This design comes from an exercise in tuning for small area, a short achievable clock period and few clock cycles on the open sky130 flow, not from production work. Where RTL was checked, it was by simulation tests only, not by an equivalence proof against the original. Some runs may be left out. An edit can pass the tests and still lose a function that they never use. For runs 3 to 7, 10 and 11, only the layout was checked, not whether the RTL still works. Power is estimated from default activity; no workload was simulated.

Run 1, PDN straps and rails:
Pins as bars on the die edge. Tap cells in gray.
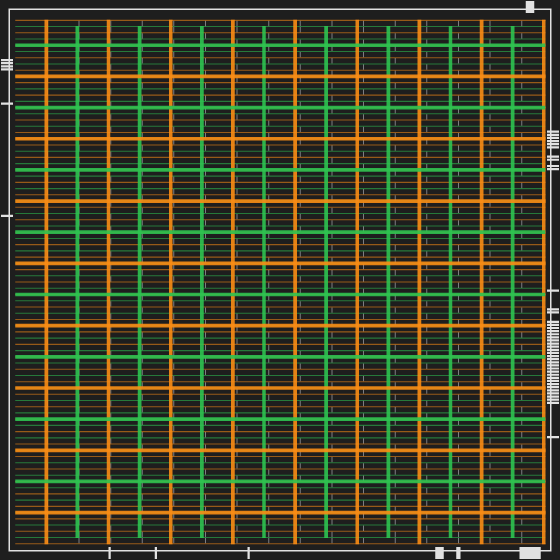
Run 1, placed cells, one color a class:
The bar under the picture is 50 µm long. Fill, decap, tap and diode cells in gray.
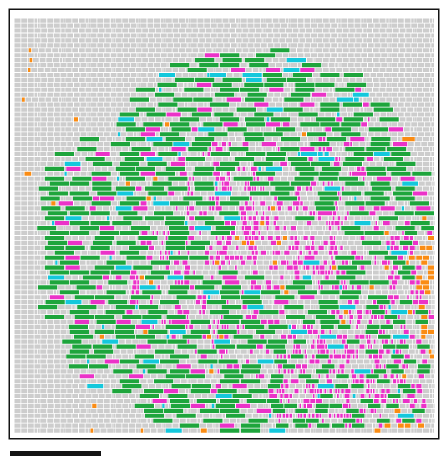
Run 1, clock wires, drivers and flops:
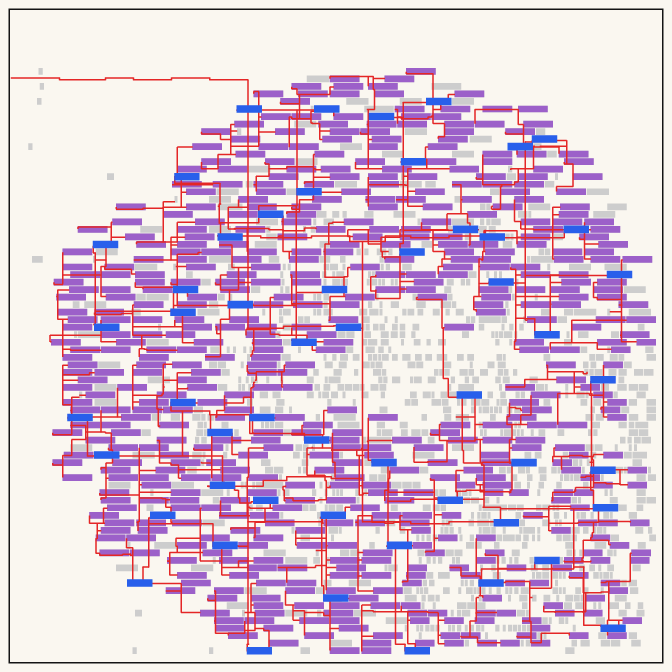
Run 1, signal wires by layer:
Two of the layers only.
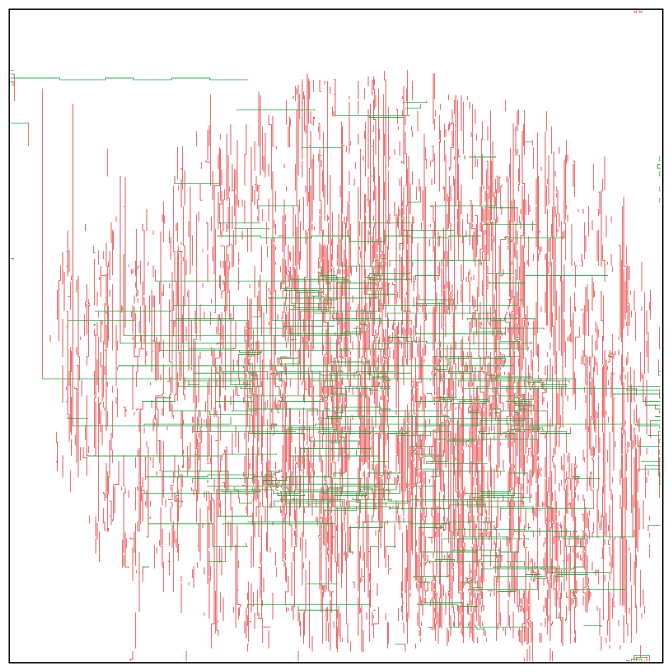
## flow/config.mk

```make
export PLATFORM = sky130hd
export DESIGN_NAME = data_mem_subsystem
export DESIGN_NICKNAME = data_mem_subsystem
export VERILOG_FILES = /design/flow/design.v
export SDC_FILE = /design/flow/constraint.sdc
export NUM_CORES = 4
export LEC_CHECK = 0
export CAP_MARGIN = 20
export CORE_MARGIN = 2
export CORE_UTILIZATION = 40
export SLEW_MARGIN = 20
export SYNTH_MEMORY_MAX_BITS = 8192
```

## flow/constraint.sdc

```tcl
create_clock -name core_clock -period 10.0 [get_ports {clk}]
set_input_delay 2.0000 -clock core_clock [delete_from_list [all_inputs] [get_ports {clk}]]
set_output_delay 2.0000 -clock core_clock [all_outputs]
set_load 0.01 [all_outputs]
```

## flow/design.v

```verilog
`timescale 1ns / 1ps
module data_mem_subsystem(
    input flush,
    input clk,
    input wr_en,
    input [15:0] addr,
    input [7:0] rdata,
    output [7:0] wdata,
    output stall,
    output cache_hit,
    output [15:0] mem_addr,
    output mem_wr_en,
    output [7:0] mem_wdata,
    input [7:0] mem_rdata
    );
wire [6:0] tag   = addr[15:9];
wire [5:0] index = addr[8:3];
reg [6:0] tag_field [0:63];
reg [63:0] valid;
reg [15:0] rd_addr;
reg        rd_valid;
wire lookup   = valid[index] & (tag_field[index] == tag);
wire rd_done  = rd_valid & (rd_addr == addr);    
wire complete = ~wr_en & rd_done;
assign stall     = ~wr_en & ~rd_done;
assign cache_hit = lookup | ~wr_en;
assign wdata     = mem_rdata;
assign mem_wr_en = wr_en;
assign mem_wdata = rdata;
assign mem_addr  = complete ? addr + 16'd1 : addr;
always @(posedge clk) begin
    rd_addr  <= mem_addr;
    rd_valid <= ~wr_en & ~flush;
    if (complete & ~flush)
        tag_field[index] <= tag;
    if (flush)
        valid <= 64'd0;
    else if (complete)
        valid[index] <= 1'b1;
end
endmodule
```

## flow/run.sh

```bash
#!/bin/bash
# synth_recipe.tcl (not shown) runs the flow's synth.tcl, then flattens the netlist and writes it again
# the make line also repeats each setting of config.mk as NAME=value (left out here)
make -C /OpenROAD-flow-scripts/flow DESIGN_CONFIG=/design/flow/config.mk WORK_HOME=/design/flow/orfs CLKGATE_MAP_FILE= SYNTH_SCRIPT=/design/flow/synth_recipe.tcl finish
```

==> results_dict.tcl, run 1 <==
set metrics [dict create \
    wl_met2_um 27700 \
    min_to "valid[14]" \
    slew_violations 0 \
    grt_busiest_layer "met2" \
    vias 12907 \
    hold_start "valid[14]" \
    ant_nets 0 \
    worst_hold_slack_ns 0.473 \
    skew_ns 0.0355 \
    r2r-end "tag_field[5][3]" \
    grt_max_degree 71 \
    numCtsBuffers 53 \
    drive_above_1_share_pct 14.4 \
    coreArea_um2 52900 \
    largest-register "tag_field" \
    synth_compound_area_share_pct 8.07 \
    crit_chain "buf_6, and3b_1, o2bb2ai_1, a2111oi_0, nor4_1, or4b_1, a22oi_1, nand4_1, o41ai_2, clkdlybuf4s50_1" \
    wl_met1_um 24900 \
    cp_data_required_time_ns 8.00 \
    post_cts_resized 0 \
    area_delta_synth_final_pct 12.2 \
    grt_pass1_vias 12673 \
    cts_hold_buffers 0 \
    layout_common_cells "448 x edfxtp_1, 135 x nor2_1, 81 x dfxtp_1, 66 x mux4_2, 59 x a21oi_1" \
    postRouteWirelength_um 60500 \
    slowest_stage "a2111oi_0" \
    synthMuxAreaShare_pct 9.07 \
    power_density_nw_per_um2 190 \
    post-place-cells 2060 \
    max_slew_margin_pct 24.5 \
    drc 0 \
    cp_num_buf_inv 2 \
    htreeDepth 2 \
    totalPowerFinal_uw 4570 \
    stdcell_count 2160 \
    crit_end "cache_hit" \
    crit_family "compound AO/OA/AOI/OAI gates" \
    floorplan.initialDensity_pct 40.6 \
    synthSimpleGateAreaFrac_pct 7.65 \
    final_area_um2 24100 \
    synthAdderAreaFrac_pct 0.291 \
    ys_types 72 \
    worst-setup-path-type "primary input to output port" \
    grtUsageTotal_pct 21.7 \
    clockBufferDepth 3 \
    gr-usage-met2_pct 33.6 \
    grtUsageMet3_pct 5.73 \
    placed_area_um2 22400 \
    cp-startpoint "addr[5]" \
    rrSetupSlack_ns 6.51 \
    syn_area_um2 21500 \
    die_h_um 236 \
    reg_top3 "tag_field: 448 flops, valid: 64 flops, rd_addr: 16 flops" \
    period_share_pct 85.3 \
    finalSetupViolCount 0 \
    ir_worst_vdd_mv 0.118 \
    grt_pass1_wl_um 88600 \
    synth_top_family_by_area "multiplexers" \
    cp.depth 10 \
    fp.dieW_um 236 \
    post-place-ws_ns 1.71 \
    cp.arrival_ns 6.53 \
    synthArstFlopShare_pct 0 \
    wire_per_inst_um 28.0 \
    cp-end-kind "output port" \
    p_leak_uw 0.00767 \
    ys.warnings.count 1 \
    reg2reg_depth 9 \
    worst_slack_ns 1.47 \
    ys_seq_elements 529 \
    drt_iter0_drc 1495 \
    antenna_found_initial 0 \
    vias_per_cell 5.98 \
    finalHoldViolCount 0 \
    path_max_fanout 64 \
    fp-row-count 84 \
    cap_violations 0 \
    layout_commonest_cell "edfxtp_1" \
    avgSynthCellArea_um2 15.4 \
    grt_overflow 0 \
    top_layer "met4" \
    startpoint_type "primary input" \
    period_needed_ns 8.53 \
    largest_reg_flops 448 \
    status "complete, no violations" \
    io_buffers 37 \
    fmax_ghz 0.117 \
    dp_hpwl_um 39600 \
    rr_startpoint "rd_addr[1]" \
    wl_met3_um 5760 \
    cts_tree "yes" \
    setup_tns_ns 0 \
    fin_util_pct 45.6 \
    gp_congestion 0.931 \
    io_pins 70 \
    rsz0062_at_grt "false" \
    synth_xor_area_share_pct 1.51 \
    dieArea_um2 55600 \
    slowest_delay_ns 0.81 \
    clock_latency_ns 0.62 \
]
Testbench counts for the RTL of run 1, summed over its fixed seeds: cycles 47,714.
Back to the opening pictures, 'PDN straps and rails':
Orange stands for VSS. Green stands for VDD.
17 straps on met4. 16 straps on met5. 85 met1 rails follow the rows.

Back to the opening pictures, 'placed cells, one color a class':
Magenta stands for remaining logic cells, cells 769, share of their area 25%. Orange stands for remaining buffers and delay cells, cells 74, share of their area 2.7%. Green stands for sequential cells, cells 529, share of their area 65%. Cyan stands for clock drivers and dummy loads, cells 100, share of their area 7.1%.

Back to the opening pictures, 'clock wires, drivers and flops':
Red stands for clock wires, length 6170 µm. Blue stands for clock-net drivers, count 53. Purple stands for flip-flops, count 529.
Position of the flops: widely spread.

Back to the opening pictures, 'signal wires by layer':
Green stands for M3, wire length 5760 µm. Red stands for M2, wire length 27.7 mm.

## run 1: report_power, final
part           total (µW)  internal, µW  switching, µW
registers            2390          2390           1.41
clock network        1910          1080            834
logic                 271          85.0            186
total                4570          3550           1020
## run 1: Yosys cell counts (all sizes together), types with 5 or more instances
master,count,area share [%]
nor4bb,5,0.23
clkbuf,39,0.68
mux4,66,6.9
nand2,58,1.0
nor3,6,0.14
a221oi,9,0.37
a22o,18,0.73
a2111oi,6,0.33
mux2,8,0.42
and3,10,0.29
o211ai,5,0.17
nand2b,8,0.23
and4,7,0.29
o22ai,36,1.0
nand4,19,0.55
xnor2,24,0.98
edfxtp,448,63
nand4b,8,0.33
nor2b,10,0.29
ha,5,0.29
a22oi,47,1.6
a21oi,59,1.4
nand3,26,0.61
a31oi,11,0.32
dfxtp,81,7.6
o21ai,18,0.42
mux2i,37,1.7
buf,60,1.8
xor2,13,0.53
o2111ai,7,0.29
nor2,135,2.4
inv,39,0.68
## run 1: area by class of cell
cell class	count	area, µm²
inverters	41	154
well taps	688	861
clock inverters	34	211
flip-flops and latches	529	15100
fillers	4565	28800
multi-input cells	728	5730
clock buffers	66	1450
repair buffers	74	623
## Run 2: what changed since run 1
--- a/flow/config.mk
+++ b/flow/config.mk
@@ -8,5 +8,6 @@
 export CAP_MARGIN = 20
 export CORE_MARGIN = 2
 export CORE_UTILIZATION = 40
+export SETUP_SLACK_MARGIN = 4
 export SLEW_MARGIN = 20
 export SYNTH_MEMORY_MAX_BITS = 8192
==> run 2 against run 1 <==
  * Combinational power rose by 27%
  * Critical path depth rose by 2
  * Clock power rose by 3%
  * Maximum frequency rose by 24%
  * Worst setup slack improved by 1.6 ns
  * Utilization rose by 3.1 points
  * Design area rose by 6.9%
==> results_dict.tcl, run 2 <==
set metrics [dict create \
    power.switching_uw 1050 \
    seq_area_um2 15100 \
    max_slew_margin_pct 19.7 \
    fmax_ghz 0.145 \
    grt_busiest_layer "met2" \
    antenna_found_initial 2 \
    avgSynthCellArea_um2 15.4 \
    grt_max_degree 68 \
    power.internal_uw 3650 \
    top_layer "met5" \
    drc 0 \
    dp_hpwl_um 38800 \
    ant_nets 0 \
    path_max_fanout 6 \
    placed_area_um2 22500 \
    dieArea_um2 55600 \
    syn_area_um2 21500 \
    skew_ns 0.0179 \
    ys_seq_elements 529 \
    cap_violations 0 \
    p_leak_uw 0.00853 \
    power_frac_comb_pct 7.3 \
    clock_latency_ns 0.61 \
    gp_congestion 0.931 \
    cp_data_required_time_ns 8.00 \
    vias_per_cell 6.06 \
    startpoint_type "primary input" \
    htreeDepth 2 \
    die_h_um 236 \
    numCtsBuffers 53 \
    post_cts_resized 176 \
    setup_tns_ns 0 \
    grt_overflow 0 \
    stdcell_count 2248 \
    swShare_pct 22.3 \
    ys_types 72 \
    io_buffers 37 \
    slowest_delay_ns 0.55 \
    fp-row-count 84 \
    cp_num_buf_inv 4 \
    ys.warnings.count 1 \
    ir_worst_vdd_mv 0.128 \
    cp-end-kind "output port" \
    largest-register "tag_field" \
    rsz0062_at_grt "true" \
    cts_tree "yes" \
    period_needed_ns 6.89 \
    clockBufferDepth 3 \
    wl_met3_um 7230 \
    synth_xor_area_share_pct 1.51 \
    reg_top3 "tag_field: 448 flops, valid: 64 flops, rd_addr: 16 flops" \
    synthSimpleGateAreaFrac_pct 7.65 \
    synthTopCellsByArea "edfxtp_1 63%, dfxtp_1 7.6%, mux4_2 6.9%, nor2_1 2.4%, mux2i_1 1.7%" \
    n_fill_cell 4434 \
    floorplan.initialDensity_pct 40.6 \
    fp.dieW_um 236 \
    wire_per_inst_um 29.6 \
    crit_family "compound AO/OA/AOI/OAI gates" \
    synthMuxAreaShare_pct 9.07 \
    post-place-ws_ns 1.72 \
    yosysMostFrequentCell "edfxtp_1" \
    synth_top_area_share_pct 62.6 \
    worst-setup-path-type "primary input to output port" \
    worst_hold_slack_ns 0.469 \
    period_share_pct 68.9 \
    totalPowerFinal_uw 4700 \
    clkPwrFrac_pct 41.7 \
    grtUsageMet3_pct 5.77 \
    status "complete, no violations" \
    synth_compound_area_share_pct 8.07 \
    yosys.area.top_type "edfxtp_1" \
    wl_met1_um 26400 \
    io_pins 70 \
    multi_input_area_um2 6130 \
    area_delta_synth_final_pct 19.9 \
    grt_pass1_vias 13192 \
    cts_hold_buffers 0 \
    finalHoldViolCount 0 \
    synthArstFlopShare_pct 0 \
    vias 13620 \
    drt_iter0_drc 1855 \
    cp.arrival_ns 4.89 \
    post-place-cells 2062 \
    drive_above_1_share_pct 24.4 \
    layout_commonest_cell "edfxtp_1" \
    final_area_um2 25800 \
]
==> run 2: path summary, 6_finish.rpt <==
path	depth (start not counted)	start	endpoint	slack, ns
hold / removal	2	valid[5]	valid[5]	0.47
hold reg to reg	2	valid[5]	valid[5]	0.47
setup / recovery	12	addr[3]	cache_hit	3.11
setup reg to reg	10	rd_addr[1]	tag_field[26][3]	6.00
==> run 2: kinds of logic after synthesis <==
| kind of cell | Yosys count |
|---|---|
| DFF | 529 |
| and+or+nand+nor | 326 |
| AOI/OAI and AO/OA | 249 |
| buffers and inverters | 140 |
| muxes | 111 |
| xor gates and xnor gates | 37 |
| adders and majority gates | 5 |
==> run 2: area by class of cell <==
type,instances,area share (%)
multi-input cells,728,23.8
repair buffers,164,7.08
inverters,41,0.632
clock buffers,63,5.46
clock inverters,35,1.15
flip-flops and latches,529,58.5
well taps,688,3.34
==> run 2: worst min-delay path: stages, from the launching register on <==
cell and delay, ns:
dfxtp_1 0.33, a21oi_1 0.04, nor2_1 0.07
==> run 2: power by group through the flow <==
stage	Combinational [µW]	Sequential, µW	Clock (µW)
finish	345	2390	1960
detailed placement	269	2440	0
floorplan	153	2440	0
global route	356	2390	2060
CTS	315	2390	1980
global placement	268	2440	0
Run 2, placed cells, one color a class:
The bar under the picture is 50 µm long. Fill, decap, tap and diode cells in gray.
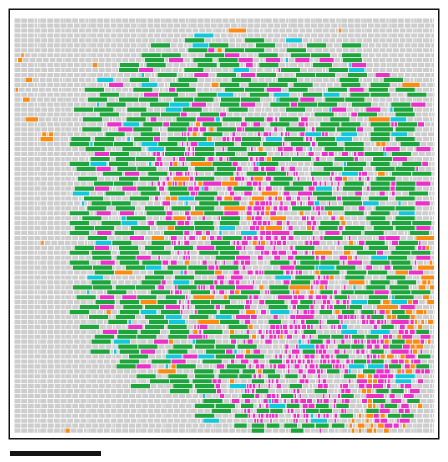
Green stands for sequential cells, cells 529, share of their area 61%. Orange stands for remaining buffers and delay cells, cells 164, share of their area 7.3%. Magenta stands for remaining logic cells, cells 769, share of their area 25%. Cyan stands for clock drivers and dummy loads, cells 98, share of their area 6.8%.

Run 2, clock nets:
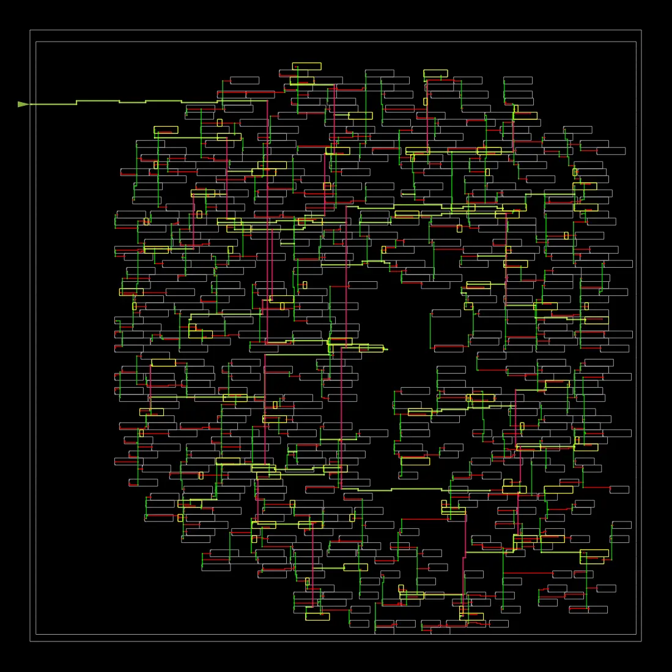
clkbuf count: 63
clk pwr: 1960 µW

Run 2, routing congestion map:
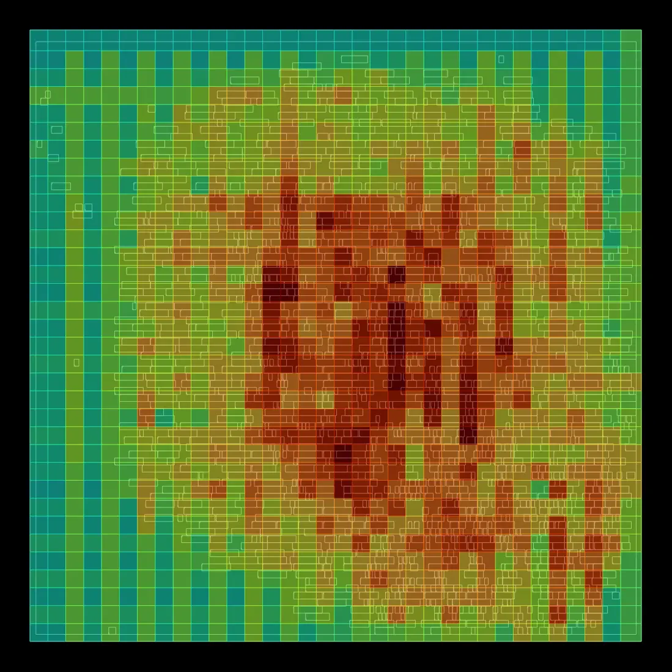
met2 Use GR: 35.2%
overall routing resource usage: 23.3%
fin util: 48.7%
grt met1 use: 32.7%

Run 2, clock wires, drivers and flops:
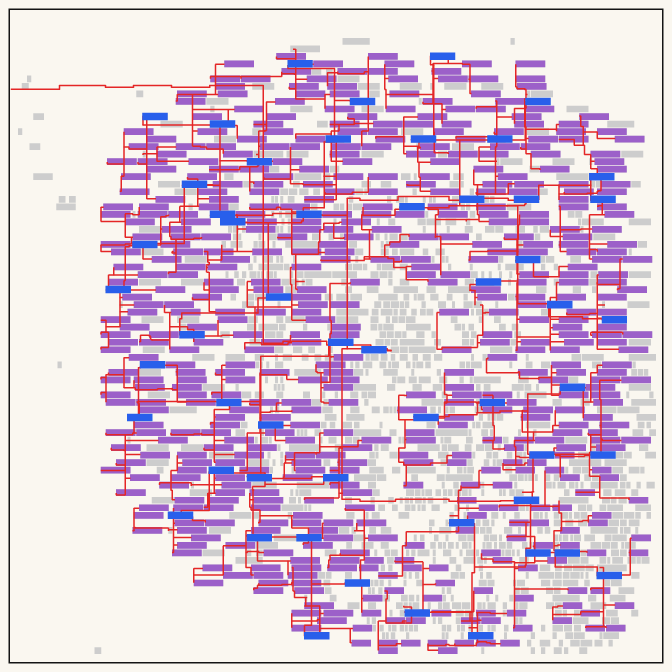
Blue stands for clock-net drivers, count 53. Red stands for clock wires, length 6050 µm. Purple stands for flip-flops, count 529.
Position of the flops: widely spread. There are 54 routed clock nets.

## Run 3: what changed since run 2
--- a/flow/design.v
+++ b/flow/design.v
@@ -19,7 +19,16 @@
 reg [63:0] valid;
 reg [15:0] rd_addr;
 reg        rd_valid;
-wire lookup   = valid[index] & (tag_field[index] == tag);
+reg [7:0] m;
+reg [7:0] cand;
+integer gj;
+always @* begin
+    for (gj = 0; gj < 8; gj = gj + 1) begin
+        cand = {valid[8*gj + addr[5:3]], tag_field[8*gj + addr[5:3]]};
+        m[gj] = cand[7] & (cand[6:0] == tag);
+    end
+end
+wire lookup = m[addr[8:6]];
 wire rd_done  = rd_valid & (rd_addr == addr);    
 wire complete = ~wr_en & rd_done;
 assign stall     = ~wr_en & ~rd_done;
--- a/flow/config.mk
+++ b/flow/config.mk
@@ -8,6 +8,6 @@
 export CAP_MARGIN = 20
 export CORE_MARGIN = 2
 export CORE_UTILIZATION = 40
-export SETUP_SLACK_MARGIN = 4
+export SETUP_SLACK_MARGIN = 5
 export SLEW_MARGIN = 20
 export SYNTH_MEMORY_MAX_BITS = 8192
==> run 3 against run 2 <==
  * Die area increased by 0.90%
  * Largest cell class unchanged
  * Design area decreased by 1.0%
  * Highest routed layer is now met4
  * Area after synthesis increased by 0.92%
  * Utilization decreased by 1.2 points
  * Flip-flop and latch count unchanged
==> results_dict.tcl, run 3 <==
set metrics [dict create \
    status "complete, no violations" \
    synth_top_area_share_pct 62.1 \
    drc 0 \
    yosysMostFrequentCell "edfxtp_1" \
    power.internal_uw 3550 \
    period_share_pct 66.1 \
    postRouteWirelength_um 57600 \
    post_cts_resized 170 \
    avgSynthCellArea_um2 15.8 \
    largest_reg_flops 448 \
    finalSetupViolCount 0 \
    path_max_fanout 5 \
    cp-startpoint "addr[3]" \
    setup_tns_ns 0 \
    crit_family "compound AO/OA/AOI/OAI gates" \
    reg_top3 "tag_field: 448 flops, valid: 64 flops, rd_addr: 16 flops" \
    synthArstFlopShare_pct 0 \
    drt_iter0_drc 1414 \
    layout_common_cells "448 x edfxtp_1, 81 x dfxtp_1, 73 x mux2i_1, 71 x nor2_1, 70 x mux4_2" \
    max_slew_margin_pct 39.0 \
    clkPwrFrac_pct 40.7 \
    cts_hold_buffers 0 \
    power.switching_uw 1030 \
    slowest_stage "a222oi_1" \
    ir_worst_vdd_mv 0.119 \
    grt_max_degree 76 \
    swShare_pct 22.5 \
    powerClk_uw 1860 \
    syn_area_um2 21700 \
    cp-end-kind "output port" \
    layout_commonest_cell "edfxtp_1" \
    powerSeq_uw 2390 \
    io_buffers 37 \
    ys.warnings.count 1 \
    rr_startpoint "rd_addr[0]" \
    power_density_nw_per_um2 180 \
    drive_above_1_share_pct 25.0 \
    fp.dieW_um 237 \
    skew_ns 0.0316 \
    startpoint_type "primary input" \
    hold_depth 2 \
    yosys-top-cells-count "448 x edfxtp_1, 137 x nor2_1, 81 x dfxtp_1, 73 x mux2i_1, 70 x mux4_2" \
    power_frac_seq_pct 52.3 \
    rsz0062_at_grt "true" \
    power-top-group "sequential cells" \
    p_leak_uw 0.00828 \
    period_needed_ns 6.61 \
    clockBufferDepth 3 \
    gp_congestion 0.830 \
    cp_num_buf_inv 3 \
    cp.depth 11 \
    ys_seq_elements 529 \
    worst_hold_slack_ns 0.470 \
    synth_compound_area_share_pct 6.19 \
    grt_pass1_wl_um 84900 \
    synthMuxAreaShare_pct 11.8 \
    io_pins 70 \
    finalHoldViolCount 0 \
    largest-register "tag_field" \
    fp-row-count 85 \
    dieArea_um2 56100 \
    synth_xor_area_share_pct 3.56 \
    crit_chain "buf_16, buf_16, mux2_4, a222oi_1, o21ai_1, xor2_1, nor4_2, nand4_1, o2111ai_2, a32o_2, buf_6" \
    slew_violations 0 \
    cap_violations 0 \
    grt_overflow 0 \
    cp_data_required_time_ns 8.00 \
    cts_tree "yes" \
    synthTopCellsByArea "edfxtp_1 62%, dfxtp_1 7.5%, mux4_2 7.3%, mux2i_1 3.4%, nor2_1 2.4%" \
    hold_start "valid[17]" \
    coreArea_um2 53700 \
    worst_slack_ns 3.39 \
]
-- run 3: path summary, 6_finish.rpt --
path	endpoint	slack (ns)
min	valid[17]	0.47
min reg2reg	valid[17]	0.47
max	cache_hit	3.39
max reg2reg	tag_field[21][4]	6.34
-- run 3: layer usage --
layer  wire length (µm)  track usage (%)
met2              26300             31.8
met1              25000             29.6
met3               4690             4.13
met5                  0                0
met4               1630             6.48
-- run 3: worst min-delay path: stages (launching register included) --
cell and delay [ns]:
dfxtp_1 0.33, a21oi_1 0.04, nor2_1 0.07
-- run 3: layout make-up --
cell class	count	area, µm²
clock buffer	72	1470
clock inverter	27	139
fill	4473	28200
multi-input combinational	715	6550
sequential	529	15100
inverter	35	133
timing repair buffer	102	1260
tap	696	871
-- run 3: stage by stage --
step                      area (µm²)  utilization, %  cells  power, µW
after floorplan                21900               -   1375       2620
after global placement         22700            42.3   2043       2720
after global routing           25500            47.5   2176       4710
final                          25500            47.5   2176       4580
after detailed placement       22700            42.3   2043       2720
after CTS                      25300            47.1   2175       4600
Run 3, PDN straps and rails:
Pins as bars on the die edge. Tap cells in gray.
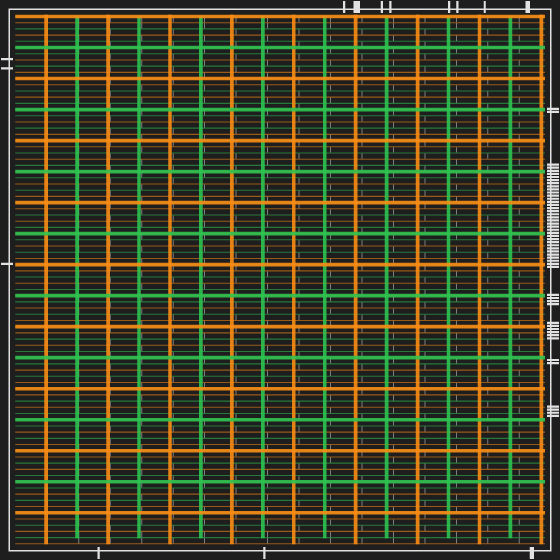
Orange stands for VSS. Green stands for VDD.
17 straps on met4. 70 signal pins sit on the boundary. 17 straps on met5.

Run 3, signal wires by layer:
Two of the layers only.
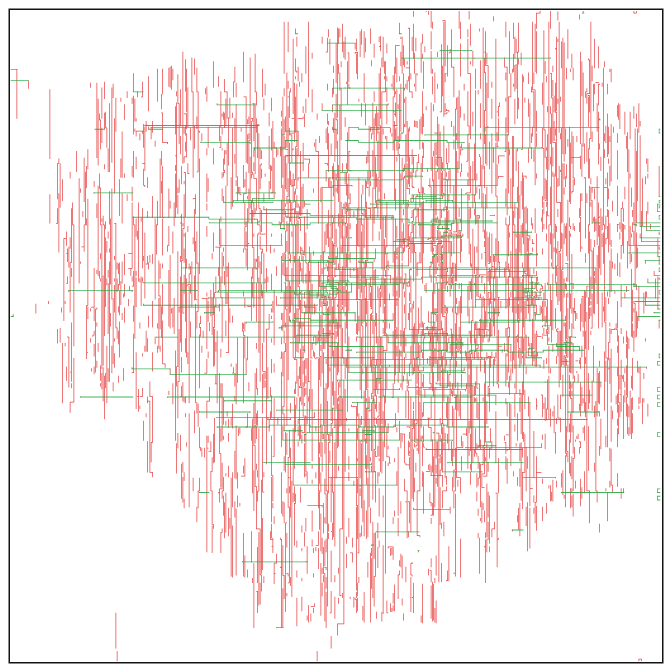
Red stands for M2, wire length 26.3 mm. Green stands for M3, wire length 4690 µm.

Run 3, clock wires, drivers and flops:
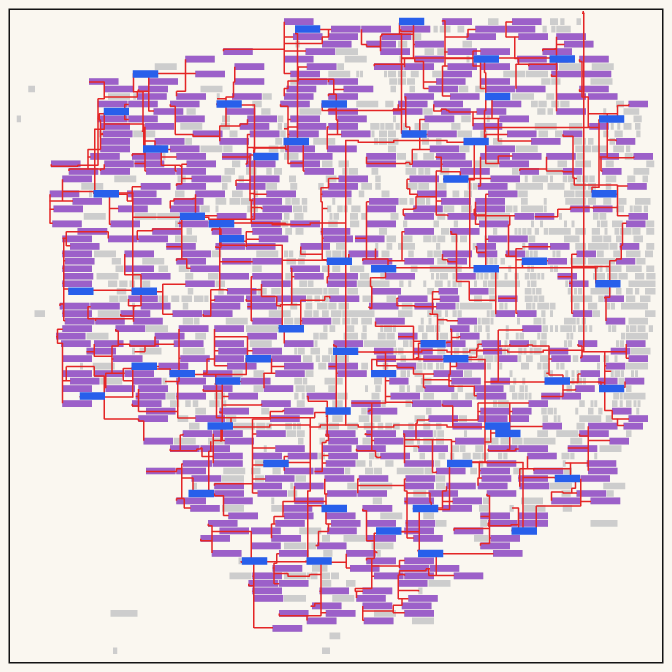
Purple stands for flip-flops, count 529. Blue stands for clock-net drivers, count 55. Red stands for clock wires, length 6200 µm.
There are 56 routed clock nets.

Run 3, routing congestion map:
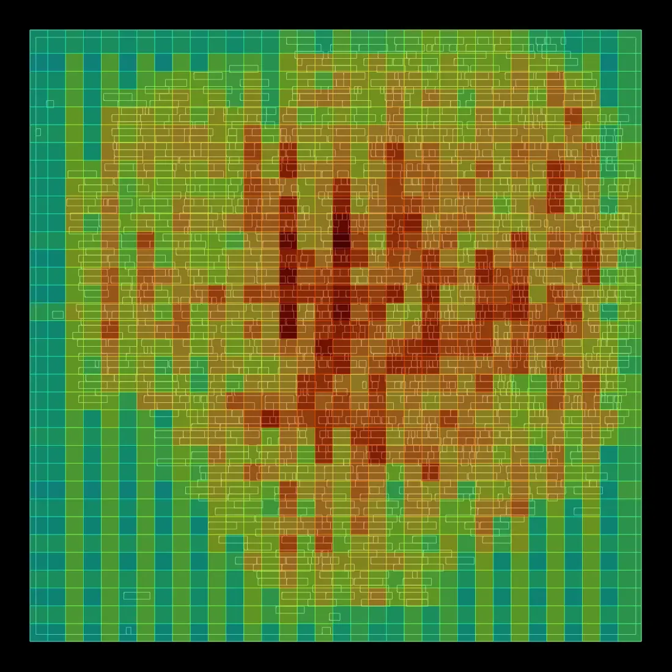
overall routing resource usage: 20.6%
routed length per instance: 26.4 µm
met2 Use GR: 31.8%

## Run 4: what changed since run 3
--- a/flow/design.v
+++ b/flow/design.v
@@ -19,16 +19,21 @@
 reg [63:0] valid;
 reg [15:0] rd_addr;
 reg        rd_valid;
-reg [7:0] m;
-reg [7:0] cand;
-integer gj;
-always @* begin
-    for (gj = 0; gj < 8; gj = gj + 1) begin
-        cand = {valid[8*gj + addr[5:3]], tag_field[8*gj + addr[5:3]]};
-        m[gj] = cand[7] & (cand[6:0] == tag);
-    end
+wire [7:0] ent [0:63];
+genvar gi;
+generate for (gi = 0; gi < 64; gi = gi + 1) begin : g_ent
+    assign ent[gi] = {valid[gi], tag_field[gi]};
+end endgenerate
+wire [7:0] m1 [0:15];
+wire [7:0] m2 [0:3];
+generate for (gi = 0; gi < 16; gi = gi + 1) begin : g_m1
+    assign m1[gi] = ent[4*gi + addr[4:3]];
 end
-wire lookup = m[addr[8:6]];
+for (gi = 0; gi < 4; gi = gi + 1) begin : g_m2
+    assign m2[gi] = m1[4*gi + addr[6:5]];
+end endgenerate
+wire [7:0] sel = m2[addr[8:7]];
+wire lookup = sel[7] & (sel[6:0] == tag);
 wire rd_done  = rd_valid & (rd_addr == addr);    
 wire complete = ~wr_en & rd_done;
 assign stall     = ~wr_en & ~rd_done;
==> run 4 against run 3 <==
  * Largest power group unchanged
  * Clock skew decreased by 0.015 ns
  * Worst hold slack improved by 0.0049 ns
  * Final cell count increased by 5.6%
  * Still clean
  * Total power increased by 1.8%
  * Combinational power increased by about 10%
  * Highest routed layer unchanged
  * Non-clock buffer count increased by 55
==> results_dict.tcl, run 4 <==
set metrics [dict create \
    wire_per_inst_um 27.7 \
    fp.dieW_um 233 \
    coreArea_um2 51500 \
    clockBufferDepth 3 \
    antenna_found_initial 1 \
    rr_startpoint "rd_addr[7]" \
    synth_compound_area_share_pct 13.8 \
    syn_area_um2 20900 \
    slew_violations 0 \
    gp_congestion 0.874 \
    drt_iter0_drc 1946 \
    synthTopCellsByArea "edfxtp_1 64%, dfxtp_1 7.7%, a22oi_1 6.2%, nor2_1 2.3%, nand3_1 1.8%" \
    yosys.area.top_type "edfxtp_1" \
    synth_top_family_by_area "compound AO/OA/AOI/OAI gates" \
    dieArea_um2 54200 \
    synth_xor_area_share_pct 1.63 \
    ys_seq_elements 529 \
    hold_start "valid[12]" \
    path_max_fanout 7 \
    synth_top_area_share_pct 64.2 \
    ys.warnings.count 1 \
    grtUsageMet3_pct 4.72 \
    finalHoldViolCount 0 \
    finalSetupViolCount 0 \
    dp_hpwl_um 35300 \
    gr-usage-met1_pct 31.8 \
    floorplan.initialDensity_pct 40.7 \
    fin_util_pct 49.3 \
    layout_common_cells "448 x edfxtp_1, 173 x a22oi_1, 81 x dfxtp_1, 74 x buf_4, 70 x nand3_1" \
    cp-end-kind "output port" \
    yosys-top-cells-count "448 x edfxtp_1, 174 x a22oi_1, 127 x nor2_1, 81 x dfxtp_1, 74 x nand3_1" \
    startpoint_type "primary input" \
    wl_met3_um 5880 \
    avgSynthCellArea_um2 14.1 \
    min_to "valid[12]" \
    ir_worst_vdd_mv 0.124 \
    cts_hold_buffers 0 \
    status "complete, no violations" \
    rsz0062_at_grt "true" \
    power_frac_comb_pct 7.7 \
    totalPowerFinal_uw 4660 \
    stdcell_count 2298 \
    wl_met2_um 29800 \
    reg_top3 "tag_field: 448 flops, valid: 64 flops, rd_addr: 16 flops" \
    setup_tns_ns 0 \
    clkPwrFrac_pct 41.0 \
    fp-row-count 83 \
    grtUsageTotal_pct 23.5 \
    area_delta_synth_final_pct 21.3 \
    power.internal_uw 3590 \
    worst_slack_ns 2.88 \
    comb-power_uw 358 \
    cp_data_required_time_ns 8.00 \
    die_h_um 233 \
    worst_hold_slack_ns 0.474 \
    post-place-cells 2114 \
    largest-register "tag_field" \
    htreeDepth 2 \
    powerSeq_uw 2390 \
    synthArstFlopShare_pct 0 \
    hold_depth 2 \
    power-top-group "sequential cells" \
    ys_types 66 \
    synthAdderAreaFrac_pct 0.418 \
    power.switching_uw 1070 \
    post-place-ws_ns 1.26 \
    grt_overflow 0 \
    placed_area_um2 22000 \
    wl_met1_um 25600 \
    p_leak_uw 0.00818 \
    postRouteWirelength_um 63700 \
    vias_per_cell 6.10 \
    synthSimpleGateAreaFrac_pct 8.07 \
    swShare_pct 23.0 \
    cap_violations 0 \
    io_buffers 37 \
    grt_max_degree 70 \
    layout_commonest_cell "edfxtp_1" \
    cp-startpoint "addr[4]" \
]
## run 4: changes by cell type in the layout (fill, tap and decap cells not counted), moves of 25 or more
cell / delta
nor2_2: +25
a22oi_1: +152
buf_4: +35
xnor2_1: -36
mux2i_1: -72
nand3_1: +60
mux4_2: -67
## run 4: final cells by class
cell class / instances / area [µm²]
sequential: 529 / 15100
clock buffer: 72 / 1460
inverter: 37 / 148
multi-input combinational: 797 / 5860
fill: 4391 / 26100
antenna: 1 / 2.50
timing repair buffer: 157 / 1830
clock inverter: 25 / 185
tap: 680 / 851
## run 4: worst max-delay path, cell delays in order
cell       delay (ns)
buf_12           0.11
buf_12           0.12
ha_4             0.19
buf_12           0.15
buf_4            0.14
or4_4            0.53
o21ai_1          0.16
a2111oi_0        0.13
a222oi_1         0.36
nand3b_1         0.12
or4b_4           0.51
o41ai_4          0.37
buf_2            0.22
## run 4: timing repair
item / 4_1_cts / 5_1_grt
setup endpoints to repair: 470 / 459
buffers inserted: 63 / 15
pin swaps: 28 / 13
endpoints found under the hold margin: 0 / 0
cloned: 8 / 0
gates resized for setup: 279 / 51
Run 4, clock nets:
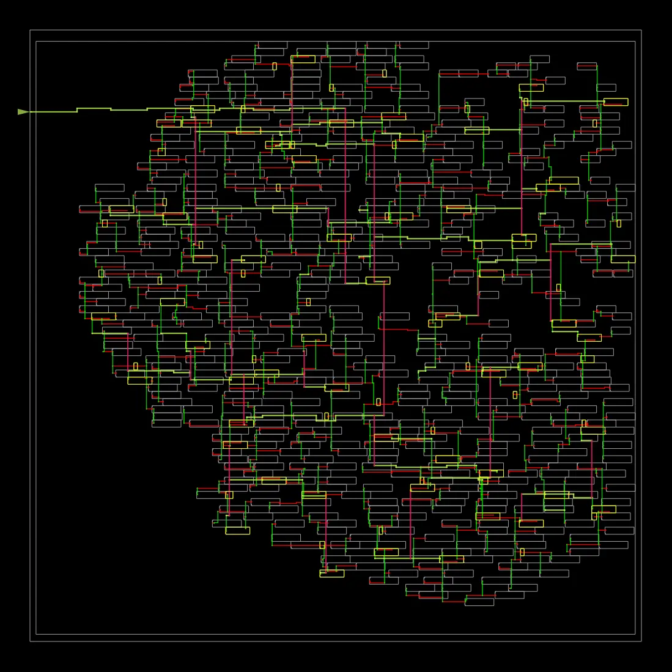
clk latency of the worst-skew pair: 0.61 ns
Num CTS Buffers: 54
clk pwr: 1910 µW
number of sequential cells: 529

Run 4, placed cells, one color a class:
The bar under the picture is 50 µm long. Fill, decap, tap and diode cells in gray.
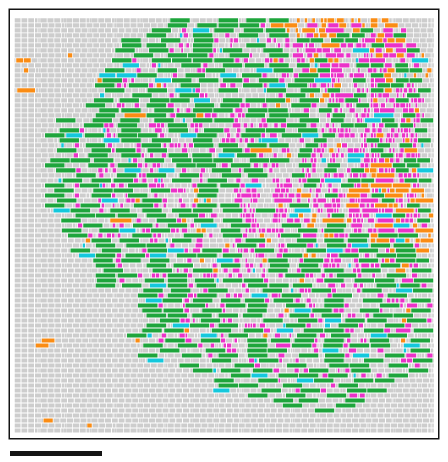
Magenta stands for remaining logic cells, cells 834, share of their area 24%. Cyan stands for clock drivers and dummy loads, cells 97, share of their area 6.7%. Orange stands for remaining buffers and delay cells, cells 157, share of their area 7.5%. Green stands for sequential cells, cells 529, share of their area 61%.

Run 4, signal wires by layer:
Two of the layers only.
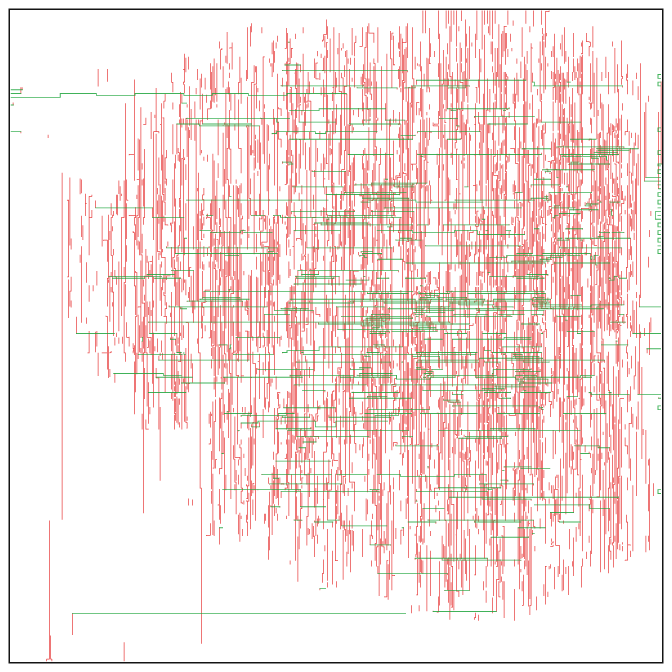
Red stands for M2, wire length 29.8 mm. Green stands for M3, wire length 5880 µm.

Run 4, routing congestion map:
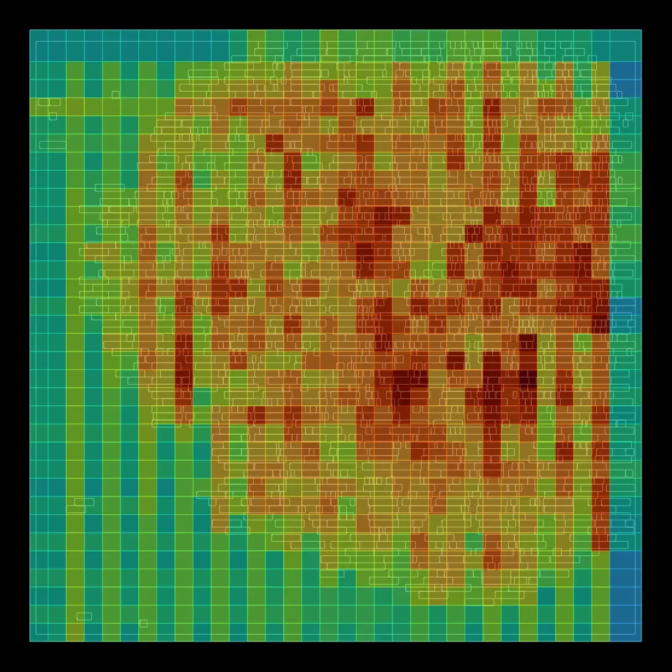
busiest grt layer: met2
met2 Use GR: 37.2%

## Run 5: what changed since run 4
==> flow/design.v (replaced) <==
`timescale 1ns / 1ps
module data_mem_subsystem(
    input flush,
    input clk,
    input wr_en,
    input [15:0] addr,
    input [7:0] rdata,
    output [7:0] wdata,
    output stall,
    output cache_hit,
    output [15:0] mem_addr,
    output mem_wr_en,
    output [7:0] mem_wdata,
    input [7:0] mem_rdata
    );
wire [6:0] tag   = addr[15:9];
wire [5:0] index = addr[8:3];
reg [6:0] tag_field [0:63];
reg [63:0] valid;
reg       second;      
reg       hit_q;       
assign stall     = ~second;
assign cache_hit = hit_q;
assign wdata     = mem_rdata;
assign mem_wr_en = wr_en;
assign mem_wdata = rdata;
assign mem_addr  = addr;
always @(posedge clk) begin
    second <= ~second & ~flush;
    hit_q  <= ~wr_en | (valid[index] & (tag_field[index] == tag));
    if (second & ~wr_en & ~flush)
        tag_field[index] <= tag;
    if (flush)
        valid <= 64'd0;
    else if (second & ~wr_en)
        valid[index] <= 1'b1;
end
endmodule
==> run 5 against run 4 <==
  * Still clean
  * Synthesized cell count is 8.9% lower
  * Utilization is 3.2 points lower
  * Count of clock-buffer cells in the layout is 10 lower
  * Clock power is 3% lower
  * Design area is 6.9% lower
==> results_dict.tcl, run 5 <==
set metrics [dict create \
    synthMuxAreaShare_pct 8.42 \
    p_leak_uw 0.00768 \
    comb-power_uw 283 \
    skew_ns 0.0220 \
    cts.sinks 514 \
    synth_top_family_by_area "compound AO/OA/AOI/OAI gates" \
    yosys-top-cells-count "448 x edfxtp_1, 151 x nor2_1, 80 x a21oi_1, 66 x dfxtp_1, 63 x a22oi_1" \
    layout_common_cells "448 x edfxtp_1, 151 x nor2_1, 80 x a21oi_1, 66 x dfxtp_1, 63 x a22oi_1" \
    yosysSeqAreaShare_pct 71.2 \
    synth_top_area_share_pct 64.8 \
    tightest_slew_ns 1.13 \
    cts_tree "yes" \
    dominant_cells "sequential cells" \
    slowest_delay_ns 0.57 \
    drive_above_1_share_pct 14.7 \
    path_max_fanout 52 \
    final_area_um2 23700 \
    power.internal_uw 3470 \
    drc 0 \
    yosys.area.top_type "edfxtp_1" \
    slew_violations 0 \
    antenna_found_initial 3 \
    wl_met2_um 27900 \
    cts_hold_buffers 0 \
    fmax_ghz 0.198 \
    syn_nets 1390 \
    cp_data_required_time_ns 8.00 \
    n_fill_cell 4474 \
    powerClk_uw 1860 \
    synthTopCellsByArea "edfxtp_1 65%, dfxtp_1 6.4%, mux4_2 4.2%, mux2i_1 2.9%, nor2_1 2.7%" \
    clock_buffers 62 \
    setup_tns_ns 0 \
    clock_latency_ns 0.61 \
    r2r-end "tag_field[59][2]" \
    hold_start "second" \
    dp_hpwl_um 34500 \
    ys_types 68 \
    post-place-ws_ns 3.88 \
    inverters 9 \
    totalPowerFinal_uw 4480 \
    finalSetupViolCount 0 \
    io_pins 70 \
    n_all_buffers 70 \
    postRouteWirelength_um 62100 \
    cp-end-kind "output port" \
    hp-class "flip-flop to flip-flop" \
    buffer_area_share_pct 4.56 \
    synthAdderAreaFrac_pct 0.241 \
    reg_top3 "tag_field: 448 flops, valid: 64 flops" \
    synth_compound_area_share_pct 8.59 \
    grt_overflow 0 \
    synth_edf_count 448 \
    crit_top_cell "buf_16" \
    top_layer "met5" \
    gp_congestion 0.941 \
    grtUsageTotal_pct 22.9 \
    seq_cell_count 514 \
    worst_slack_ns 4.94 \
    reg2reg_depth 4 \
    avgSynthCellArea_um2 15.4 \
    layout_commonest_cell "edfxtp_1" \
    ir_worst_vdd_mv 0.143 \
    vias 12782 \
    cp.arrival_ns 3.06 \
    yosysMostFrequentCell "edfxtp_1" \
    area_delta_synth_final_pct 13.9 \
    post-place-cells 1964 \
    synth_xor_area_share_pct 0.211 \
    wl_met3_um 6150 \
    vias_per_cell 6.16 \
    status "complete, no violations" \
    clkPwrFrac_pct 41.6 \
    stdcell_count 2075 \
    placed_area_um2 21400 \
    ant_nets 0 \
    drt_iter0_drc 1754 \
    finalHoldViolCount 0 \
    grt_pass1_wl_um 88500 \
    grt_max_degree 68 \
    hold_depth 1 \
    synthSimpleGateAreaFrac_pct 8.01 \
    diodes 0 \
    syn_area_um2 20800 \
    power-top-group "sequential cells" \
    largest_reg_flops 448 \
    coreArea_um2 51300 \
    seq-cell-share_pct 62.5 \
    grt_pass1_vias 12366 \
    fp-row-count 83 \
    die_h_um 232 \
    min_to "second" \
    layout.comb_gates.multi_input 708 \
    crit_chain "buf_16, buf_16, clkdlybuf4s50_1" \
    numCtsBuffers 52 \
    period_needed_ns 5.06 \
    dieArea_um2 53700 \
    slowest_stage "clkdlybuf4s50_1" \
    power_frac_comb_pct 6.3 \
    ys.warnings.count 1 \
    wl_met1_um 25500 \
    rrSetupSlack_ns 6.85 \
    powerSeq_uw 2330 \
    htreeDepth 2 \
    multi_input_area_share_pct 22.5 \
    clockBufferDepth 3 \
    fp.dieW_um 232 \
    worst_hold_slack_ns 0.412 \
    power_frac_seq_pct 52.1 \
    synthArstFlopShare_pct 0 \
    clk_share_pct 6.77 \
    max_slew_margin_pct 25.0 \
    seq_area_um2 14800 \
    io_buffers 31 \
    power_density_nw_per_um2 189 \
    taps 680 \
    startpoint_type "primary input" \
    floorplan.initialDensity_pct 40.5 \
    rsz0062_at_grt "true" \
    multi_input_area_um2 5320 \
    rr_startpoint "second" \
    worst-setup-path-type "primary input to output port" \
    cap_violations 0 \
    ys_seq_elements 514 \
    power.switching_uw 1010 \
    period_share_pct 50.6 \
    swShare_pct 22.6 \
    fin_util_pct 46.1 \
    path_clk_slew_ns 0.06 \
    largest-register "tag_field" \
]
## run 5: changes by cell type in the layout (fill, tap and decap cells not counted), sizes merged, moves of 22 or more
cell | before | now
mux2 | 1 | 23
nand3 | 74 | 6
a21oi | 30 | 80
a22oi | 174 | 63
buf | 146 | 33
inv | 37 | 11
nand2 | 70 | 42
mux4 | 3 | 39
mux2i | 1 | 61
o22ai | 28 | 6
## run 5: worst max-delay path by stage
stage                        from     endpoint  slack, ns  cells after the start
final                     addr[4]  mem_addr[4]       4.94                      3
after floorplan           addr[3]        hit_q       5.65                     11
after detailed placement  addr[3]        hit_q       3.88                      9
after CTS                 addr[4]  mem_addr[4]       4.90                      3
after global placement    addr[3]        hit_q       3.86                      9
after global routing      addr[4]  mem_addr[4]       4.90                      3
## run 5: worst max-delay path, delay by kind of cell
kind / cells / cell delay (ns)
buf+inv: 3 / 1.05
## run 5: layer usage
layer / global-route usage (%) / vias to the layer above
met2: 35.3 / 814
met3: 5.30 / 149
met4: 9.01 / 2
met5: 0 / -
li1: - / 5331
met1: 31.4 / 6486
## run 5: repair_timing
item	4_1_cts	5_1_grt
setup endpoints to repair	118	5
buffers inserted	0	1
gates resized for setup	51	4
cloned	12	4
Run 5, routing congestion map:
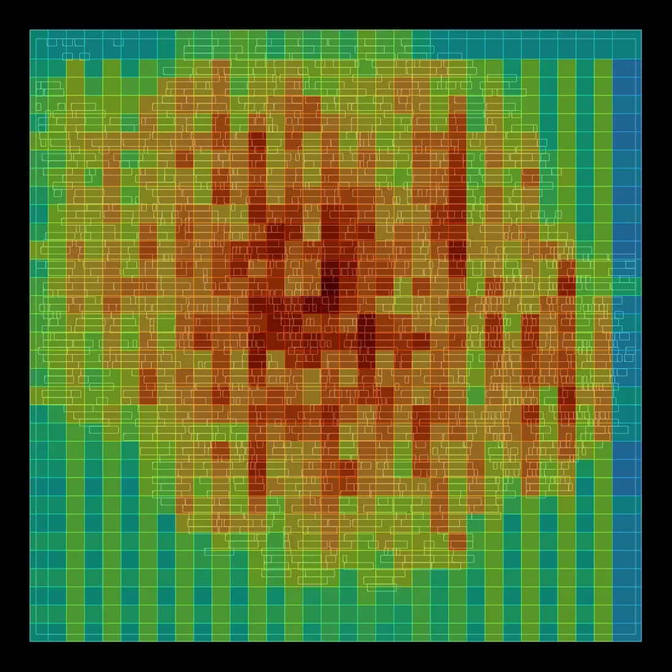
routed length per instance: 29.9 µm
M3 GR Usage: 5.30%

Run 5, placed cells, one color a class:
The bar under the picture is 50 µm long. Fill, decap, tap and diode cells in gray.
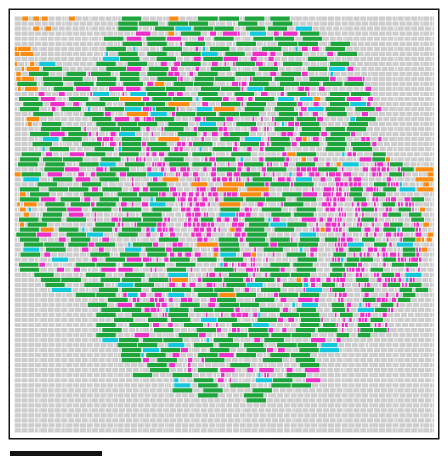
Cyan stands for clock drivers and dummy loads, cells 94, share of their area 7.0%. Green stands for sequential cells, cells 514, share of their area 65%. Orange stands for remaining buffers and delay cells, cells 70, share of their area 4.7%. Magenta stands for remaining logic cells, cells 717, share of their area 23%.

Run 5, signal wires by layer:
Two of the layers only.
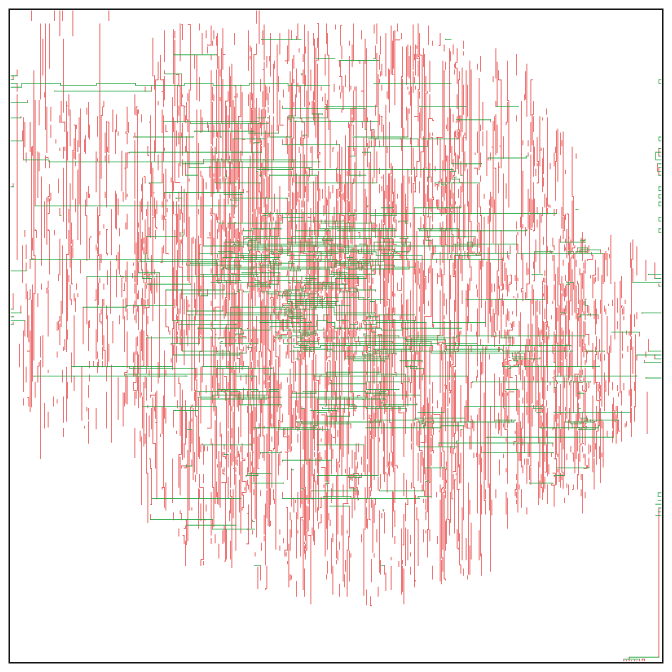
Red stands for M2, wire length 27.9 mm. Green stands for M3, wire length 6150 µm.

Run 5, clock wires, drivers and flops:
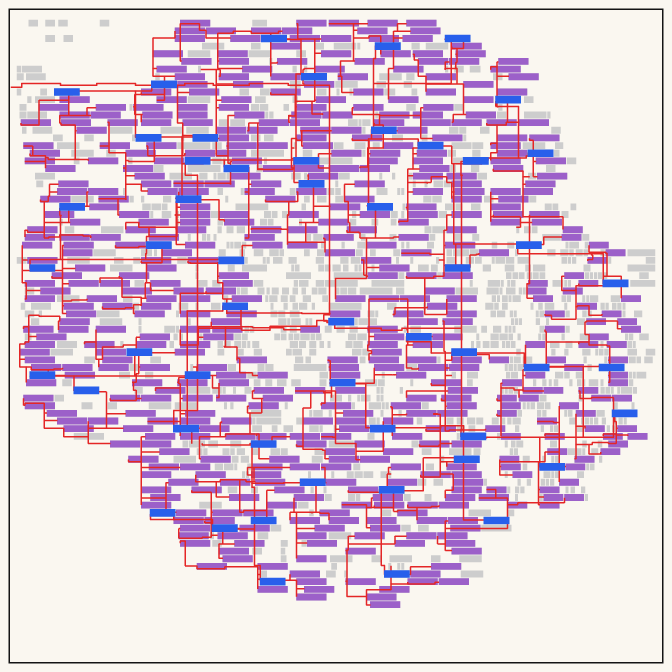
Purple stands for flip-flops, count 514. Blue stands for clock-net drivers, count 52. Red stands for clock wires, length 6000 µm.
There are 53 routed clock nets.

## Run 6: what changed since run 5
--- a/flow/config.mk
+++ b/flow/config.mk
@@ -7,7 +7,9 @@
 export LEC_CHECK = 0
 export CAP_MARGIN = 20
 export CORE_MARGIN = 2
-export CORE_UTILIZATION = 40
+export CORE_UTILIZATION = 60
+export CTS_BUF_LIST = sky130_fd_sc_hd__clkbuf_4 sky130_fd_sc_hd__clkbuf_8
+export CTS_CLUSTER_SIZE = 30
 export SETUP_SLACK_MARGIN = 5
 export SLEW_MARGIN = 20
 export SYNTH_MEMORY_MAX_BITS = 8192
==> run 6 against run 5 <==
  * Still clean on timing, DRC and antenna
  * Combinational power fell by 15%
  * Register-to-register slack improved by 0.12 ns
  * Via count fell by 0.84%
  * Critical path depth rose by 2
  * Sequential power barely moved
  * Clock power fell by 5%
  * Global-route usage rose by 9.0 points
  * Area after synthesis did not move
  * Design area fell by 3.5%
  * First-iteration DRC count fell by 16%
  * Critical endpoint is now tag_field[62][3]
==> results_dict.tcl, run 6 <==
set metrics [dict create \
    status "complete, no violations" \
    slowest_stage "and3b_1" \
    buffer_area_share_pct 2.29 \
    synth_edf_count 448 \
    ys.warnings.count 1 \
    synth_top_family_by_area "compound AO/OA/AOI/OAI gates" \
    worst_slack_ns 4.97 \
    vias 12675 \
    synthTopCellsByArea "edfxtp_1 65%, dfxtp_1 6.4%, mux4_2 4.2%, mux2i_1 2.9%, nor2_1 2.7%" \
    rr_startpoint "second" \
    reg_top3 "tag_field: 448 flops, valid: 64 flops" \
    power_frac_seq_pct 53.7 \
    hold_start "second" \
    fmax_ghz 0.199 \
    crit_family "simple AND/OR/NAND/NOR gates" \
    synthMuxAreaShare_pct 8.42 \
    largest-register "tag_field" \
    synth_compound_area_share_pct 8.59 \
    wire_per_inst_um 30.2 \
    synth_xor_area_share_pct 0.211 \
    final_area_um2 22800 \
    path_max_fanout 64 \
    power.internal_uw 3360 \
    syn_area_um2 20800 \
    yosys-top-cells-count "448 x edfxtp_1, 151 x nor2_1, 80 x a21oi_1, 66 x dfxtp_1, 63 x a22oi_1" \
    dieArea_um2 36100 \
    crit_chain "buf_12, buf_4, and3b_1, nand2_1, nor2_1" \
    worst_hold_slack_ns 0.423 \
    max_slew_margin_pct 31.3 \
    clkPwrFrac_pct 40.8 \
    placed_area_um2 21200 \
    cp_data_required_time_ns 10.27 \
    tightest_slew_ns 1.02 \
    multi_input_area_um2 5320 \
    gp_congestion 0.886 \
    antenna_found_initial 0 \
    rsz0062_at_grt "false" \
    postCtsSetupRepairBufs 0 \
    cp.arrival_ns 5.30 \
    path_clk_slew_ns 0.06 \
    taps 455 \
    netlist_instances 1351 \
    setup_tns_ns 0 \
    area_delta_synth_final_pct 9.94 \
    io_buffers 31 \
    drc 0 \
    period_needed_ns 5.03 \
    postRouteWirelength_um 57100 \
    grtUsageTotal_pct 31.9 \
    slowest_delay_ns 0.89 \
    dominant_cells "sequential cells" \
    yosys.area.top_type "edfxtp_1" \
    cp-startpoint "addr[4]" \
    n_all_buffers 58 \
    ys_types 68 \
    cp-end-kind "flip-flop" \
    inverters 9 \
    layout_commonest_cell "edfxtp_1" \
    coreArea_um2 34300 \
    cts_hold_buffers 0 \
    seq_area_um2 14800 \
    diodes 0 \
    period_share_pct 50.3 \
    seq-cell-share_pct 64.7 \
    dp_hpwl_um 33700 \
    p_leak_uw 0.00745 \
    ant_nets 0 \
    stdcell_count 1892 \
    root_buffer "clkbuf_8" \
    drt_iter0_drc 1475 \
    floorplan.initialDensity_pct 60.5 \
    clk_share_pct 7.02 \
    cp_num_buf_inv 2 \
    avgSynthCellArea_um2 15.4 \
    power_density_nw_per_um2 190 \
    post-place-cells 1743 \
    largest_reg_flops 448 \
    clock_latency_ns 0.65 \
    io_pins 70 \
    cap_violations 0 \
    synthSimpleGateAreaFrac_pct 8.01 \
    drive_above_1_share_pct 17.2 \
    totalPowerFinal_uw 4350 \
    fp-row-count 68 \
    grt_pass1_wl_um 82200 \
    grt_pass1_vias 11963 \
    worst-setup-path-type "primary input to flip-flop" \
    startpoint_type "primary input" \
    layout_common_cells "448 x edfxtp_1, 151 x nor2_1, 84 x clkbuf_8, 80 x a21oi_1, 66 x dfxtp_1" \
    htreeDepth 3 \
    layout.comb_gates.multi_input 708 \
    hp-class "flip-flop to flip-flop" \
    power_frac_comb_pct 5.5 \
    fp.dieW_um 190 \
    grt_max_degree 70 \
    synthAdderAreaFrac_pct 0.241 \
    cts_tree "yes" \
    clockBufferDepth 3 \
    yosysSeqAreaShare_pct 71.2 \
    synthArstFlopShare_pct 0 \
    multi_input_area_share_pct 23.3 \
    firstDrtPassIters 5 \
    fin_nets 1411 \
    post-place-ws_ns 3.97 \
    synthFlopType "edfxtp_1" \
    slew_violations 0 \
    syn_nets 1390 \
    finalHoldViolCount 0 \
    fin_util_pct 66.6 \
    ys_seq_elements 514 \
    vias_per_cell 6.70 \
    grt_overflow 0 \
    ir_worst_vdd_mv 0.143 \
    yosysMostFrequentCell "edfxtp_1" \
    die_h_um 190 \
    swShare_pct 22.6 \
    finalSetupViolCount 0 \
    power.switching_uw 982 \
    n_fill_cell 2426 \
    synth_top_area_share_pct 64.8 \
]
[run 6: path summary, 6_finish.rpt]
kind                      endpoint  cells past startpoint  slack (ns)
hold reg to reg             second                      1        0.42
setup reg to reg   tag_field[0][1]                      4        6.97
hold / removal              second                      1        0.42
setup / recovery  tag_field[62][3]                      5        4.97
[run 6: power groups by stage]
| stage | registers (µW) | logic, µW | clock network (µW) |
|---|---|---|---|
| floorplan | 2380 | 142 | 0 |
| global placement | 2380 | 232 | 0 |
| detailed placement | 2380 | 234 | 0 |
| CTS | 2330 | 236 | 1790 |
| global route | 2330 | 253 | 1880 |
| finish | 2330 | 241 | 1770 |
[run 6: timing repair]
action                     in CTS  in global routing
resized for setup              16                  4
cloned                          0                  1
setup endpoints to repair      64                  3
[run 6: routing by layer]
layer | up-vias | global-route usage, % | part of all wire [%]
li1 | 5357 | - | -
met1 | 6460 | 46.3 | 41
met2 | 737 | 47.6 | 46
met3 | 121 | 7.18 | 9.3
met4 | 0 | 12.0 | 3.6
met5 | - | 0 | 0
Run 6, placed cells, one color a class:
The bar under the picture is 50 µm long. Fill, decap, tap and diode cells in gray.
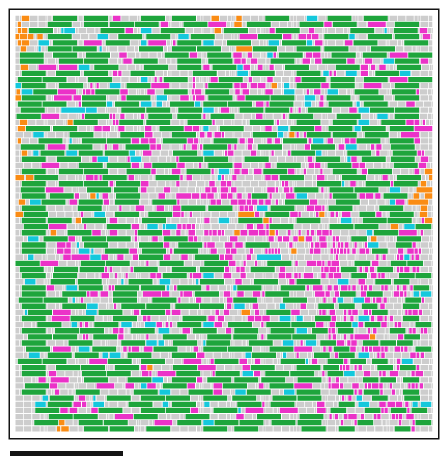
Orange stands for remaining buffers and delay cells, cells 58, share of their area 2.3%. Cyan stands for clock drivers and dummy loads, cells 148, share of their area 7.2%. Magenta stands for remaining logic cells, cells 717, share of their area 24%. Green stands for sequential cells, cells 514, share of their area 66%.

Run 6, clock wires, drivers and flops:
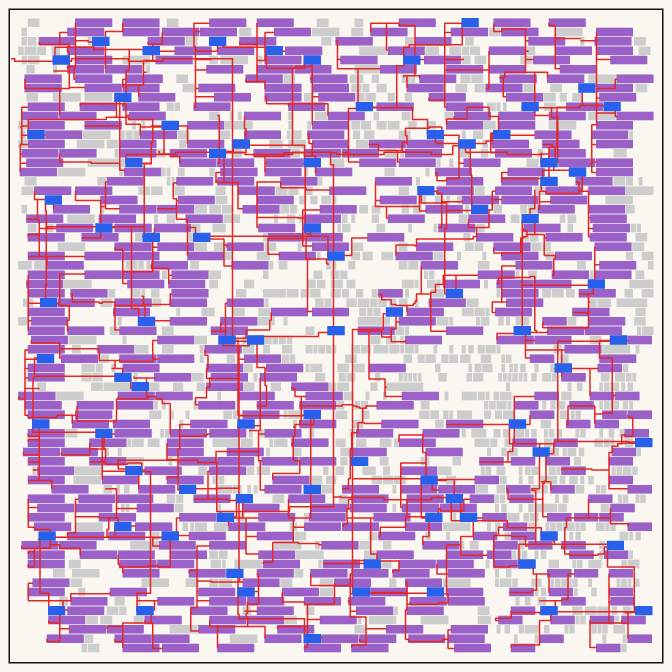
Red stands for clock wires, length 6150 µm. Purple stands for flip-flops, count 514. Blue stands for clock-net drivers, count 81.
There are 82 routed clock nets.

Run 6, clock nets:
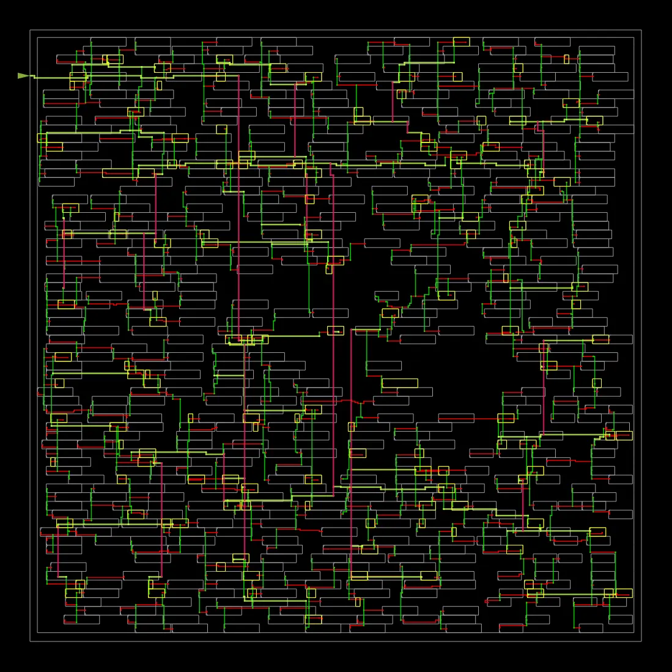
clock sinks: 514
clkbuf count: 117
number of sequential cells: 514
Num CTS Buffers: 81
clock skew: 0.0298 ns

Run 6, PDN straps and rails:
Pins as bars on the die edge. Tap cells in gray.
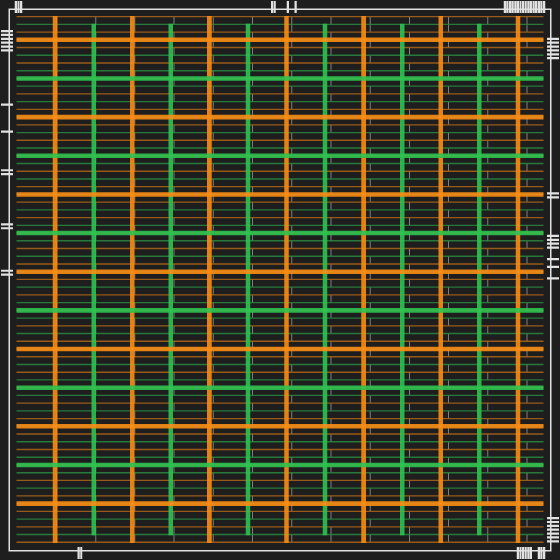
Orange stands for VSS. Green stands for VDD.
455 tap cells. 13 straps on met4.

## Run 7: what changed since run 6
==> flow/flow/run.sh (new file) <==
#!/bin/bash
set -euo pipefail
export SETUP_SLACK_MARGIN=6
export BUFFER_PORTS_ARGS="-buffer_cell sky130_fd_sc_hd__buf_4"
bash standard.sh > orfs_make.log 2>&1
==> flow/standard.sh (new file) <==
#!/bin/bash
# synth_recipe.tcl (not shown) runs the flow's synth.tcl, then flattens the netlist and writes it again
# the make line also repeats each setting of config.mk as NAME=value (left out here)
make -C /OpenROAD-flow-scripts/flow DESIGN_CONFIG=/design/flow/config.mk WORK_HOME=/design/flow/orfs CLKGATE_MAP_FILE= SYNTH_SCRIPT=/design/flow/synth_recipe.tcl "${@:-finish}"
==> flow/config.mk (replaced) <==
export PLATFORM = sky130hd
export DESIGN_NAME = data_mem_subsystem
export DESIGN_NICKNAME = data_mem_subsystem
export VERILOG_FILES = /design/flow/design.v
export SDC_FILE = /design/flow/constraint.sdc
export NUM_CORES = 4
export LEC_CHECK = 0
export CAP_MARGIN = 20
export CORE_MARGIN = 2
export CORE_UTILIZATION = 50
export SLEW_MARGIN = 20
export SYNTH_MEMORY_MAX_BITS = 8192
removed: flow/run.sh
==> run 7 against run 6 <==
  * Largest cell class unchanged
  * Combinational power increased by 35%
  * Still clean on timing, DRC and antenna
  * Critical path type unchanged
  * Critical endpoint is now hit_q
  * Critical path depth increased by 5
  * Sequential power about the same
==> results_dict.tcl, run 7 <==
set metrics [dict create \
    path_max_fanout 13 \
    yosysMostFrequentCell "edfxtp_1" \
    cp_data_required_time_ns 10.55 \
    wl_met2_um 29600 \
    final_area_um2 24400 \
    syn_nets 1390 \
    ys_types 68 \
    finalSetupViolCount 0 \
    layout_common_cells "448 x edfxtp_1, 88 x nor2_1, 80 x a21oi_1, 66 x dfxtp_1, 63 x a22oi_1" \
    dieArea_um2 43200 \
    area_delta_synth_final_pct 17.7 \
    setup_tns_ns 0 \
    slowest_stage "or4_4" \
    synth_edf_count 448 \
    ant_nets 0 \
    avgSynthCellArea_um2 15.4 \
    cp_num_buf_inv 3 \
    comb-power_uw 325 \
    netlist_instances 1351 \
    grt_overflow 0 \
    period_share_pct 43.0 \
    largest_reg_flops 448 \
    root_buffer "clkbuf_16" \
    postCtsSetupRepairBufs 33 \
    yosysSeqAreaShare_pct 71.2 \
    cts_tree "yes" \
    syn_area_um2 20800 \
    wire_per_inst_um 33.0 \
    power.internal_uw 3480 \
    status "complete, no violations" \
    drive_above_1_share_pct 23.8 \
    coreArea_um2 40900 \
    synthArstFlopShare_pct 0 \
    path_clk_slew_ns 0.06 \
    synthFlopType "edfxtp_1" \
    hold_depth 1 \
    reg_top3 "tag_field: 448 flops, valid: 64 flops" \
    drt_iter0_drc 1876 \
    ys_seq_elements 514 \
    powerSeq_uw 2330 \
    startpoint_type "primary input" \
    largest-register "tag_field" \
    synthTopCellsByArea "edfxtp_1 65%, dfxtp_1 6.4%, mux4_2 4.2%, mux2i_1 2.9%, nor2_1 2.7%" \
    wl_met1_um 25900 \
    cp.depth 10 \
    clock_latency_ns 0.60 \
    cp-end-kind "flip-flop" \
    antenna_found_initial 0 \
    fp.dieW_um 208 \
    die_h_um 208 \
    tightest_slew_ns 1.12 \
    reg2reg_depth 4 \
    post_cts_resized 116 \
    period_needed_ns 4.30 \
    top_layer "met4" \
    skew_ns 0.0259 \
    power.switching_uw 1000 \
    power_frac_comb_pct 7.2 \
    totalPowerFinal_uw 4490 \
    p_leak_uw 0.00810 \
    power_frac_seq_pct 52.0 \
    layout_commonest_cell "edfxtp_1" \
    swShare_pct 22.4 \
    fp-row-count 74 \
    ys.warnings.count 1 \
    htreeDepth 2 \
    clockBufferDepth 3 \
    cap_violations 0 \
    wl_met3_um 6300 \
    drc 0 \
    vias 13100 \
    worst_hold_slack_ns 0.410 \
    powerClk_uw 1830 \
    crit_chain "bufbuf_16, buf_4, and3b_1, buf_4, a22oi_1, a41oi_1, or4_4, or3_1, a211oi_2, a41o_1" \
    fin_nets 1433 \
    grt_pass1_wl_um 92700 \
    firstDrtPassIters 8 \
    slew_violations 0 \
    fmax_ghz 0.233 \
    grt_pass1_vias 12598 \
    finalHoldViolCount 0 \
    cts_hold_buffers 0 \
    ir_worst_vdd_mv 0.140 \
    io_pins 70 \
    dp_hpwl_um 34500 \
    grt_max_degree 67 \
    rsz0062_at_grt "true" \
    yosys.area.top_type "edfxtp_1" \
    power_density_nw_per_um2 184 \
    crit_top_cell "buf_4" \
    power-top-group "sequential cells" \
    hp-class "flip-flop to flip-flop" \
    vias_per_cell 6.66 \
    cp.arrival_ns 4.85 \
    postRouteWirelength_um 64900 \
    worst-setup-path-type "primary input to flip-flop" \
    crit_family "simple AND/OR/NAND/NOR gates" \
    floorplan.initialDensity_pct 50.7 \
    max_slew_margin_pct 25.2 \
    slowest_delay_ns 0.65 \
    diodes 0 \
    io_buffers 31 \
    yosys-top-cells-count "448 x edfxtp_1, 151 x nor2_1, 80 x a21oi_1, 66 x dfxtp_1, 63 x a22oi_1" \
    fin_util_pct 59.7 \
    numCtsBuffers 52 \
    clkPwrFrac_pct 40.8 \
    gp_congestion 0.892 \
    cts.sinks 514 \
    synth_top_area_share_pct 64.8 \
    placed_area_um2 21300 \
]
[run 7: worst paths after layout]
kind                              start               end  slack [ns]
worst max-delay path            addr[5]             hit_q        5.70
worst min-delay path             second            second        0.41
worst max register to register   second  tag_field[41][6]        7.11
worst min register to register   second            second        0.41
[run 7: area by class of cell]
class | instances | area [µm²]
clock buffer | 66 | 1380
clock inverter | 28 | 189
fill | 3117 | 16500
inverter | 9 | 37.5
multi-input combinational | 708 | 5610
sequential | 514 | 14800
tap | 532 | 666
timing repair buffer | 109 | 1780
[run 7: cells by family after synthesis]
group	Yosys count	synth area share, %
AOI/OAI and AO/OA	255	8.59
adders and majority gates	4	0.241
buffers and inverters	129	3.36
and+or+nand+nor	321	8.01
DFF	514	71.2
muxes	123	8.42
xor gates and xnor gates	5	0.211
[run 7: per-stage QoR]
step / setup WS (ns) / std cells
3_3_place_gp: 4.25 / 1808
6_report: 5.70 / 1966
2_1_floorplan: 5.79 / 1351
4_1_cts: 5.74 / 1961
3_5_place_dp: 4.24 / 1808
5_1_grt: 5.72 / 1966
[run 7: per-layer routing]
layer	up-vias	GRT usage [%]
met5	-	0
met4	0	13.3
met3	183	6.97
met2	840	45.9
met1	6669	41.4
li1	5408	-
Run 7, PDN straps and rails:
Pins as bars on the die edge. Tap cells in gray.
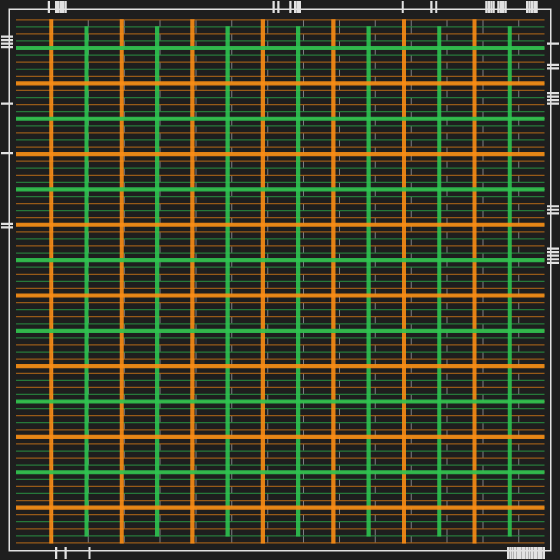
Orange stands for VSS. Green stands for VDD.
70 signal pins sit on the boundary. 14 straps on met4. 14 straps on met5. 532 tap cells.

Run 7, routing congestion map:
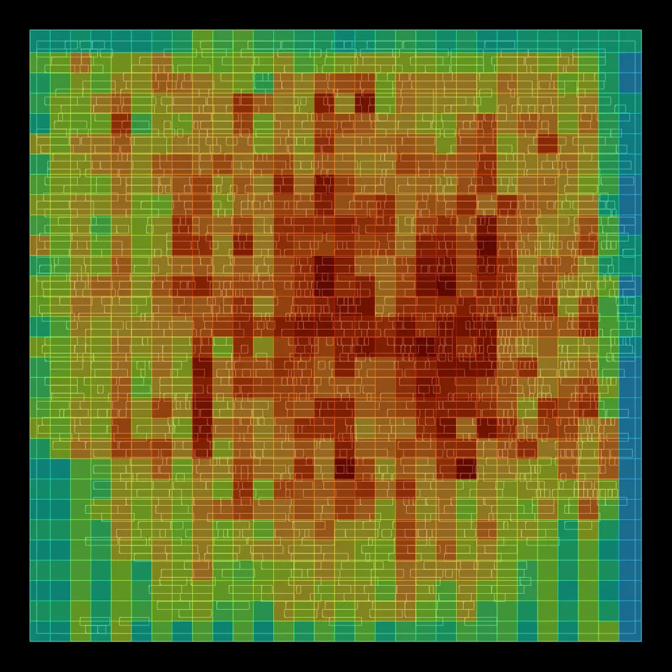
grt met1 use: 41.4%
overall routing resource usage: 30.0%
M3 GR Usage: 6.97%

Run 7, placed cells, one color a class:
The bar under the picture is 50 µm long. Fill, decap, tap and diode cells in gray.
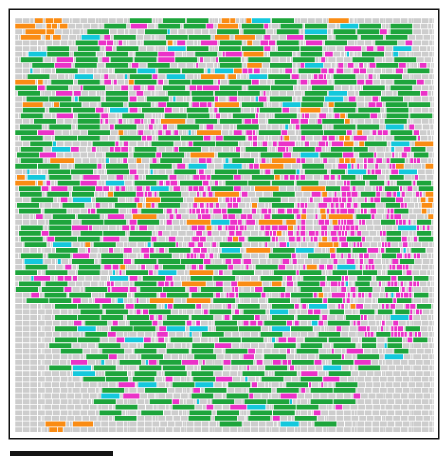
Cyan stands for clock drivers and dummy loads, cells 94, share of their area 6.6%. Orange stands for remaining buffers and delay cells, cells 109, share of their area 7.5%. Green stands for sequential cells, cells 514, share of their area 62%. Magenta stands for remaining logic cells, cells 717, share of their area 24%.

Run 7, signal wires by layer:
Two of the layers only.
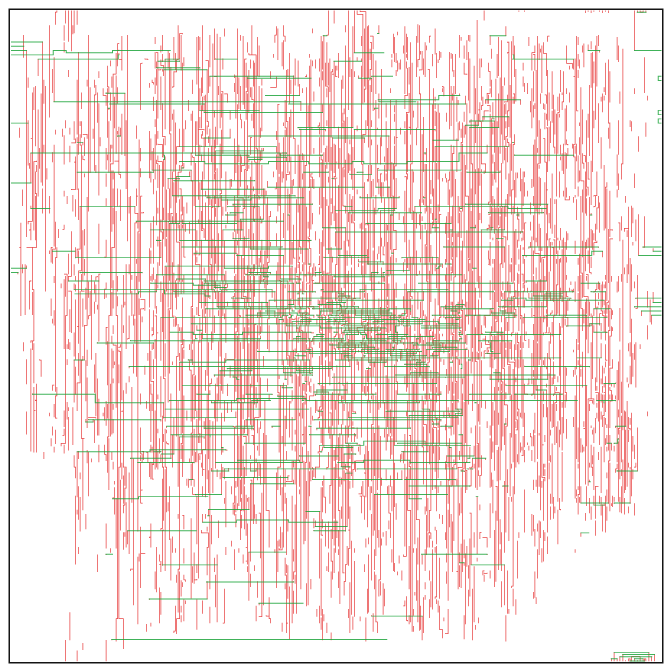
Green stands for M3, wire length 6300 µm. Red stands for M2, wire length 29.6 mm.

## Run 8: what changed since run 7
--- a/flow/design.v
+++ b/flow/design.v
@@ -18,21 +18,27 @@
 reg [6:0] tag_field [0:63];
 reg [63:0] valid;
 reg       second;      
-reg       hit_q;       
+reg       rd_q;        
+reg [5:0] index_q;     
+reg [6:0] tag_q;
+reg [7:0] entry_q;     
 assign stall     = ~second;
-assign cache_hit = hit_q;
+assign cache_hit = rd_q | (entry_q[7] & (entry_q[6:0] == tag_q));
 assign wdata     = mem_rdata;
 assign mem_wr_en = wr_en;
 assign mem_wdata = rdata;
 assign mem_addr  = addr;
 always @(posedge clk) begin
-    second <= ~second & ~flush;
-    hit_q  <= ~wr_en | (valid[index] & (tag_field[index] == tag));
-    if (second & ~wr_en & ~flush)
-        tag_field[index] <= tag;
+    second  <= ~second & ~flush;
+    rd_q    <= ~wr_en;
+    index_q <= index;
+    tag_q   <= tag;
+    entry_q <= {valid[index], tag_field[index]};
+    if (second & rd_q)
+        tag_field[index_q] <= tag_q;
     if (flush)
         valid <= 64'd0;
-    else if (second & ~wr_en)
-        valid[index] <= 1'b1;
+    else if (second & rd_q)
+        valid[index_q] <= 1'b1;
 end
 endmodule
==> flow/flow/run.sh (replaced) <==
#!/bin/bash
set -euo pipefail
export SETUP_SLACK_MARGIN=5.8
export BUFFER_PORTS_ARGS="-buffer_cell sky130_fd_sc_hd__buf_4"
bash standard.sh > orfs_make.log 2>&1
==> run 8 against run 7 <==
  * Maximum frequency is 1.8% higher
  * Count of clock-buffer cells in the layout rose by 11
  * Highest routed layer unchanged
  * Critical path type is now primary input to output port
  * Still clean
  * Flip-flop and latch count is 21 higher
  * Combinational power down 24%
==> results_dict.tcl, run 8 <==
set metrics [dict create \
    grtUsageTotal_pct 23.4 \
    cp_num_buf_inv 2 \
    synthArstFlopShare_pct 0 \
    reg_top3 "tag_field: 448 flops, valid: 64 flops, entry_q: 8 flops" \
    wl_met1_um 21300 \
    syn_nets 1195 \
    largest-register "tag_field" \
    drc 0 \
    numCtsBuffers 54 \
    grtUsageMet3_pct 3.26 \
    slowest_stage "buf_16" \
    ys_seq_elements 535 \
    startpoint_type "primary input" \
    ys_types 52 \
    period_share_pct 42.2 \
    rsz0062_at_grt "true" \
    totalPowerFinal_uw 4680 \
    cp.arrival_ns 2.22 \
    synth_edf_count 448 \
    postRouteWirelength_um 49600 \
    die_h_um 209 \
    grt_max_degree 66 \
    syn_area_um2 21000 \
    post-place-ws_ns 4.69 \
    tightest_slew_ns 1.10 \
    crit_family "buffers and inverters" \
    synth_top_area_share_pct 64.1 \
    htreeDepth 2 \
    vias_per_cell 6.12 \
    p_leak_uw 0.00765 \
    worst_slack_ns 5.78 \
    stdcell_count 1761 \
    clockBufferDepth 3 \
    netlist_instances 1156 \
    setup_tns_ns 0 \
    postCtsSetupRepairBufs 10 \
    synthFlopType "edfxtp_1" \
    yosysMostFrequentCell "edfxtp_1" \
    fin_util_pct 56.9 \
    final_area_um2 23700 \
    dp_hpwl_um 28200 \
    yosys.area.top_type "edfxtp_1" \
    avgSynthCellArea_um2 18.1 \
    floorplan.initialDensity_pct 50.3 \
    grt_busiest_layer "met2" \
    power_density_nw_per_um2 197 \
    area_delta_synth_final_pct 13.1 \
    wl_met2_um 23600 \
    cap_violations 0 \
    yosys-top-cells-count "448 x edfxtp_1, 142 x nor2_1, 135 x mux4_2, 87 x dfxtp_1, 55 x a21oi_1" \
    post-place-cells 1643 \
    diodes 0 \
    worst_hold_slack_ns 0.454 \
    path_max_fanout 3 \
    fin_nets 1217 \
    layout_common_cells "448 x edfxtp_1, 142 x nor2_1, 135 x mux4_2, 80 x dfxtp_1, 57 x clkbuf_16" \
    drive_above_1_share_pct 24.1 \
    fp-row-count 75 \
    drt_iter0_drc 1185 \
    placed_area_um2 21500 \
    grt_overflow 0 \
    antenna_found_initial 0 \
    ys.warnings.count 1 \
    firstDrtPassIters 5 \
    hp-class "flip-flop to flip-flop" \
    period_needed_ns 4.22 \
    post_cts_resized 49 \
    n_fill_cell 3170 \
    grt_pass1_wl_um 73400 \
    vias 10779 \
    status "complete, no violations" \
    fmax_ghz 0.237 \
    root_buffer "clkbuf_16" \
    ir_worst_vdd_mv 0.119 \
    gr-usage-met1_pct 34.3 \
    cp_data_required_time_ns 8.00 \
]
Testbench counts for the RTL of run 8, summed over its fixed seeds: cycles 64,000.
-- run 8: cell count changes in the layout (fill, tap and decap cells not counted), moves of 17 or more --
cell     previous run  this run
mux2i_1            61        23
nor2_1             88       142
buf_4              50        21
a21oi_1            80        55
mux2_2             22         2
mux4_2             39       135
nor2_2             53         0
nand2_1            36        19
a22oi_1            63         3
-- run 8: cell families after synthesis --
logic type / synth area share [%]
AOI/OAI and AO/OA: 4.15
DFF: 72.4
buffers and inverters: 2.72
adders and majority gates: 0.239
muxes: 15.7
xor gates and xnor gates: 0.376
and+or+nand+nor: 4.37
-- run 8: report_power, final --
group	switching [µW]	internal [µW]
Clock	831	1170
Combinational	146	101
Sequential	11.0	2420
-- run 8: final timing paths --
path | start | cells past startpoint | end | slack [ns]
hold reg to reg | second | 1 | second | 0.45
hold / removal | second | 1 | second | 0.45
setup / recovery | addr[4] | 2 | mem_addr[4] | 5.78
setup reg to reg | rd_q | 4 | tag_field[5][3] | 6.98
-- run 8: cell type report --
class	count	area, µm²	area share [%]
multi-input cells	517	5210	22.0
flip-flops and latches	535	15200	64.1
clock buffers	77	1530	6.45
clock inverters	23	225	0.949
well taps	539	674	2.84
repair buffers	62	848	3.58
inverters	8	30.0	0.127
Run 8, signal wires by layer:
Two of the layers only.
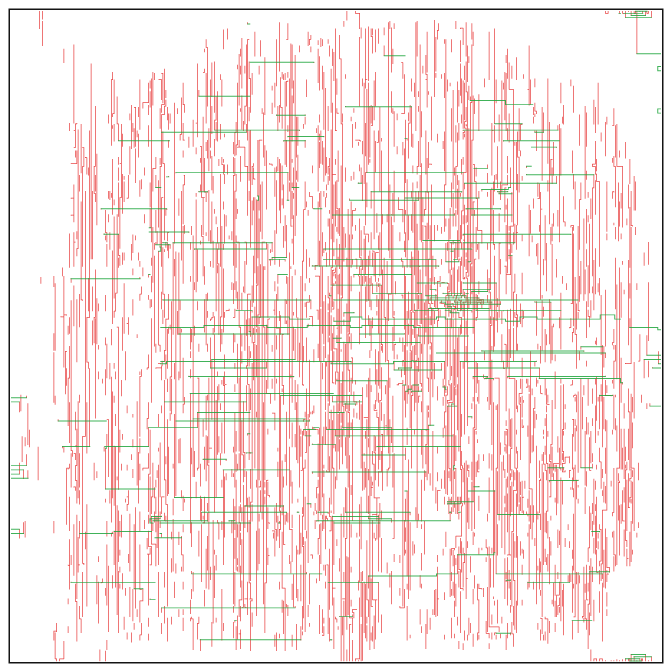
Red stands for M2, wire length 23.6 mm. Green stands for M3, wire length 3180 µm.

Run 8, placed cells, one color a class:
The bar under the picture is 50 µm long. Fill, decap, tap and diode cells in gray.
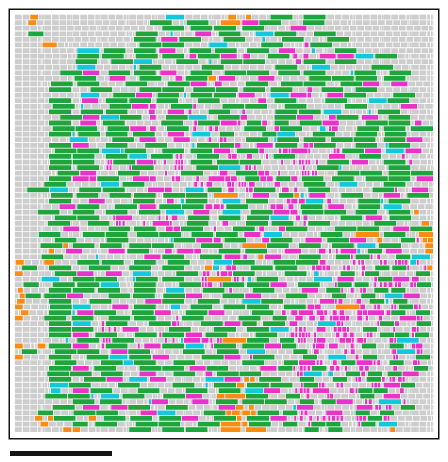
Magenta stands for remaining logic cells, cells 525, share of their area 23%. Orange stands for remaining buffers and delay cells, cells 62, share of their area 3.7%. Green stands for sequential cells, cells 535, share of their area 66%. Cyan stands for clock drivers and dummy loads, cells 100, share of their area 7.6%.

Run 8, clock wires, drivers and flops:
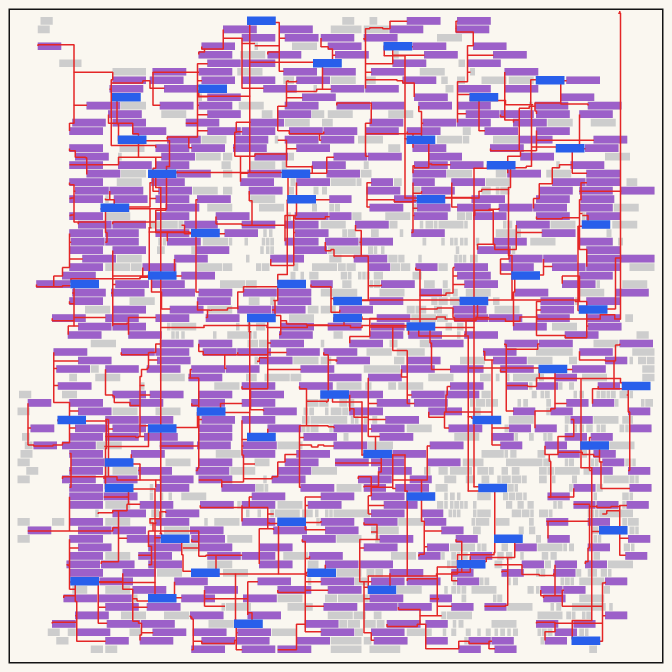
Red stands for clock wires, length 6150 µm. Purple stands for flip-flops, count 535. Blue stands for clock-net drivers, count 54.
Position of the flops: widely spread.

Run 8, clock nets:
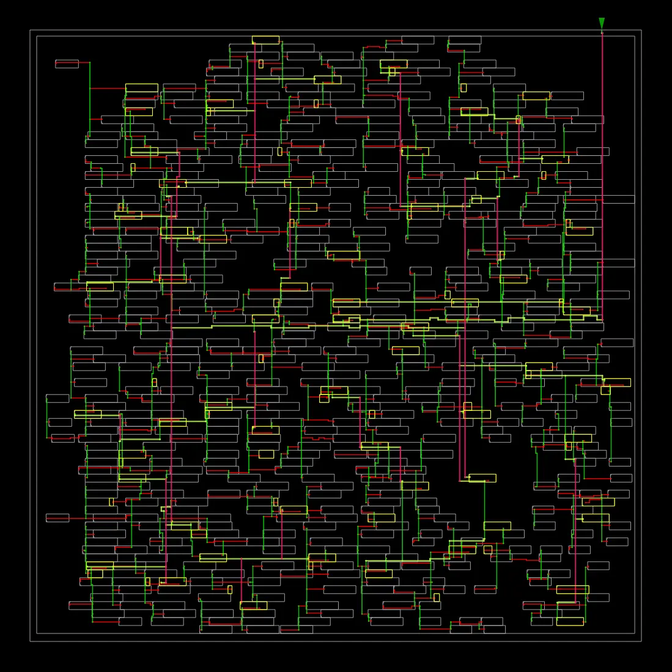
number of sequential cells: 535
clkbuf count: 77
clock sinks: 535
clock skew: 0.0276 ns

## Run 9: what changed since run 8
--- a/flow/config.mk
+++ b/flow/config.mk
@@ -8,5 +8,8 @@
 export CAP_MARGIN = 20
 export CORE_MARGIN = 2
 export CORE_UTILIZATION = 50
+export CTS_BUF_LIST = sky130_fd_sc_hd__clkbuf_8 sky130_fd_sc_hd__clkbuf_16
+export CTS_CLUSTER_DIAMETER = 60
+export CTS_CLUSTER_SIZE = 20
 export SLEW_MARGIN = 20
 export SYNTH_MEMORY_MAX_BITS = 8192
==> run 9 against run 8 <==
  * Area after synthesis did not move
  * Maximum frequency is essentially flat
  * Via count shrank 1.5%
  * First-iteration DRC count up 8.0%
  * Register-to-register slack worse by 0.06 ns
  * Flip-flop and latch count stayed put
  * Critical endpoint unchanged
  * Largest cell class unchanged
==> results_dict.tcl, run 9 <==
set metrics [dict create \
    ir_worst_vdd_mv 0.103 \
    post-place-cells 1643 \
    grt_overflow 0 \
    rsz0062_at_grt "true" \
    placed_area_um2 21500 \
    ant_nets 0 \
    syn_area_um2 21000 \
    grt_pass1_vias 10498 \
    r2r-end "tag_field[5][5]" \
    power_frac_comb_pct 5.9 \
    startpoint_type "primary input" \
    cp-startpoint "addr[4]" \
    yosys-top-cells-count "448 x edfxtp_1, 142 x nor2_1, 135 x mux4_2, 87 x dfxtp_1, 55 x a21oi_1" \
    io_buffers 31 \
    coreArea_um2 41700 \
    fin_nets 1201 \
    antenna_found_initial 1 \
    worst-setup-path-type "primary input to output port" \
    grt_max_degree 66 \
    vias_per_cell 6.15 \
    wl_met2_um 23000 \
    diodes 0 \
    tightest_slew_ns 1.07 \
    largest_reg_flops 448 \
    power_frac_seq_pct 58.1 \
    top_layer "met5" \
    seq_area_um2 15200 \
    cp.depth 2 \
    grt_pass1_wl_um 72000 \
    slowest_delay_ns 0.11 \
    cp-end-kind "output port" \
    wire_per_inst_um 28.2 \
    synthTopCellsByArea "edfxtp_1 64%, mux4_2 14%, dfxtp_1 8.3%, nor2_1 2.5%, buf_4 1.3%" \
    rrSetupSlack_ns 6.92 \
    yosysMostFrequentCell "edfxtp_1" \
    firstDrtPassIters 5 \
    cp_num_buf_inv 2 \
    stdcell_count 1728 \
    totalPowerFinal_uw 4190 \
    die_h_um 209 \
    swShare_pct 21.7 \
    drt_iter0_drc 1280 \
    synthAdderAreaFrac_pct 0.239 \
    synthSimpleGateAreaFrac_pct 4.37 \
    layout_common_cells "448 x edfxtp_1, 142 x nor2_1, 135 x mux4_2, 80 x dfxtp_1, 55 x a21oi_1" \
    crit_end "mem_addr[4]" \
    period_needed_ns 4.22 \
    largest-register "tag_field" \
    fp-row-count 75 \
    cp.arrival_ns 2.22 \
    power.switching_uw 911 \
    power_density_nw_per_um2 181 \
    hold_start "second" \
    grt_busiest_layer "met2" \
    layout_commonest_cell "edfxtp_1" \
    final_area_um2 23200 \
    netlist_instances 1156 \
    yosysSeqAreaShare_pct 72.4 \
    synth_xor_area_share_pct 0.376 \
    fmax_ghz 0.237 \
    min_to "second" \
    hp-class "flip-flop to flip-flop" \
    cp_data_required_time_ns 8.00 \
    clockBufferDepth 3 \
    root_buffer "clkbuf_16" \
    multi_input_area_um2 5210 \
    p_leak_uw 0.00740 \
    dp_hpwl_um 28200 \
    synth_top_family_by_area "multiplexers" \
    synth_compound_area_share_pct 4.15 \
    area_delta_synth_final_pct 10.4 \
    hold_depth 1 \
    cap_violations 0 \
    ys_types 52 \
    reg_top3 "tag_field: 448 flops, valid: 64 flops, entry_q: 8 flops" \
    worst_hold_slack_ns 0.455 \
    rr_startpoint "rd_q" \
    ys.warnings.count 1 \
    avgSynthCellArea_um2 18.1 \
    syn_nets 1195 \
    slowest_stage "buf_16" \
    fp.dieW_um 209 \
    period_share_pct 42.2 \
    drc 0 \
    finalHoldViolCount 0 \
    postRouteWirelength_um 48800 \
    floorplan.initialDensity_pct 50.3 \
    grtUsageMet3_pct 3.14 \
    setup_tns_ns 0 \
    n_fill_cell 3211 \
    cts_hold_buffers 0 \
    synth_edf_count 448 \
    slew_violations 0 \
    path_clk_slew_ns 0.07 \
    crit_family "buffers and inverters" \
    reg2reg_depth 4 \
    yosys.area.top_type "edfxtp_1" \
    cts.sinks 535 \
    synth_top_area_share_pct 64.1 \
    io_pins 70 \
    htreeDepth 2 \
    post-place-ws_ns 4.69 \
    vias 10620 \
    drive_above_1_share_pct 23.0 \
    synthMuxAreaShare_pct 15.7 \
    finalSetupViolCount 0 \
    wl_met3_um 2980 \
    synthArstFlopShare_pct 0 \
    dieArea_um2 43600 \
    crit_chain "buf_16, buf_6" \
    clkPwrFrac_pct 36.0 \
    gp_congestion 0.807 \
    max_slew_margin_pct 28.3 \
    power.internal_uw 3280 \
    path_max_fanout 3 \
    worst_slack_ns 5.78 \
    status "complete, no violations" \
    ys_seq_elements 535 \
    synthFlopType "edfxtp_1" \
    wl_met1_um 21200 \
    cts_tree "yes" \
]
run 9: changes by cell type in the layout (fill, tap and decap cells not counted), sizes merged:
cell	change
buf	+1
bufinv	-3
clkbuf	-37
clkinv	-6
clkinvlp	+1
inv	+11
run 9: what timing repair did:
item	4_1_cts	5_1_grt
cloned	6	0
endpoints found under the setup margin	23	23
gates resized for setup	49	4
setup buffers	10	3
run 9: logic make-up (layout without fill, tap and decap cells):
group / count (synthesis) / after routing
AO/OA/AOI/OAI: 136 / 136
adder cells (fa/ha/maj): 4 / 4
XOR/XNOR: 9 / 9
buffers and inverters: 104 / 137
multiplexers: 160 / 160
flip-flops: 535 / 535
AND/OR/NAND/NOR: 208 / 208
run 9: layout make-up:
class	count	area share [%]
multi-input combinational	517	22.5
clock buffer	40	4.27
timing repair buffer	63	3.70
sequential	535	65.7
tap	539	2.91
clock inverter	26	0.800
inverter	8	0.130
run 9: power by group through the flow:
stage | registers [µW] | logic, µW | clock network, µW
detailed placement | 2480 | 224 | 0
floorplan | 2490 | 145 | 0
CTS | 2430 | 248 | 1540
global route | 2430 | 264 | 1620
finish | 2430 | 247 | 1510
global placement | 2480 | 223 | 0
Run 9, placed cells, one color a class:
The bar under the picture is 50 µm long. Fill, decap, tap and diode cells in gray.
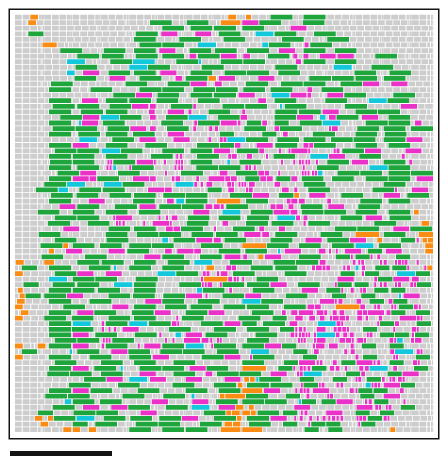
Orange stands for remaining buffers and delay cells, cells 63, share of their area 3.8%. Green stands for sequential cells, cells 535, share of their area 68%. Cyan stands for clock drivers and dummy loads, cells 66, share of their area 5.2%. Magenta stands for remaining logic cells, cells 525, share of their area 23%.

Run 9, clock nets:
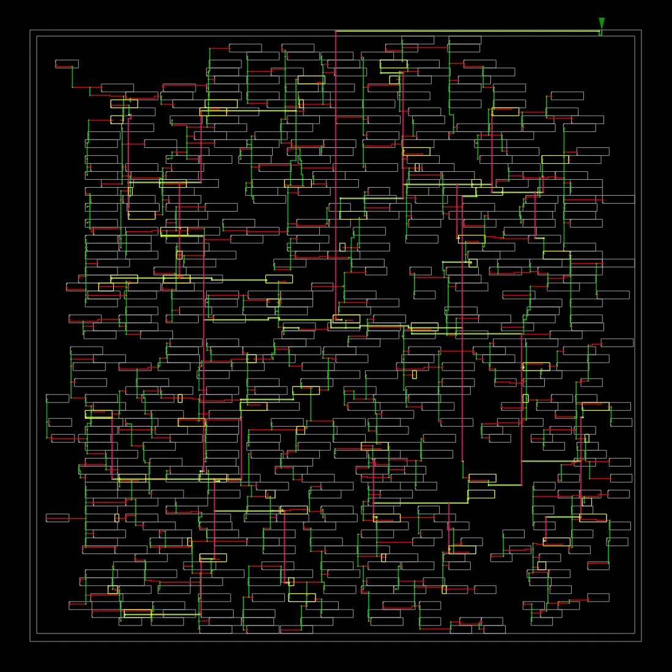
clk pwr: 1510 µW
clkbuf count: 40
clk latency of the worst-skew pair: 0.57 ns
clock skew: 0.0198 ns
Num CTS Buffers: 37

Run 9, clock wires, drivers and flops:
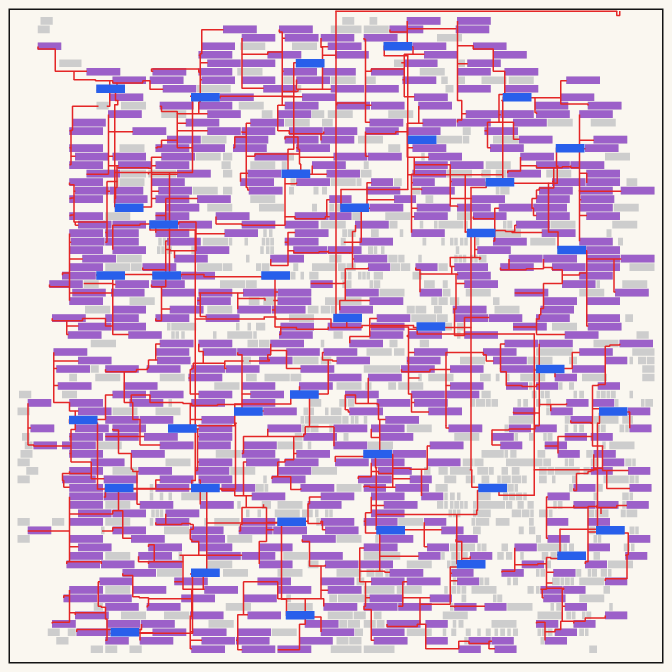
Blue stands for clock-net drivers, count 37. Red stands for clock wires, length 5580 µm. Purple stands for flip-flops, count 535.
Position of the flops: widely spread. There are 38 routed clock nets.

Run 9, routing congestion map:
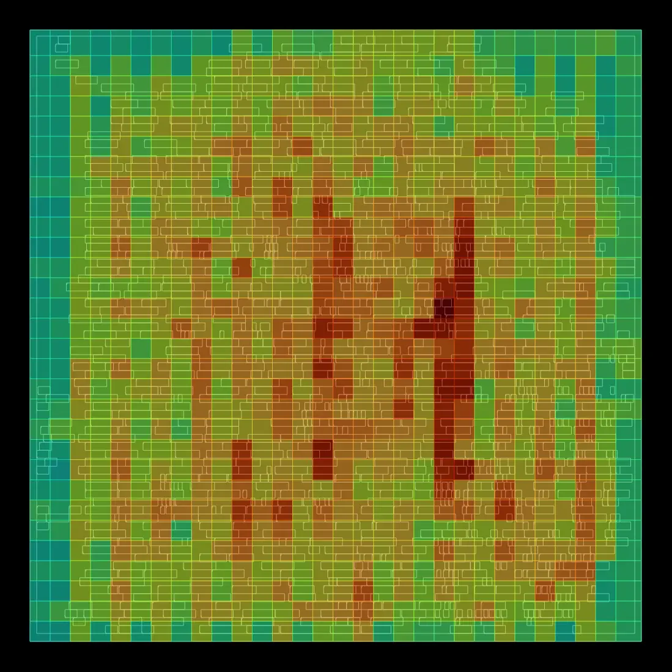
fin util: 55.6%
overall routing resource usage: 22.9%
met2 Use GR: 35.4%
grt met1 use: 33.9%

## Run 10: what changed since run 9
==> flow/design.v (replaced) <==
`timescale 1ns / 1ps
module dmc_nor2(input a, input b, output y);
assign y = ~(a | b);
endmodule
module dmc_aoi222(input a0, input b0, input a1, input b1, input a2, input b2, output y);
assign y = ~((a0 & b0) | (a1 & b1) | (a2 & b2));
endmodule
module data_mem_subsystem(
    input flush,
    input clk,
    input wr_en,
    input [15:0] addr,
    input [7:0] rdata,
    output [7:0] wdata,
    output stall,
    output cache_hit,
    output [15:0] mem_addr,
    output mem_wr_en,
    output [7:0] mem_wdata,
    input [7:0] mem_rdata
    );
wire [6:0] tag   = addr[15:9];
wire [5:0] index = addr[8:3];
reg [6:0] tag_field [0:63];
reg [63:0] valid;
reg       second;      
reg       rd_q;        
reg       valid_q;     
reg [6:0] diff_q;      
assign stall     = ~second;
assign cache_hit = rd_q | (valid_q & ~|diff_q);
assign wdata     = mem_rdata;
assign mem_wr_en = wr_en;
assign mem_wdata = rdata;
assign mem_addr  = addr;
wire [7:0] lo_n = ~(8'd1 << index[2:0]);
wire [7:0] hi_n = ~(8'd1 << index[5:3]);
wire alloc = second & rd_q;                  
wire [7:0] hi_wn = hi_n | {8{~alloc}};
wire [63:0] line;      
wire [63:0] line_we;   
genvar g, b, t;
generate
    for (g = 0; g < 64; g = g + 1) begin : g_dec
        dmc_nor2 u_sel (.a(hi_n[g/8]),  .b(lo_n[g%8]), .y(line[g]));
        dmc_nor2 u_we  (.a(hi_wn[g/8]), .b(lo_n[g%8]), .y(line_we[g]));
    end
endgenerate
wire [7:0] ent [0:63];
wire [21:0] part_n [0:7];
wire [7:0] entry;
generate
    for (g = 0; g < 64; g = g + 1) begin : g_ent
        assign ent[g] = {valid[g], tag_field[g]};
    end
    for (b = 0; b < 8; b = b + 1) begin : g_bit
        for (t = 0; t < 21; t = t + 1) begin : g_term
            dmc_aoi222 u (.a0(line[3*t]),   .b0(ent[3*t][b]),
                          .a1(line[3*t+1]), .b1(ent[3*t+1][b]),
                          .a2(line[3*t+2]), .b2(ent[3*t+2][b]),
                          .y(part_n[b][t]));
        end
        assign part_n[b][21] = ~(line[63] & ent[63][b]);
        assign entry[b] = ~&part_n[b];
    end
endgenerate
integer i;
always @(posedge clk) begin
    second  <= ~second & ~flush;
    rd_q    <= ~wr_en;
    valid_q <= entry[7];
    diff_q  <= entry[6:0] ^ tag;
    for (i = 0; i < 64; i = i + 1) begin
        if (line_we[i])
            tag_field[i] <= tag;
        valid[i] <= ~flush & (valid[i] | line_we[i]);
    end
end
endmodule
--- a/flow/config.mk
+++ b/flow/config.mk
@@ -8,8 +8,7 @@
 export CAP_MARGIN = 20
 export CORE_MARGIN = 2
 export CORE_UTILIZATION = 50
-export CTS_BUF_LIST = sky130_fd_sc_hd__clkbuf_8 sky130_fd_sc_hd__clkbuf_16
-export CTS_CLUSTER_DIAMETER = 60
-export CTS_CLUSTER_SIZE = 20
 export SLEW_MARGIN = 20
+export SYNTH_HIERARCHICAL = 1
 export SYNTH_MEMORY_MAX_BITS = 8192
+export SYNTH_MINIMUM_KEEP_SIZE = 0
==> run 10 against run 9 <==
  * Non-clock buffer count up 11
  * Largest power group unchanged
  * Still clean
  * Die area fell by 11%
  * Critical path depth unchanged
  * Sequential power fell by 2%
==> results_dict.tcl, run 10 <==
set metrics [dict create \
    n_all_buffers 74 \
    cp_data_required_time_ns 8.00 \
    ys.warnings.count 9 \
    ys_types 24 \
    status "complete, no violations" \
    cts_hold_buffers 0 \
    final_area_um2 21800 \
    finalSetupViolCount 0 \
    totalPowerFinal_uw 4500 \
    finalHoldViolCount 0 \
    clockBufferDepth 3 \
    largest-register "tag_field" \
    synth_top_area_share_pct 72.5 \
    postCtsSetupRepairBufs 16 \
    coreArea_um2 36600 \
    wire_per_inst_um 29.3 \
    post-place-ws_ns 4.56 \
    antenna_found_initial 0 \
    synth_edf_count 448 \
    cp.depth 2 \
    gr-usage-met1_pct 34.8 \
    layout_common_cells "448 x edfxtp_1, 250 x nor2_1, 168 x a222oi_1, 74 x dfxtp_1, 57 x clkbuf_16" \
    multi_input_area_share_pct 15.8 \
    vias_per_cell 6.56 \
    io_buffers 31 \
    worst_slack_ns 5.75 \
    grt_busiest_layer "met2" \
    power_density_nw_per_um2 206 \
    ys_seq_elements 522 \
    grt_pass1_wl_um 71300 \
    layout.comb_gates.multi_input 531 \
    startpoint_type "primary input" \
    inverters 2 \
    netlist_instances 1096 \
    grtUsageTotal_pct 25.6 \
    yosys-top-cells-count "448 x edfxtp_1, 260 x nor2_1, 168 x a222oi_1, 74 x dfxtp_1, 33 x buf_4" \
    yosys.area.top_type "edfxtp_1" \
    ir_worst_vdd_mv 0.168 \
    multi_input_area_um2 3450 \
    drc 0 \
    skew_ns 0.0249 \
    root_buffer "clkbuf_16" \
    postRouteWirelength_um 49600 \
    reg2reg_depth 5 \
    cts_tree "yes" \
    yosysMostFrequentCell "edfxtp_1" \
    stdcell_count 1695 \
    grt_pass1_vias 10714 \
    vias 11116 \
    placed_area_um2 19200 \
    power_frac_comb_pct 3.8 \
    grt_max_degree 66 \
    cp-end-kind "output port" \
    seq_area_um2 14900 \
    hold_depth 2 \
    slowest_delay_ns 0.12 \
    cp_num_buf_inv 2 \
    worst-setup-path-type "primary input to output port" \
    fmax_ghz 0.235 \
    reg_top3 "tag_field: 448 flops, valid: 64 flops, diff_q: 7 flops" \
    period_needed_ns 4.25 \
    clkPwrFrac_pct 43.3 \
    swShare_pct 20.1 \
    firstDrtPassIters 8 \
    slew_violations 0 \
    area_delta_synth_final_pct 17.6 \
    rsz0062_at_grt "true" \
    htreeDepth 2 \
    dp_hpwl_um 28500 \
    synthArstFlopShare_pct 0 \
    fp.dieW_um 197 \
    cap_violations 0 \
    ant_nets 0 \
    cts.sinks 522 \
    path_clk_slew_ns 0.06 \
    setup_tns_ns 0 \
    synthFlopType "edfxtp_1" \
    io_pins 70 \
    dieArea_um2 38700 \
    n_fill_cell 2703 \
    dominant_cells "sequential cells" \
    path_max_fanout 2 \
    syn_nets 1131 \
    power.internal_uw 3590 \
    diodes 0 \
    crit_family "buffers and inverters" \
    largest_reg_flops 448 \
    avgSynthCellArea_um2 16.9 \
    yosysSeqAreaShare_pct 80.5 \
    period_share_pct 42.5 \
    cp.arrival_ns 2.25 \
    max_slew_margin_pct 35.4 \
    power.switching_uw 904 \
    seq-cell-share_pct 68.4 \
    hp-class "flip-flop to flip-flop" \
]
-- run 10: path summary, 6_finish.rpt --
path	start	to	slack (ns)
worst max-delay path	addr[12]	mem_addr[12]	5.75
worst min-delay path	valid[7]	valid[7]	0.47
worst max register to register	tag_field[18][3]	diff_q[3]	7.41
worst min register to register	valid[7]	valid[7]	0.47
-- run 10: Yosys stat by module (local to each module, per instance) --
module | cells | flops+latches | cell area (µm²) | times used
dmc_aoi222 | 1 | 0 | 10.0 | 168
dmc_nor2 | 1 | 0 | 3.75 | 128
data_mem_subsystem | 800 | 522 | 16400 | 1
-- run 10: power groups by stage --
stage	Combinational [µW]	Sequential [µW]	Clock, µW
after floorplan	61.1	2420	0
after global placement	124	2420	0
final	172	2380	1950
after global routing	179	2380	2060
after detailed placement	126	2420	0
after CTS	159	2380	1980
-- run 10: metal layers --
layer,share of wire (%),up-vias
met1,39,5627
met4,4.1,2
met3,9.2,101
met5,0.085,-
met2,48,611
li1,-,4775
-- run 10: cells by family (layout without fill, tap and decap cells) --
kind of cell,Yosys count,in the layout,synth area share (%)
flops,522,522,80.5
simple gates,347,347,7.96
xor+xnor,7,7,0.330
buf+inv,43,174,1.54
compound gates,177,177,9.71
Run 10, signal wires by layer:
Two of the layers only.
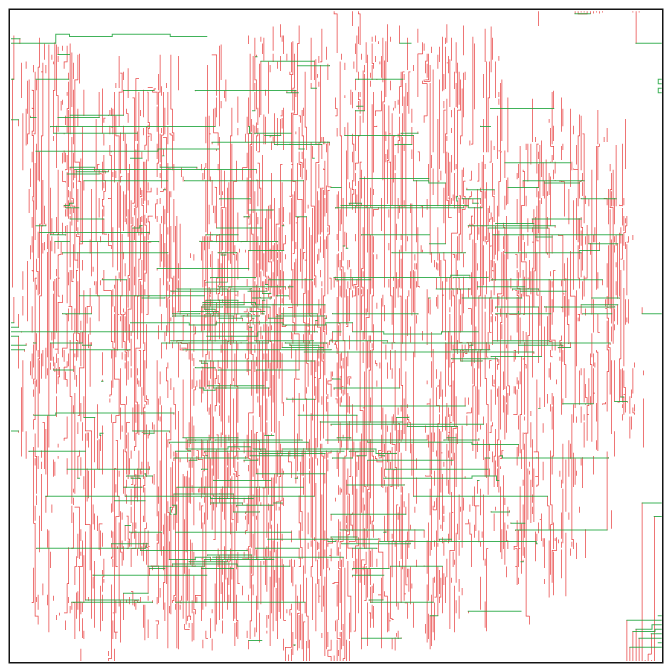
Red stands for M2, wire length 23.8 mm. Green stands for M3, wire length 4560 µm.

Run 10, routing congestion map:
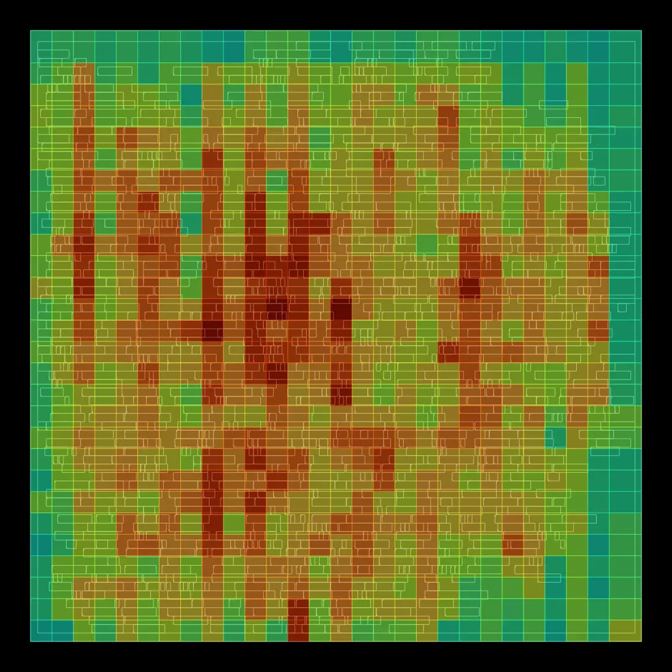
M3 GR Usage: 4.33%
fin util: 59.6%

Run 10, clock wires, drivers and flops:
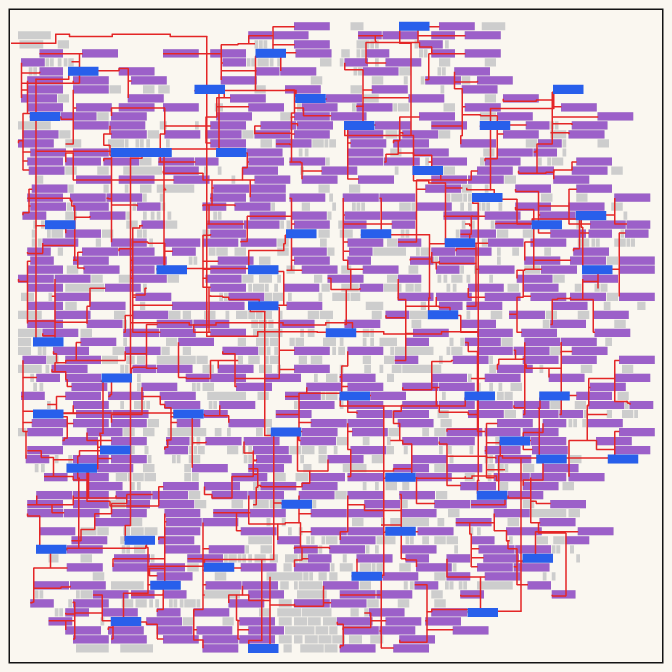
Purple stands for flip-flops, count 522. Blue stands for clock-net drivers, count 52. Red stands for clock wires, length 5710 µm.
Position of the flops: widely spread. There are 53 routed clock nets.

Run 10, clock nets:
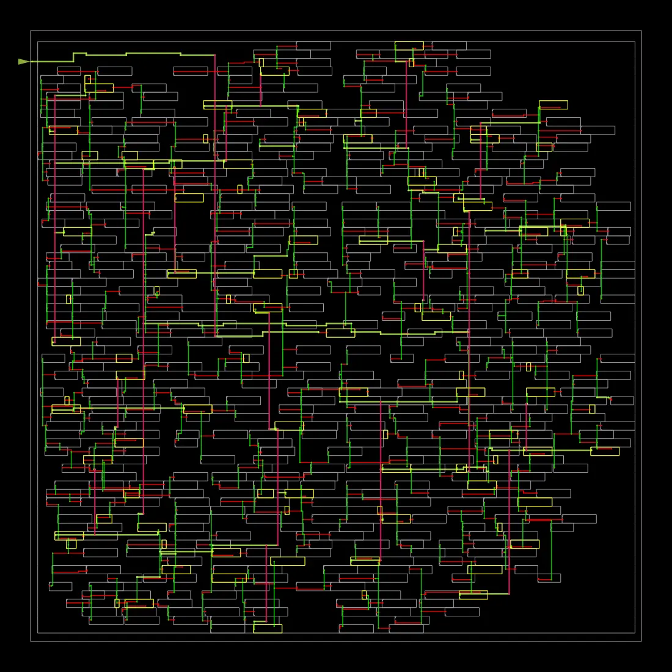
number of sequential cells: 522
Num CTS Buffers: 52
clk latency of the worst-skew pair: 0.61 ns

## Run 11: what changed since run 10
--- a/flow/config.mk
+++ b/flow/config.mk
@@ -8,6 +8,9 @@
 export CAP_MARGIN = 20
 export CORE_MARGIN = 2
 export CORE_UTILIZATION = 50
+export CTS_BUF_LIST = sky130_fd_sc_hd__clkbuf_8 sky130_fd_sc_hd__clkbuf_16
+export CTS_CLUSTER_DIAMETER = 60
+export CTS_CLUSTER_SIZE = 20
 export SLEW_MARGIN = 20
 export SYNTH_HIERARCHICAL = 1
 export SYNTH_MEMORY_MAX_BITS = 8192
==> run 11 against run 10 <==
  * Critical path type is now primary input to flip-flop
  * Largest cell class unchanged
  * Largest power group unchanged
  * Still clean
  * Final cell count is 1.8% lower
  * Highest routed layer is now met4
  * Via count is 0.18% lower
  * Combinational power is 6% higher
==> results_dict.tcl, run 11 <==
set metrics [dict create \
    postRouteWirelength_um 49300 \
    power_density_nw_per_um2 189 \
    swShare_pct 20.0 \
    power_frac_seq_pct 58.7 \
    multi_input_area_um2 3530 \
    period_share_pct 42.5 \
    rrSetupSlack_ns 7.48 \
    synth_xor_area_share_pct 0.330 \
    ir_worst_vdd_mv 0.187 \
    dieArea_um2 38700 \
    syn_nets 1131 \
    cp.depth 10 \
    startpoint_type "primary input" \
    reg_top3 "tag_field: 448 flops, valid: 64 flops, diff_q: 7 flops" \
    area_delta_synth_final_pct 15.4 \
    period_needed_ns 4.25 \
    slowest_stage "a222oi_1" \
    clock_latency_ns 0.54 \
    numCtsBuffers 34 \
    fin_nets 1206 \
    slowest_delay_ns 0.62 \
    firstDrtPassIters 10 \
    synthMuxAreaShare_pct 0 \
    finalHoldViolCount 0 \
    post-place-ws_ns 4.56 \
    rr_startpoint "tag_field[18][2]" \
    seq_area_um2 14900 \
    cp-startpoint "addr[8]" \
    ant_nets 0 \
    die_h_um 197 \
    root_buffer "clkbuf_16" \
    fmax_ghz 0.235 \
    synth_compound_area_share_pct 9.71 \
    path_max_fanout 8 \
    clkPwrFrac_pct 36.8 \
    yosys.area.top_type "edfxtp_1" \
    gp_congestion 0.884 \
    worst-setup-path-type "primary input to flip-flop" \
    largest-register "tag_field" \
    min_to "valid[4]" \
    avgSynthCellArea_um2 16.9 \
    power-top-group "sequential cells" \
    netlist_instances 1096 \
    vias_per_cell 6.66 \
    cp_num_buf_inv 2 \
    ys_seq_elements 522 \
    worst_slack_ns 5.75 \
    setup_tns_ns 0 \
    drive_above_1_share_pct 14.7 \
    diodes 0 \
    slew_violations 0 \
    clockBufferDepth 3 \
    floorplan.initialDensity_pct 50.7 \
    synthTopCellsByArea "edfxtp_1 72%, a222oi_1 9.1%, dfxtp_1 8.0%, nor2_1 5.3%, buf_4 1.3%" \
    n_fill_cell 2728 \
    antenna_found_initial 2 \
    synthSimpleGateAreaFrac_pct 7.96 \
    layout_common_cells "448 x edfxtp_1, 238 x nor2_1, 168 x a222oi_1, 74 x dfxtp_1, 39 x clkbuf_16" \
    synth_top_area_share_pct 72.5 \
    placed_area_um2 19200 \
    io_buffers 31 \
    dp_hpwl_um 28500 \
    synthFlopType "edfxtp_1" \
    ys_types 24 \
    drt_iter0_drc 1727 \
    tightest_slew_ns 1.23 \
    power.switching_uw 809 \
    cp-end-kind "flip-flop" \
    crit_family "simple AND/OR/NAND/NOR gates" \
    grtUsageMet3_pct 4.24 \
    cap_violations 0 \
    vias 11096 \
    yosys-top-cells-count "448 x edfxtp_1, 260 x nor2_1, 168 x a222oi_1, 74 x dfxtp_1, 33 x buf_4" \
    cts.sinks 522 \
    synthArstFlopShare_pct 0 \
    cp.arrival_ns 4.65 \
    ys.warnings.count 9 \
    postCtsSetupRepairBufs 16 \
    syn_area_um2 18600 \
    yosysMostFrequentCell "edfxtp_1" \
    cts_hold_buffers 0 \
    grt_pass1_wl_um 71100 \
    io_pins 70 \
    reg2reg_depth 5 \
    synthAdderAreaFrac_pct 0 \
    grt_busiest_layer "met2" \
    crit_chain "bufbuf_16, nor2_1, nand2_2, buf_4, nor2_2, a222oi_1, nand4_1, or4_4, a2111oi_4, xnor2_1" \
    fp.dieW_um 197 \
    power.internal_uw 3230 \
    htreeDepth 2 \
    cts_tree "yes" \
    r2r-end "diff_q[2]" \
    cp_data_required_time_ns 10.40 \
    p_leak_uw 0.00685 \
    skew_ns 0.0131 \
    finalSetupViolCount 0 \
    yosysSeqAreaShare_pct 80.5 \
    power_frac_comb_pct 4.5 \
    fp-row-count 70 \
    drc 0 \
    synth_edf_count 448 \
    max_slew_margin_pct 17.8 \
    hold_start "valid[4]" \
    grt_max_degree 66 \
    hp-class "flip-flop to flip-flop" \
    layout_commonest_cell "edfxtp_1" \
    grt_overflow 0 \
    post_cts_resized 75 \
    hold_depth 2 \
    powerSeq_uw 2370 \
    fin_util_pct 58.5 \
    wire_per_inst_um 29.6 \
    synth_top_family_by_area "compound AO/OA/AOI/OAI gates" \
    largest_reg_flops 448 \
    comb-power_uw 182 \
    crit_end "diff_q[5]" \
    rsz0062_at_grt "true" \
    status "complete, no violations" \
    coreArea_um2 36600 \
    gr-usage-met2_pct 41.1 \
    grt_pass1_vias 10516 \
    powerClk_uw 1480 \
    path_clk_slew_ns 0.07 \
    final_area_um2 21400 \
]
run 11: cell counts after synthesis:
Identical to the previous run, type by type.
run 11: per-stage QoR:
| step | std cells | total power [µW] | hold WS, ns |
|---|---|---|---|
| finish | 1665 | 4040 | 0.472 |
| global route | 1665 | 4150 | 0.485 |
| CTS | 1651 | 4050 | 0.472 |
| detailed placement | 1563 | 2550 | 0.453 |
| global placement | 1563 | 2550 | 0.444 |
| floorplan | 1096 | 2480 | 0.422 |
run 11: layout make-up:
class / count / area share (%)
clock buffers: 38 / 4.39
clock inverters: 24 / 1.01
inverters: 2 / 0.0351
multi-input cells: 531 / 16.5
flip-flops and latches: 522 / 69.7
well taps: 468 / 2.73
repair buffers: 80 / 5.58
run 11: per-layer routing:
layer | vias up | wire length, µm
met5 | - | 0
met4 | 0 | 1750
met3 | 100 | 4220
met2 | 594 | 23900
met1 | 5685 | 19500
li1 | 4717 | -
run 11: per-module statistics from Yosys (local to each module, per instance):
module / cell area, µm² / cells / flip-flops and latches
data_mem_subsystem: 16400 / 800 / 522
dmc_aoi222: 10.0 / 1 / 0
dmc_nor2: 3.75 / 1 / 0
Run 11, PDN straps and rails:
Pins as bars on the die edge. Tap cells in gray.
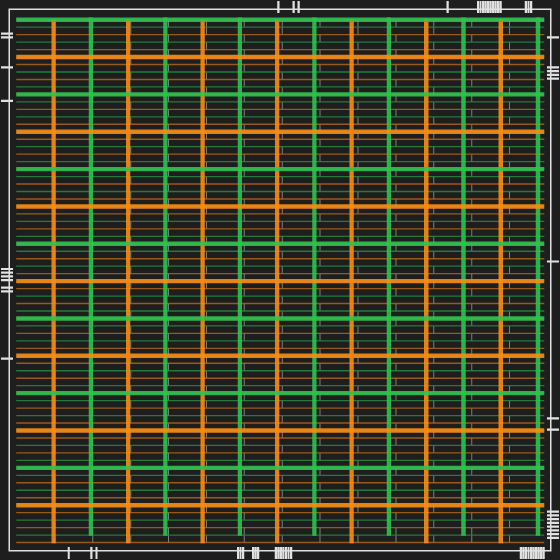
Green stands for VDD. Orange stands for VSS.
70 signal pins sit on the boundary. 71 met1 rails follow the rows. 14 straps on met4. 14 straps on met5. 468 tap cells.

Run 11, routing congestion map:
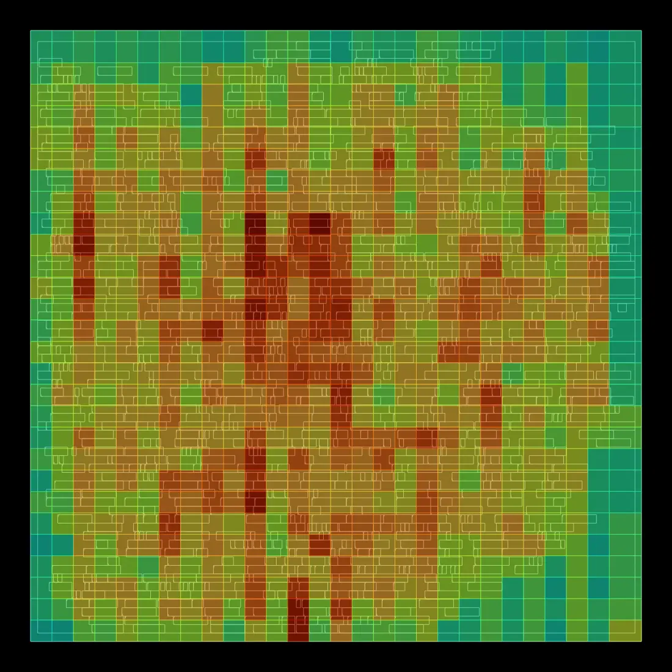
grt met1 use: 35.3%
overall routing resource usage: 25.4%

Run 11, clock wires, drivers and flops:
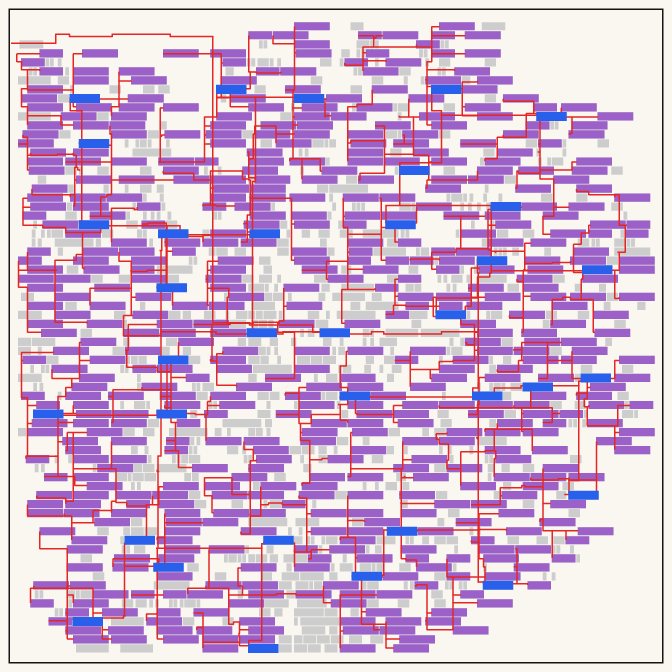
Blue stands for clock-net drivers, count 34. Purple stands for flip-flops, count 522. Red stands for clock wires, length 5110 µm.
Position of the flops: widely spread. There are 35 routed clock nets.

Run 11, signal wires by layer:
Two of the layers only.
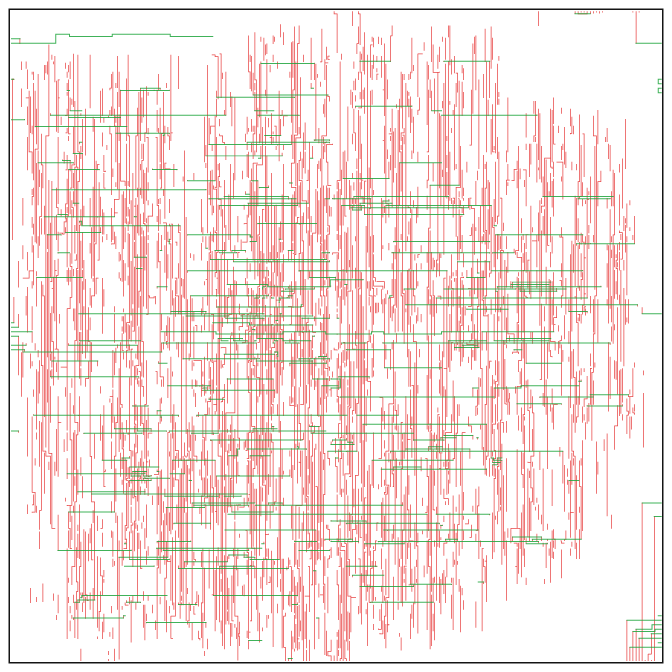
Red stands for M2, wire length 23.9 mm. Green stands for M3, wire length 4220 µm.

## Run 12: what changed since run 11
--- a/flow/design.v
+++ b/flow/design.v
@@ -4,6 +4,15 @@
 endmodule
 module dmc_aoi222(input a0, input b0, input a1, input b1, input a2, input b2, output y);
 assign y = ~((a0 & b0) | (a1 & b1) | (a2 & b2));
+endmodule
+module dmc_nand4(input a, input b, input c, input d, output y);
+assign y = ~(a & b & c & d);
+endmodule
+module dmc_nand2(input a, input b, output y);
+assign y = ~(a & b);
+endmodule
+module dmc_nor3(input a, input b, input c, output y);
+assign y = ~(a | b | c);
 endmodule
 module data_mem_subsystem(
     input flush,
@@ -60,8 +69,17 @@
                           .a2(line[3*t+2]), .b2(ent[3*t+2][b]),
                           .y(part_n[b][t]));
         end
-        assign part_n[b][21] = ~(line[63] & ent[63][b]);
-        assign entry[b] = ~&part_n[b];
+        dmc_nand2 u_last (.a(line[63]), .b(ent[63][b]), .y(part_n[b][21]));
+        wire [5:0] grp;
+        wire [1:0] grp_n;
+        for (t = 0; t < 5; t = t + 1) begin : g_grp
+            dmc_nand4 u (.a(part_n[b][4*t]), .b(part_n[b][4*t+1]),
+                         .c(part_n[b][4*t+2]), .d(part_n[b][4*t+3]), .y(grp[t]));
+        end
+        dmc_nand2 u_g5 (.a(part_n[b][20]), .b(part_n[b][21]), .y(grp[5]));
+        dmc_nor3 u_n0 (.a(grp[0]), .b(grp[1]), .c(grp[2]), .y(grp_n[0]));
+        dmc_nor3 u_n1 (.a(grp[3]), .b(grp[4]), .c(grp[5]), .y(grp_n[1]));
+        dmc_nand2 u_out (.a(grp_n[0]), .b(grp_n[1]), .y(entry[b]));
     end
 endgenerate
 integer i;
==> flow/flow/run.sh (replaced) <==
#!/bin/bash
set -euo pipefail
export SETUP_SLACK_MARGIN=5.75
export BUFFER_PORTS_ARGS="-buffer_cell sky130_fd_sc_hd__buf_4"
bash standard.sh > orfs_make.log 2>&1
==> run 12 against run 11 <==
  * Flip-flop and latch count stayed put
  * Clock skew rose by 0.0055 ns
  * Worst hold slack about the same
==> results_dict.tcl, run 12 <==
set metrics [dict create \
    layout_common_cells "448 x edfxtp_1, 259 x nor2_1, 168 x a222oi_1, 74 x dfxtp_1, 41 x nand4_1" \
    power_density_nw_per_um2 192 \
    cp-end-kind "output port" \
    wl_met3_um 4410 \
    clock_latency_ns 0.54 \
    placed_area_um2 19200 \
    reg_top3 "tag_field: 448 flops, valid: 64 flops, diff_q: 7 flops" \
    synth_edf_count 448 \
    rrSetupSlack_ns 7.91 \
    n_fill_cell 2777 \
    totalPowerFinal_uw 4040 \
    status "complete, no violations" \
    slowest_stage "buf_12" \
    wl_met1_um 19200 \
    grt_pass1_wl_um 68200 \
    slowest_delay_ns 0.12 \
    yosysMostFrequentCell "edfxtp_1" \
    largest_reg_flops 448 \
    drt_iter0_drc 1698 \
    taps 468 \
    hold_depth 2 \
    cap_violations 0 \
    r2r-end "tag_field[39][6]" \
    reg2reg_depth 3 \
    skew_ns 0.0185 \
    max_slew_margin_pct 37.2 \
    rr_startpoint "second" \
    grt_max_degree 66 \
    multi_input_area_um2 3400 \
    postRouteWirelength_um 46200 \
    hold_start "valid[30]" \
    grt_pass1_vias 10386 \
    dp_hpwl_um 26800 \
    seq_cell_count 522 \
    synthTopCellsByArea "edfxtp_1 72%, a222oi_1 9.0%, dfxtp_1 7.9%, nor2_1 5.2%, buf_4 1.5%" \
    largest-register "tag_field" \
    period_needed_ns 4.25 \
]
Testbench counts for the RTL of run 12, summed over its fixed seeds: cycles 64,000.
-- run 12: power breakdown --
part / internal (µW) / leakage, µW / switching [µW]
clock network: 804 / 0.000628 / 714
logic: 54.8 / 0.00147 / 96.2
registers: 2370 / 0.00463 / 4.52
-- run 12: how the worst max path moves through the flow --
| stage | start | endpoint | slack (ns) | cells after the start |
|---|---|---|---|---|
| floorplan | addr[0] | mem_addr[0] | 5.88 | 1 |
| global placement | addr[3] | diff_q[2] | 5.17 | 8 |
| detailed placement | addr[11] | mem_addr[11] | 5.16 | 2 |
| CTS | addr[11] | mem_addr[11] | 5.72 | 2 |
| global route | addr[4] | diff_q[0] | 5.72 | 9 |
| finish | addr[9] | mem_addr[9] | 5.75 | 2 |
-- run 12: cell families after synthesis --
kind of cell	count (synthesis)	synth area share (%)
buffers and inverters	43	1.64
DFF	522	80.1
AOI/OAI and AO/OA	169	9.06
xor gates and xnor gates	7	0.329
and+or+nand+nor	370	8.83
-- run 12: what timing repair did --
action | 4_1_cts | 5_1_grt
gates resized for setup | 45 | 2
pin swaps | 0 | 2
endpoints found under the setup margin | 16 | 8
setup buffers | 4 | 6
gates cloned | 10 | 0
Run 12, signal wires by layer:
Two of the layers only.
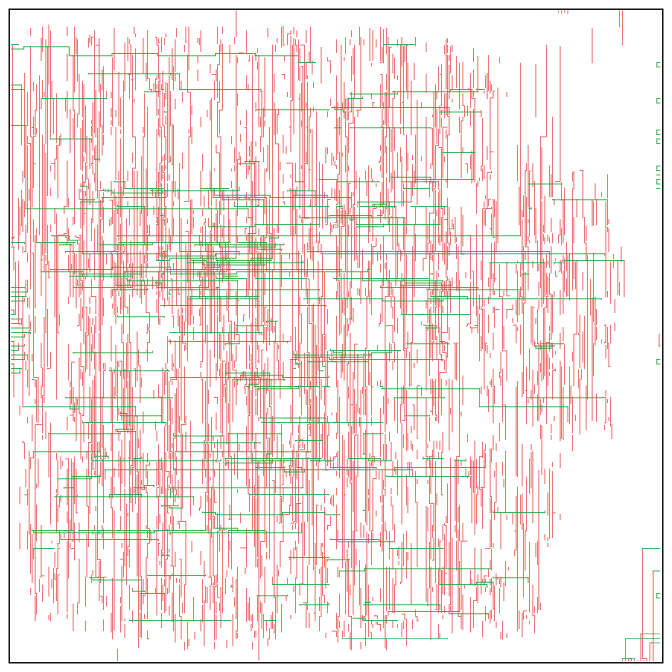
Green stands for M3, wire length 4410 µm. Red stands for M2, wire length 21.6 mm.

Run 12, clock nets:
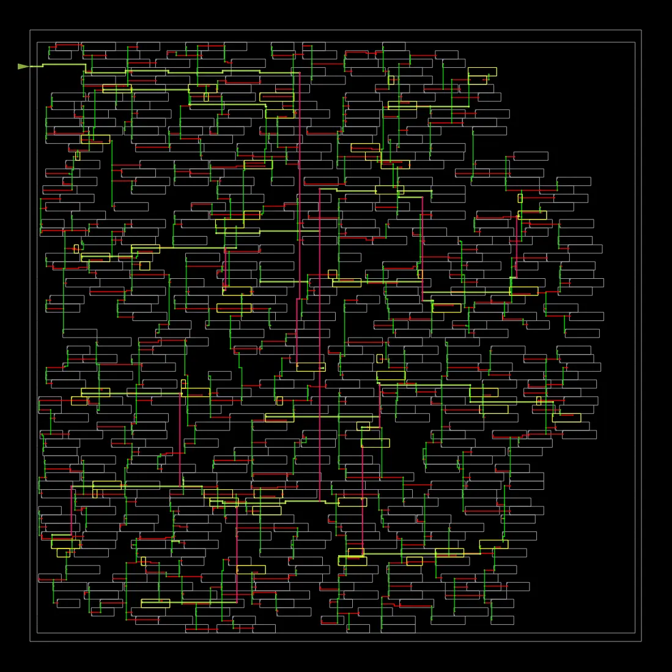
clkbuf count: 44
clock sinks: 522
Num CTS Buffers: 35

Run 12, clock wires, drivers and flops:
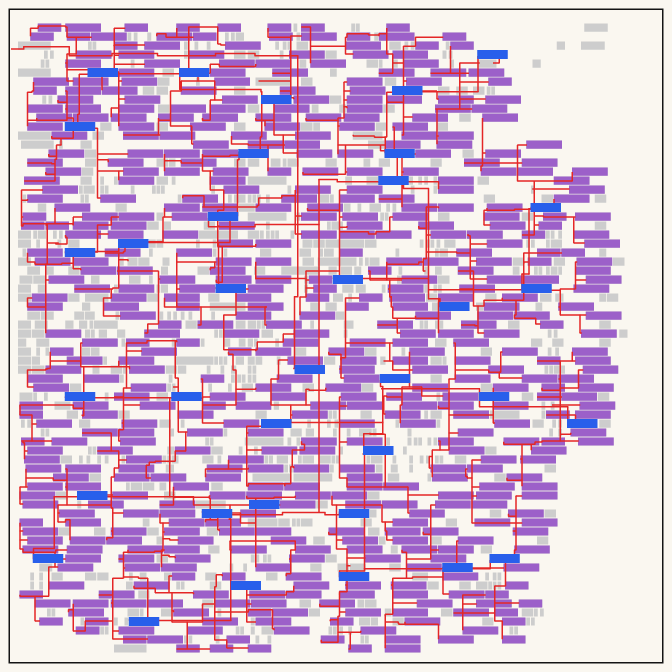
Red stands for clock wires, length 5170 µm. Purple stands for flip-flops, count 522. Blue stands for clock-net drivers, count 35.
There are 36 routed clock nets. Position of the flops: widely spread.

Run 12, routing congestion map:
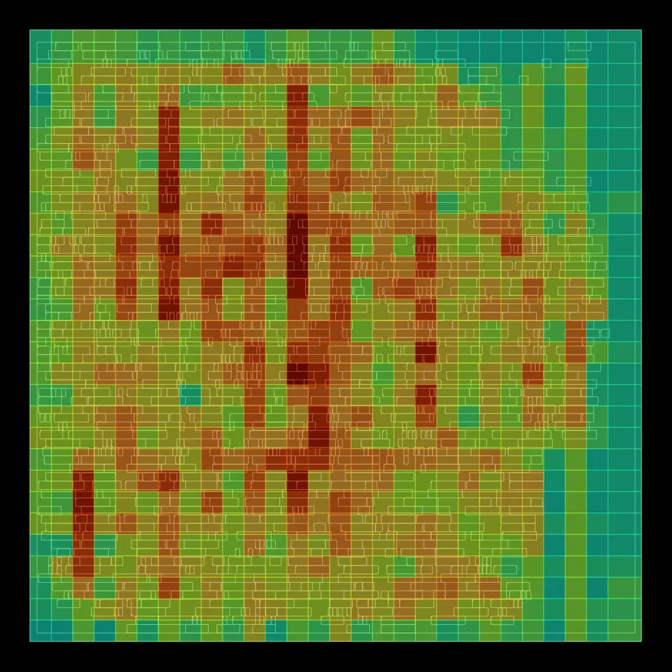
grt met1 use: 34.5%
routed length per instance: 27.8 µm
fin util: 57.3%

-- separate check: timing with driven ports --
The flow's constraints put no driver on any port. The routed layouts listed below were extracted and timed again, unchanged, in two steps. Step 1, drivers: a clkbuf_16 drives clk and a buf_2 each remaining input, both assumed. Step 2, shift: input delay + t, output delay - t, t = (earliest + latest rising clock arrival at the registers) / 2. This alone moves slack from input paths to output paths. Slacks: ideal / step 1 / step 2; pairs: ideal / step 1.
run | shift t [ns] | setup slack, ns
run 1 | 0.655 | 1.469 / 1.430 / 1.430
run 2 | 0.665 | 3.109 / 2.827 / 2.827
run 3 | 0.665 | 3.393 / 3.148 / 3.148
run 4 | 0.663 | 2.877 / 2.823 / 2.823
run 5 | 0.655 | 4.942 / 4.852 / 4.431
run 6 | 0.683 | 4.969 / 4.954 / 4.271
run 7 | 0.651 | 5.705 / 5.504 / 4.879
run 8 | 0.655 | 5.781 / 5.612 / 5.235
run 9 | 0.613 | 5.782 / 5.600 / 5.258
run 10 | 0.648 | 5.751 / 5.591 / 5.095
run 11 | 0.584 | 5.748 / 5.574 / 5.065
run 12 | 0.585 | 5.754 / 5.580 / 5.225
After both steps every run listed still meets setup and hold.
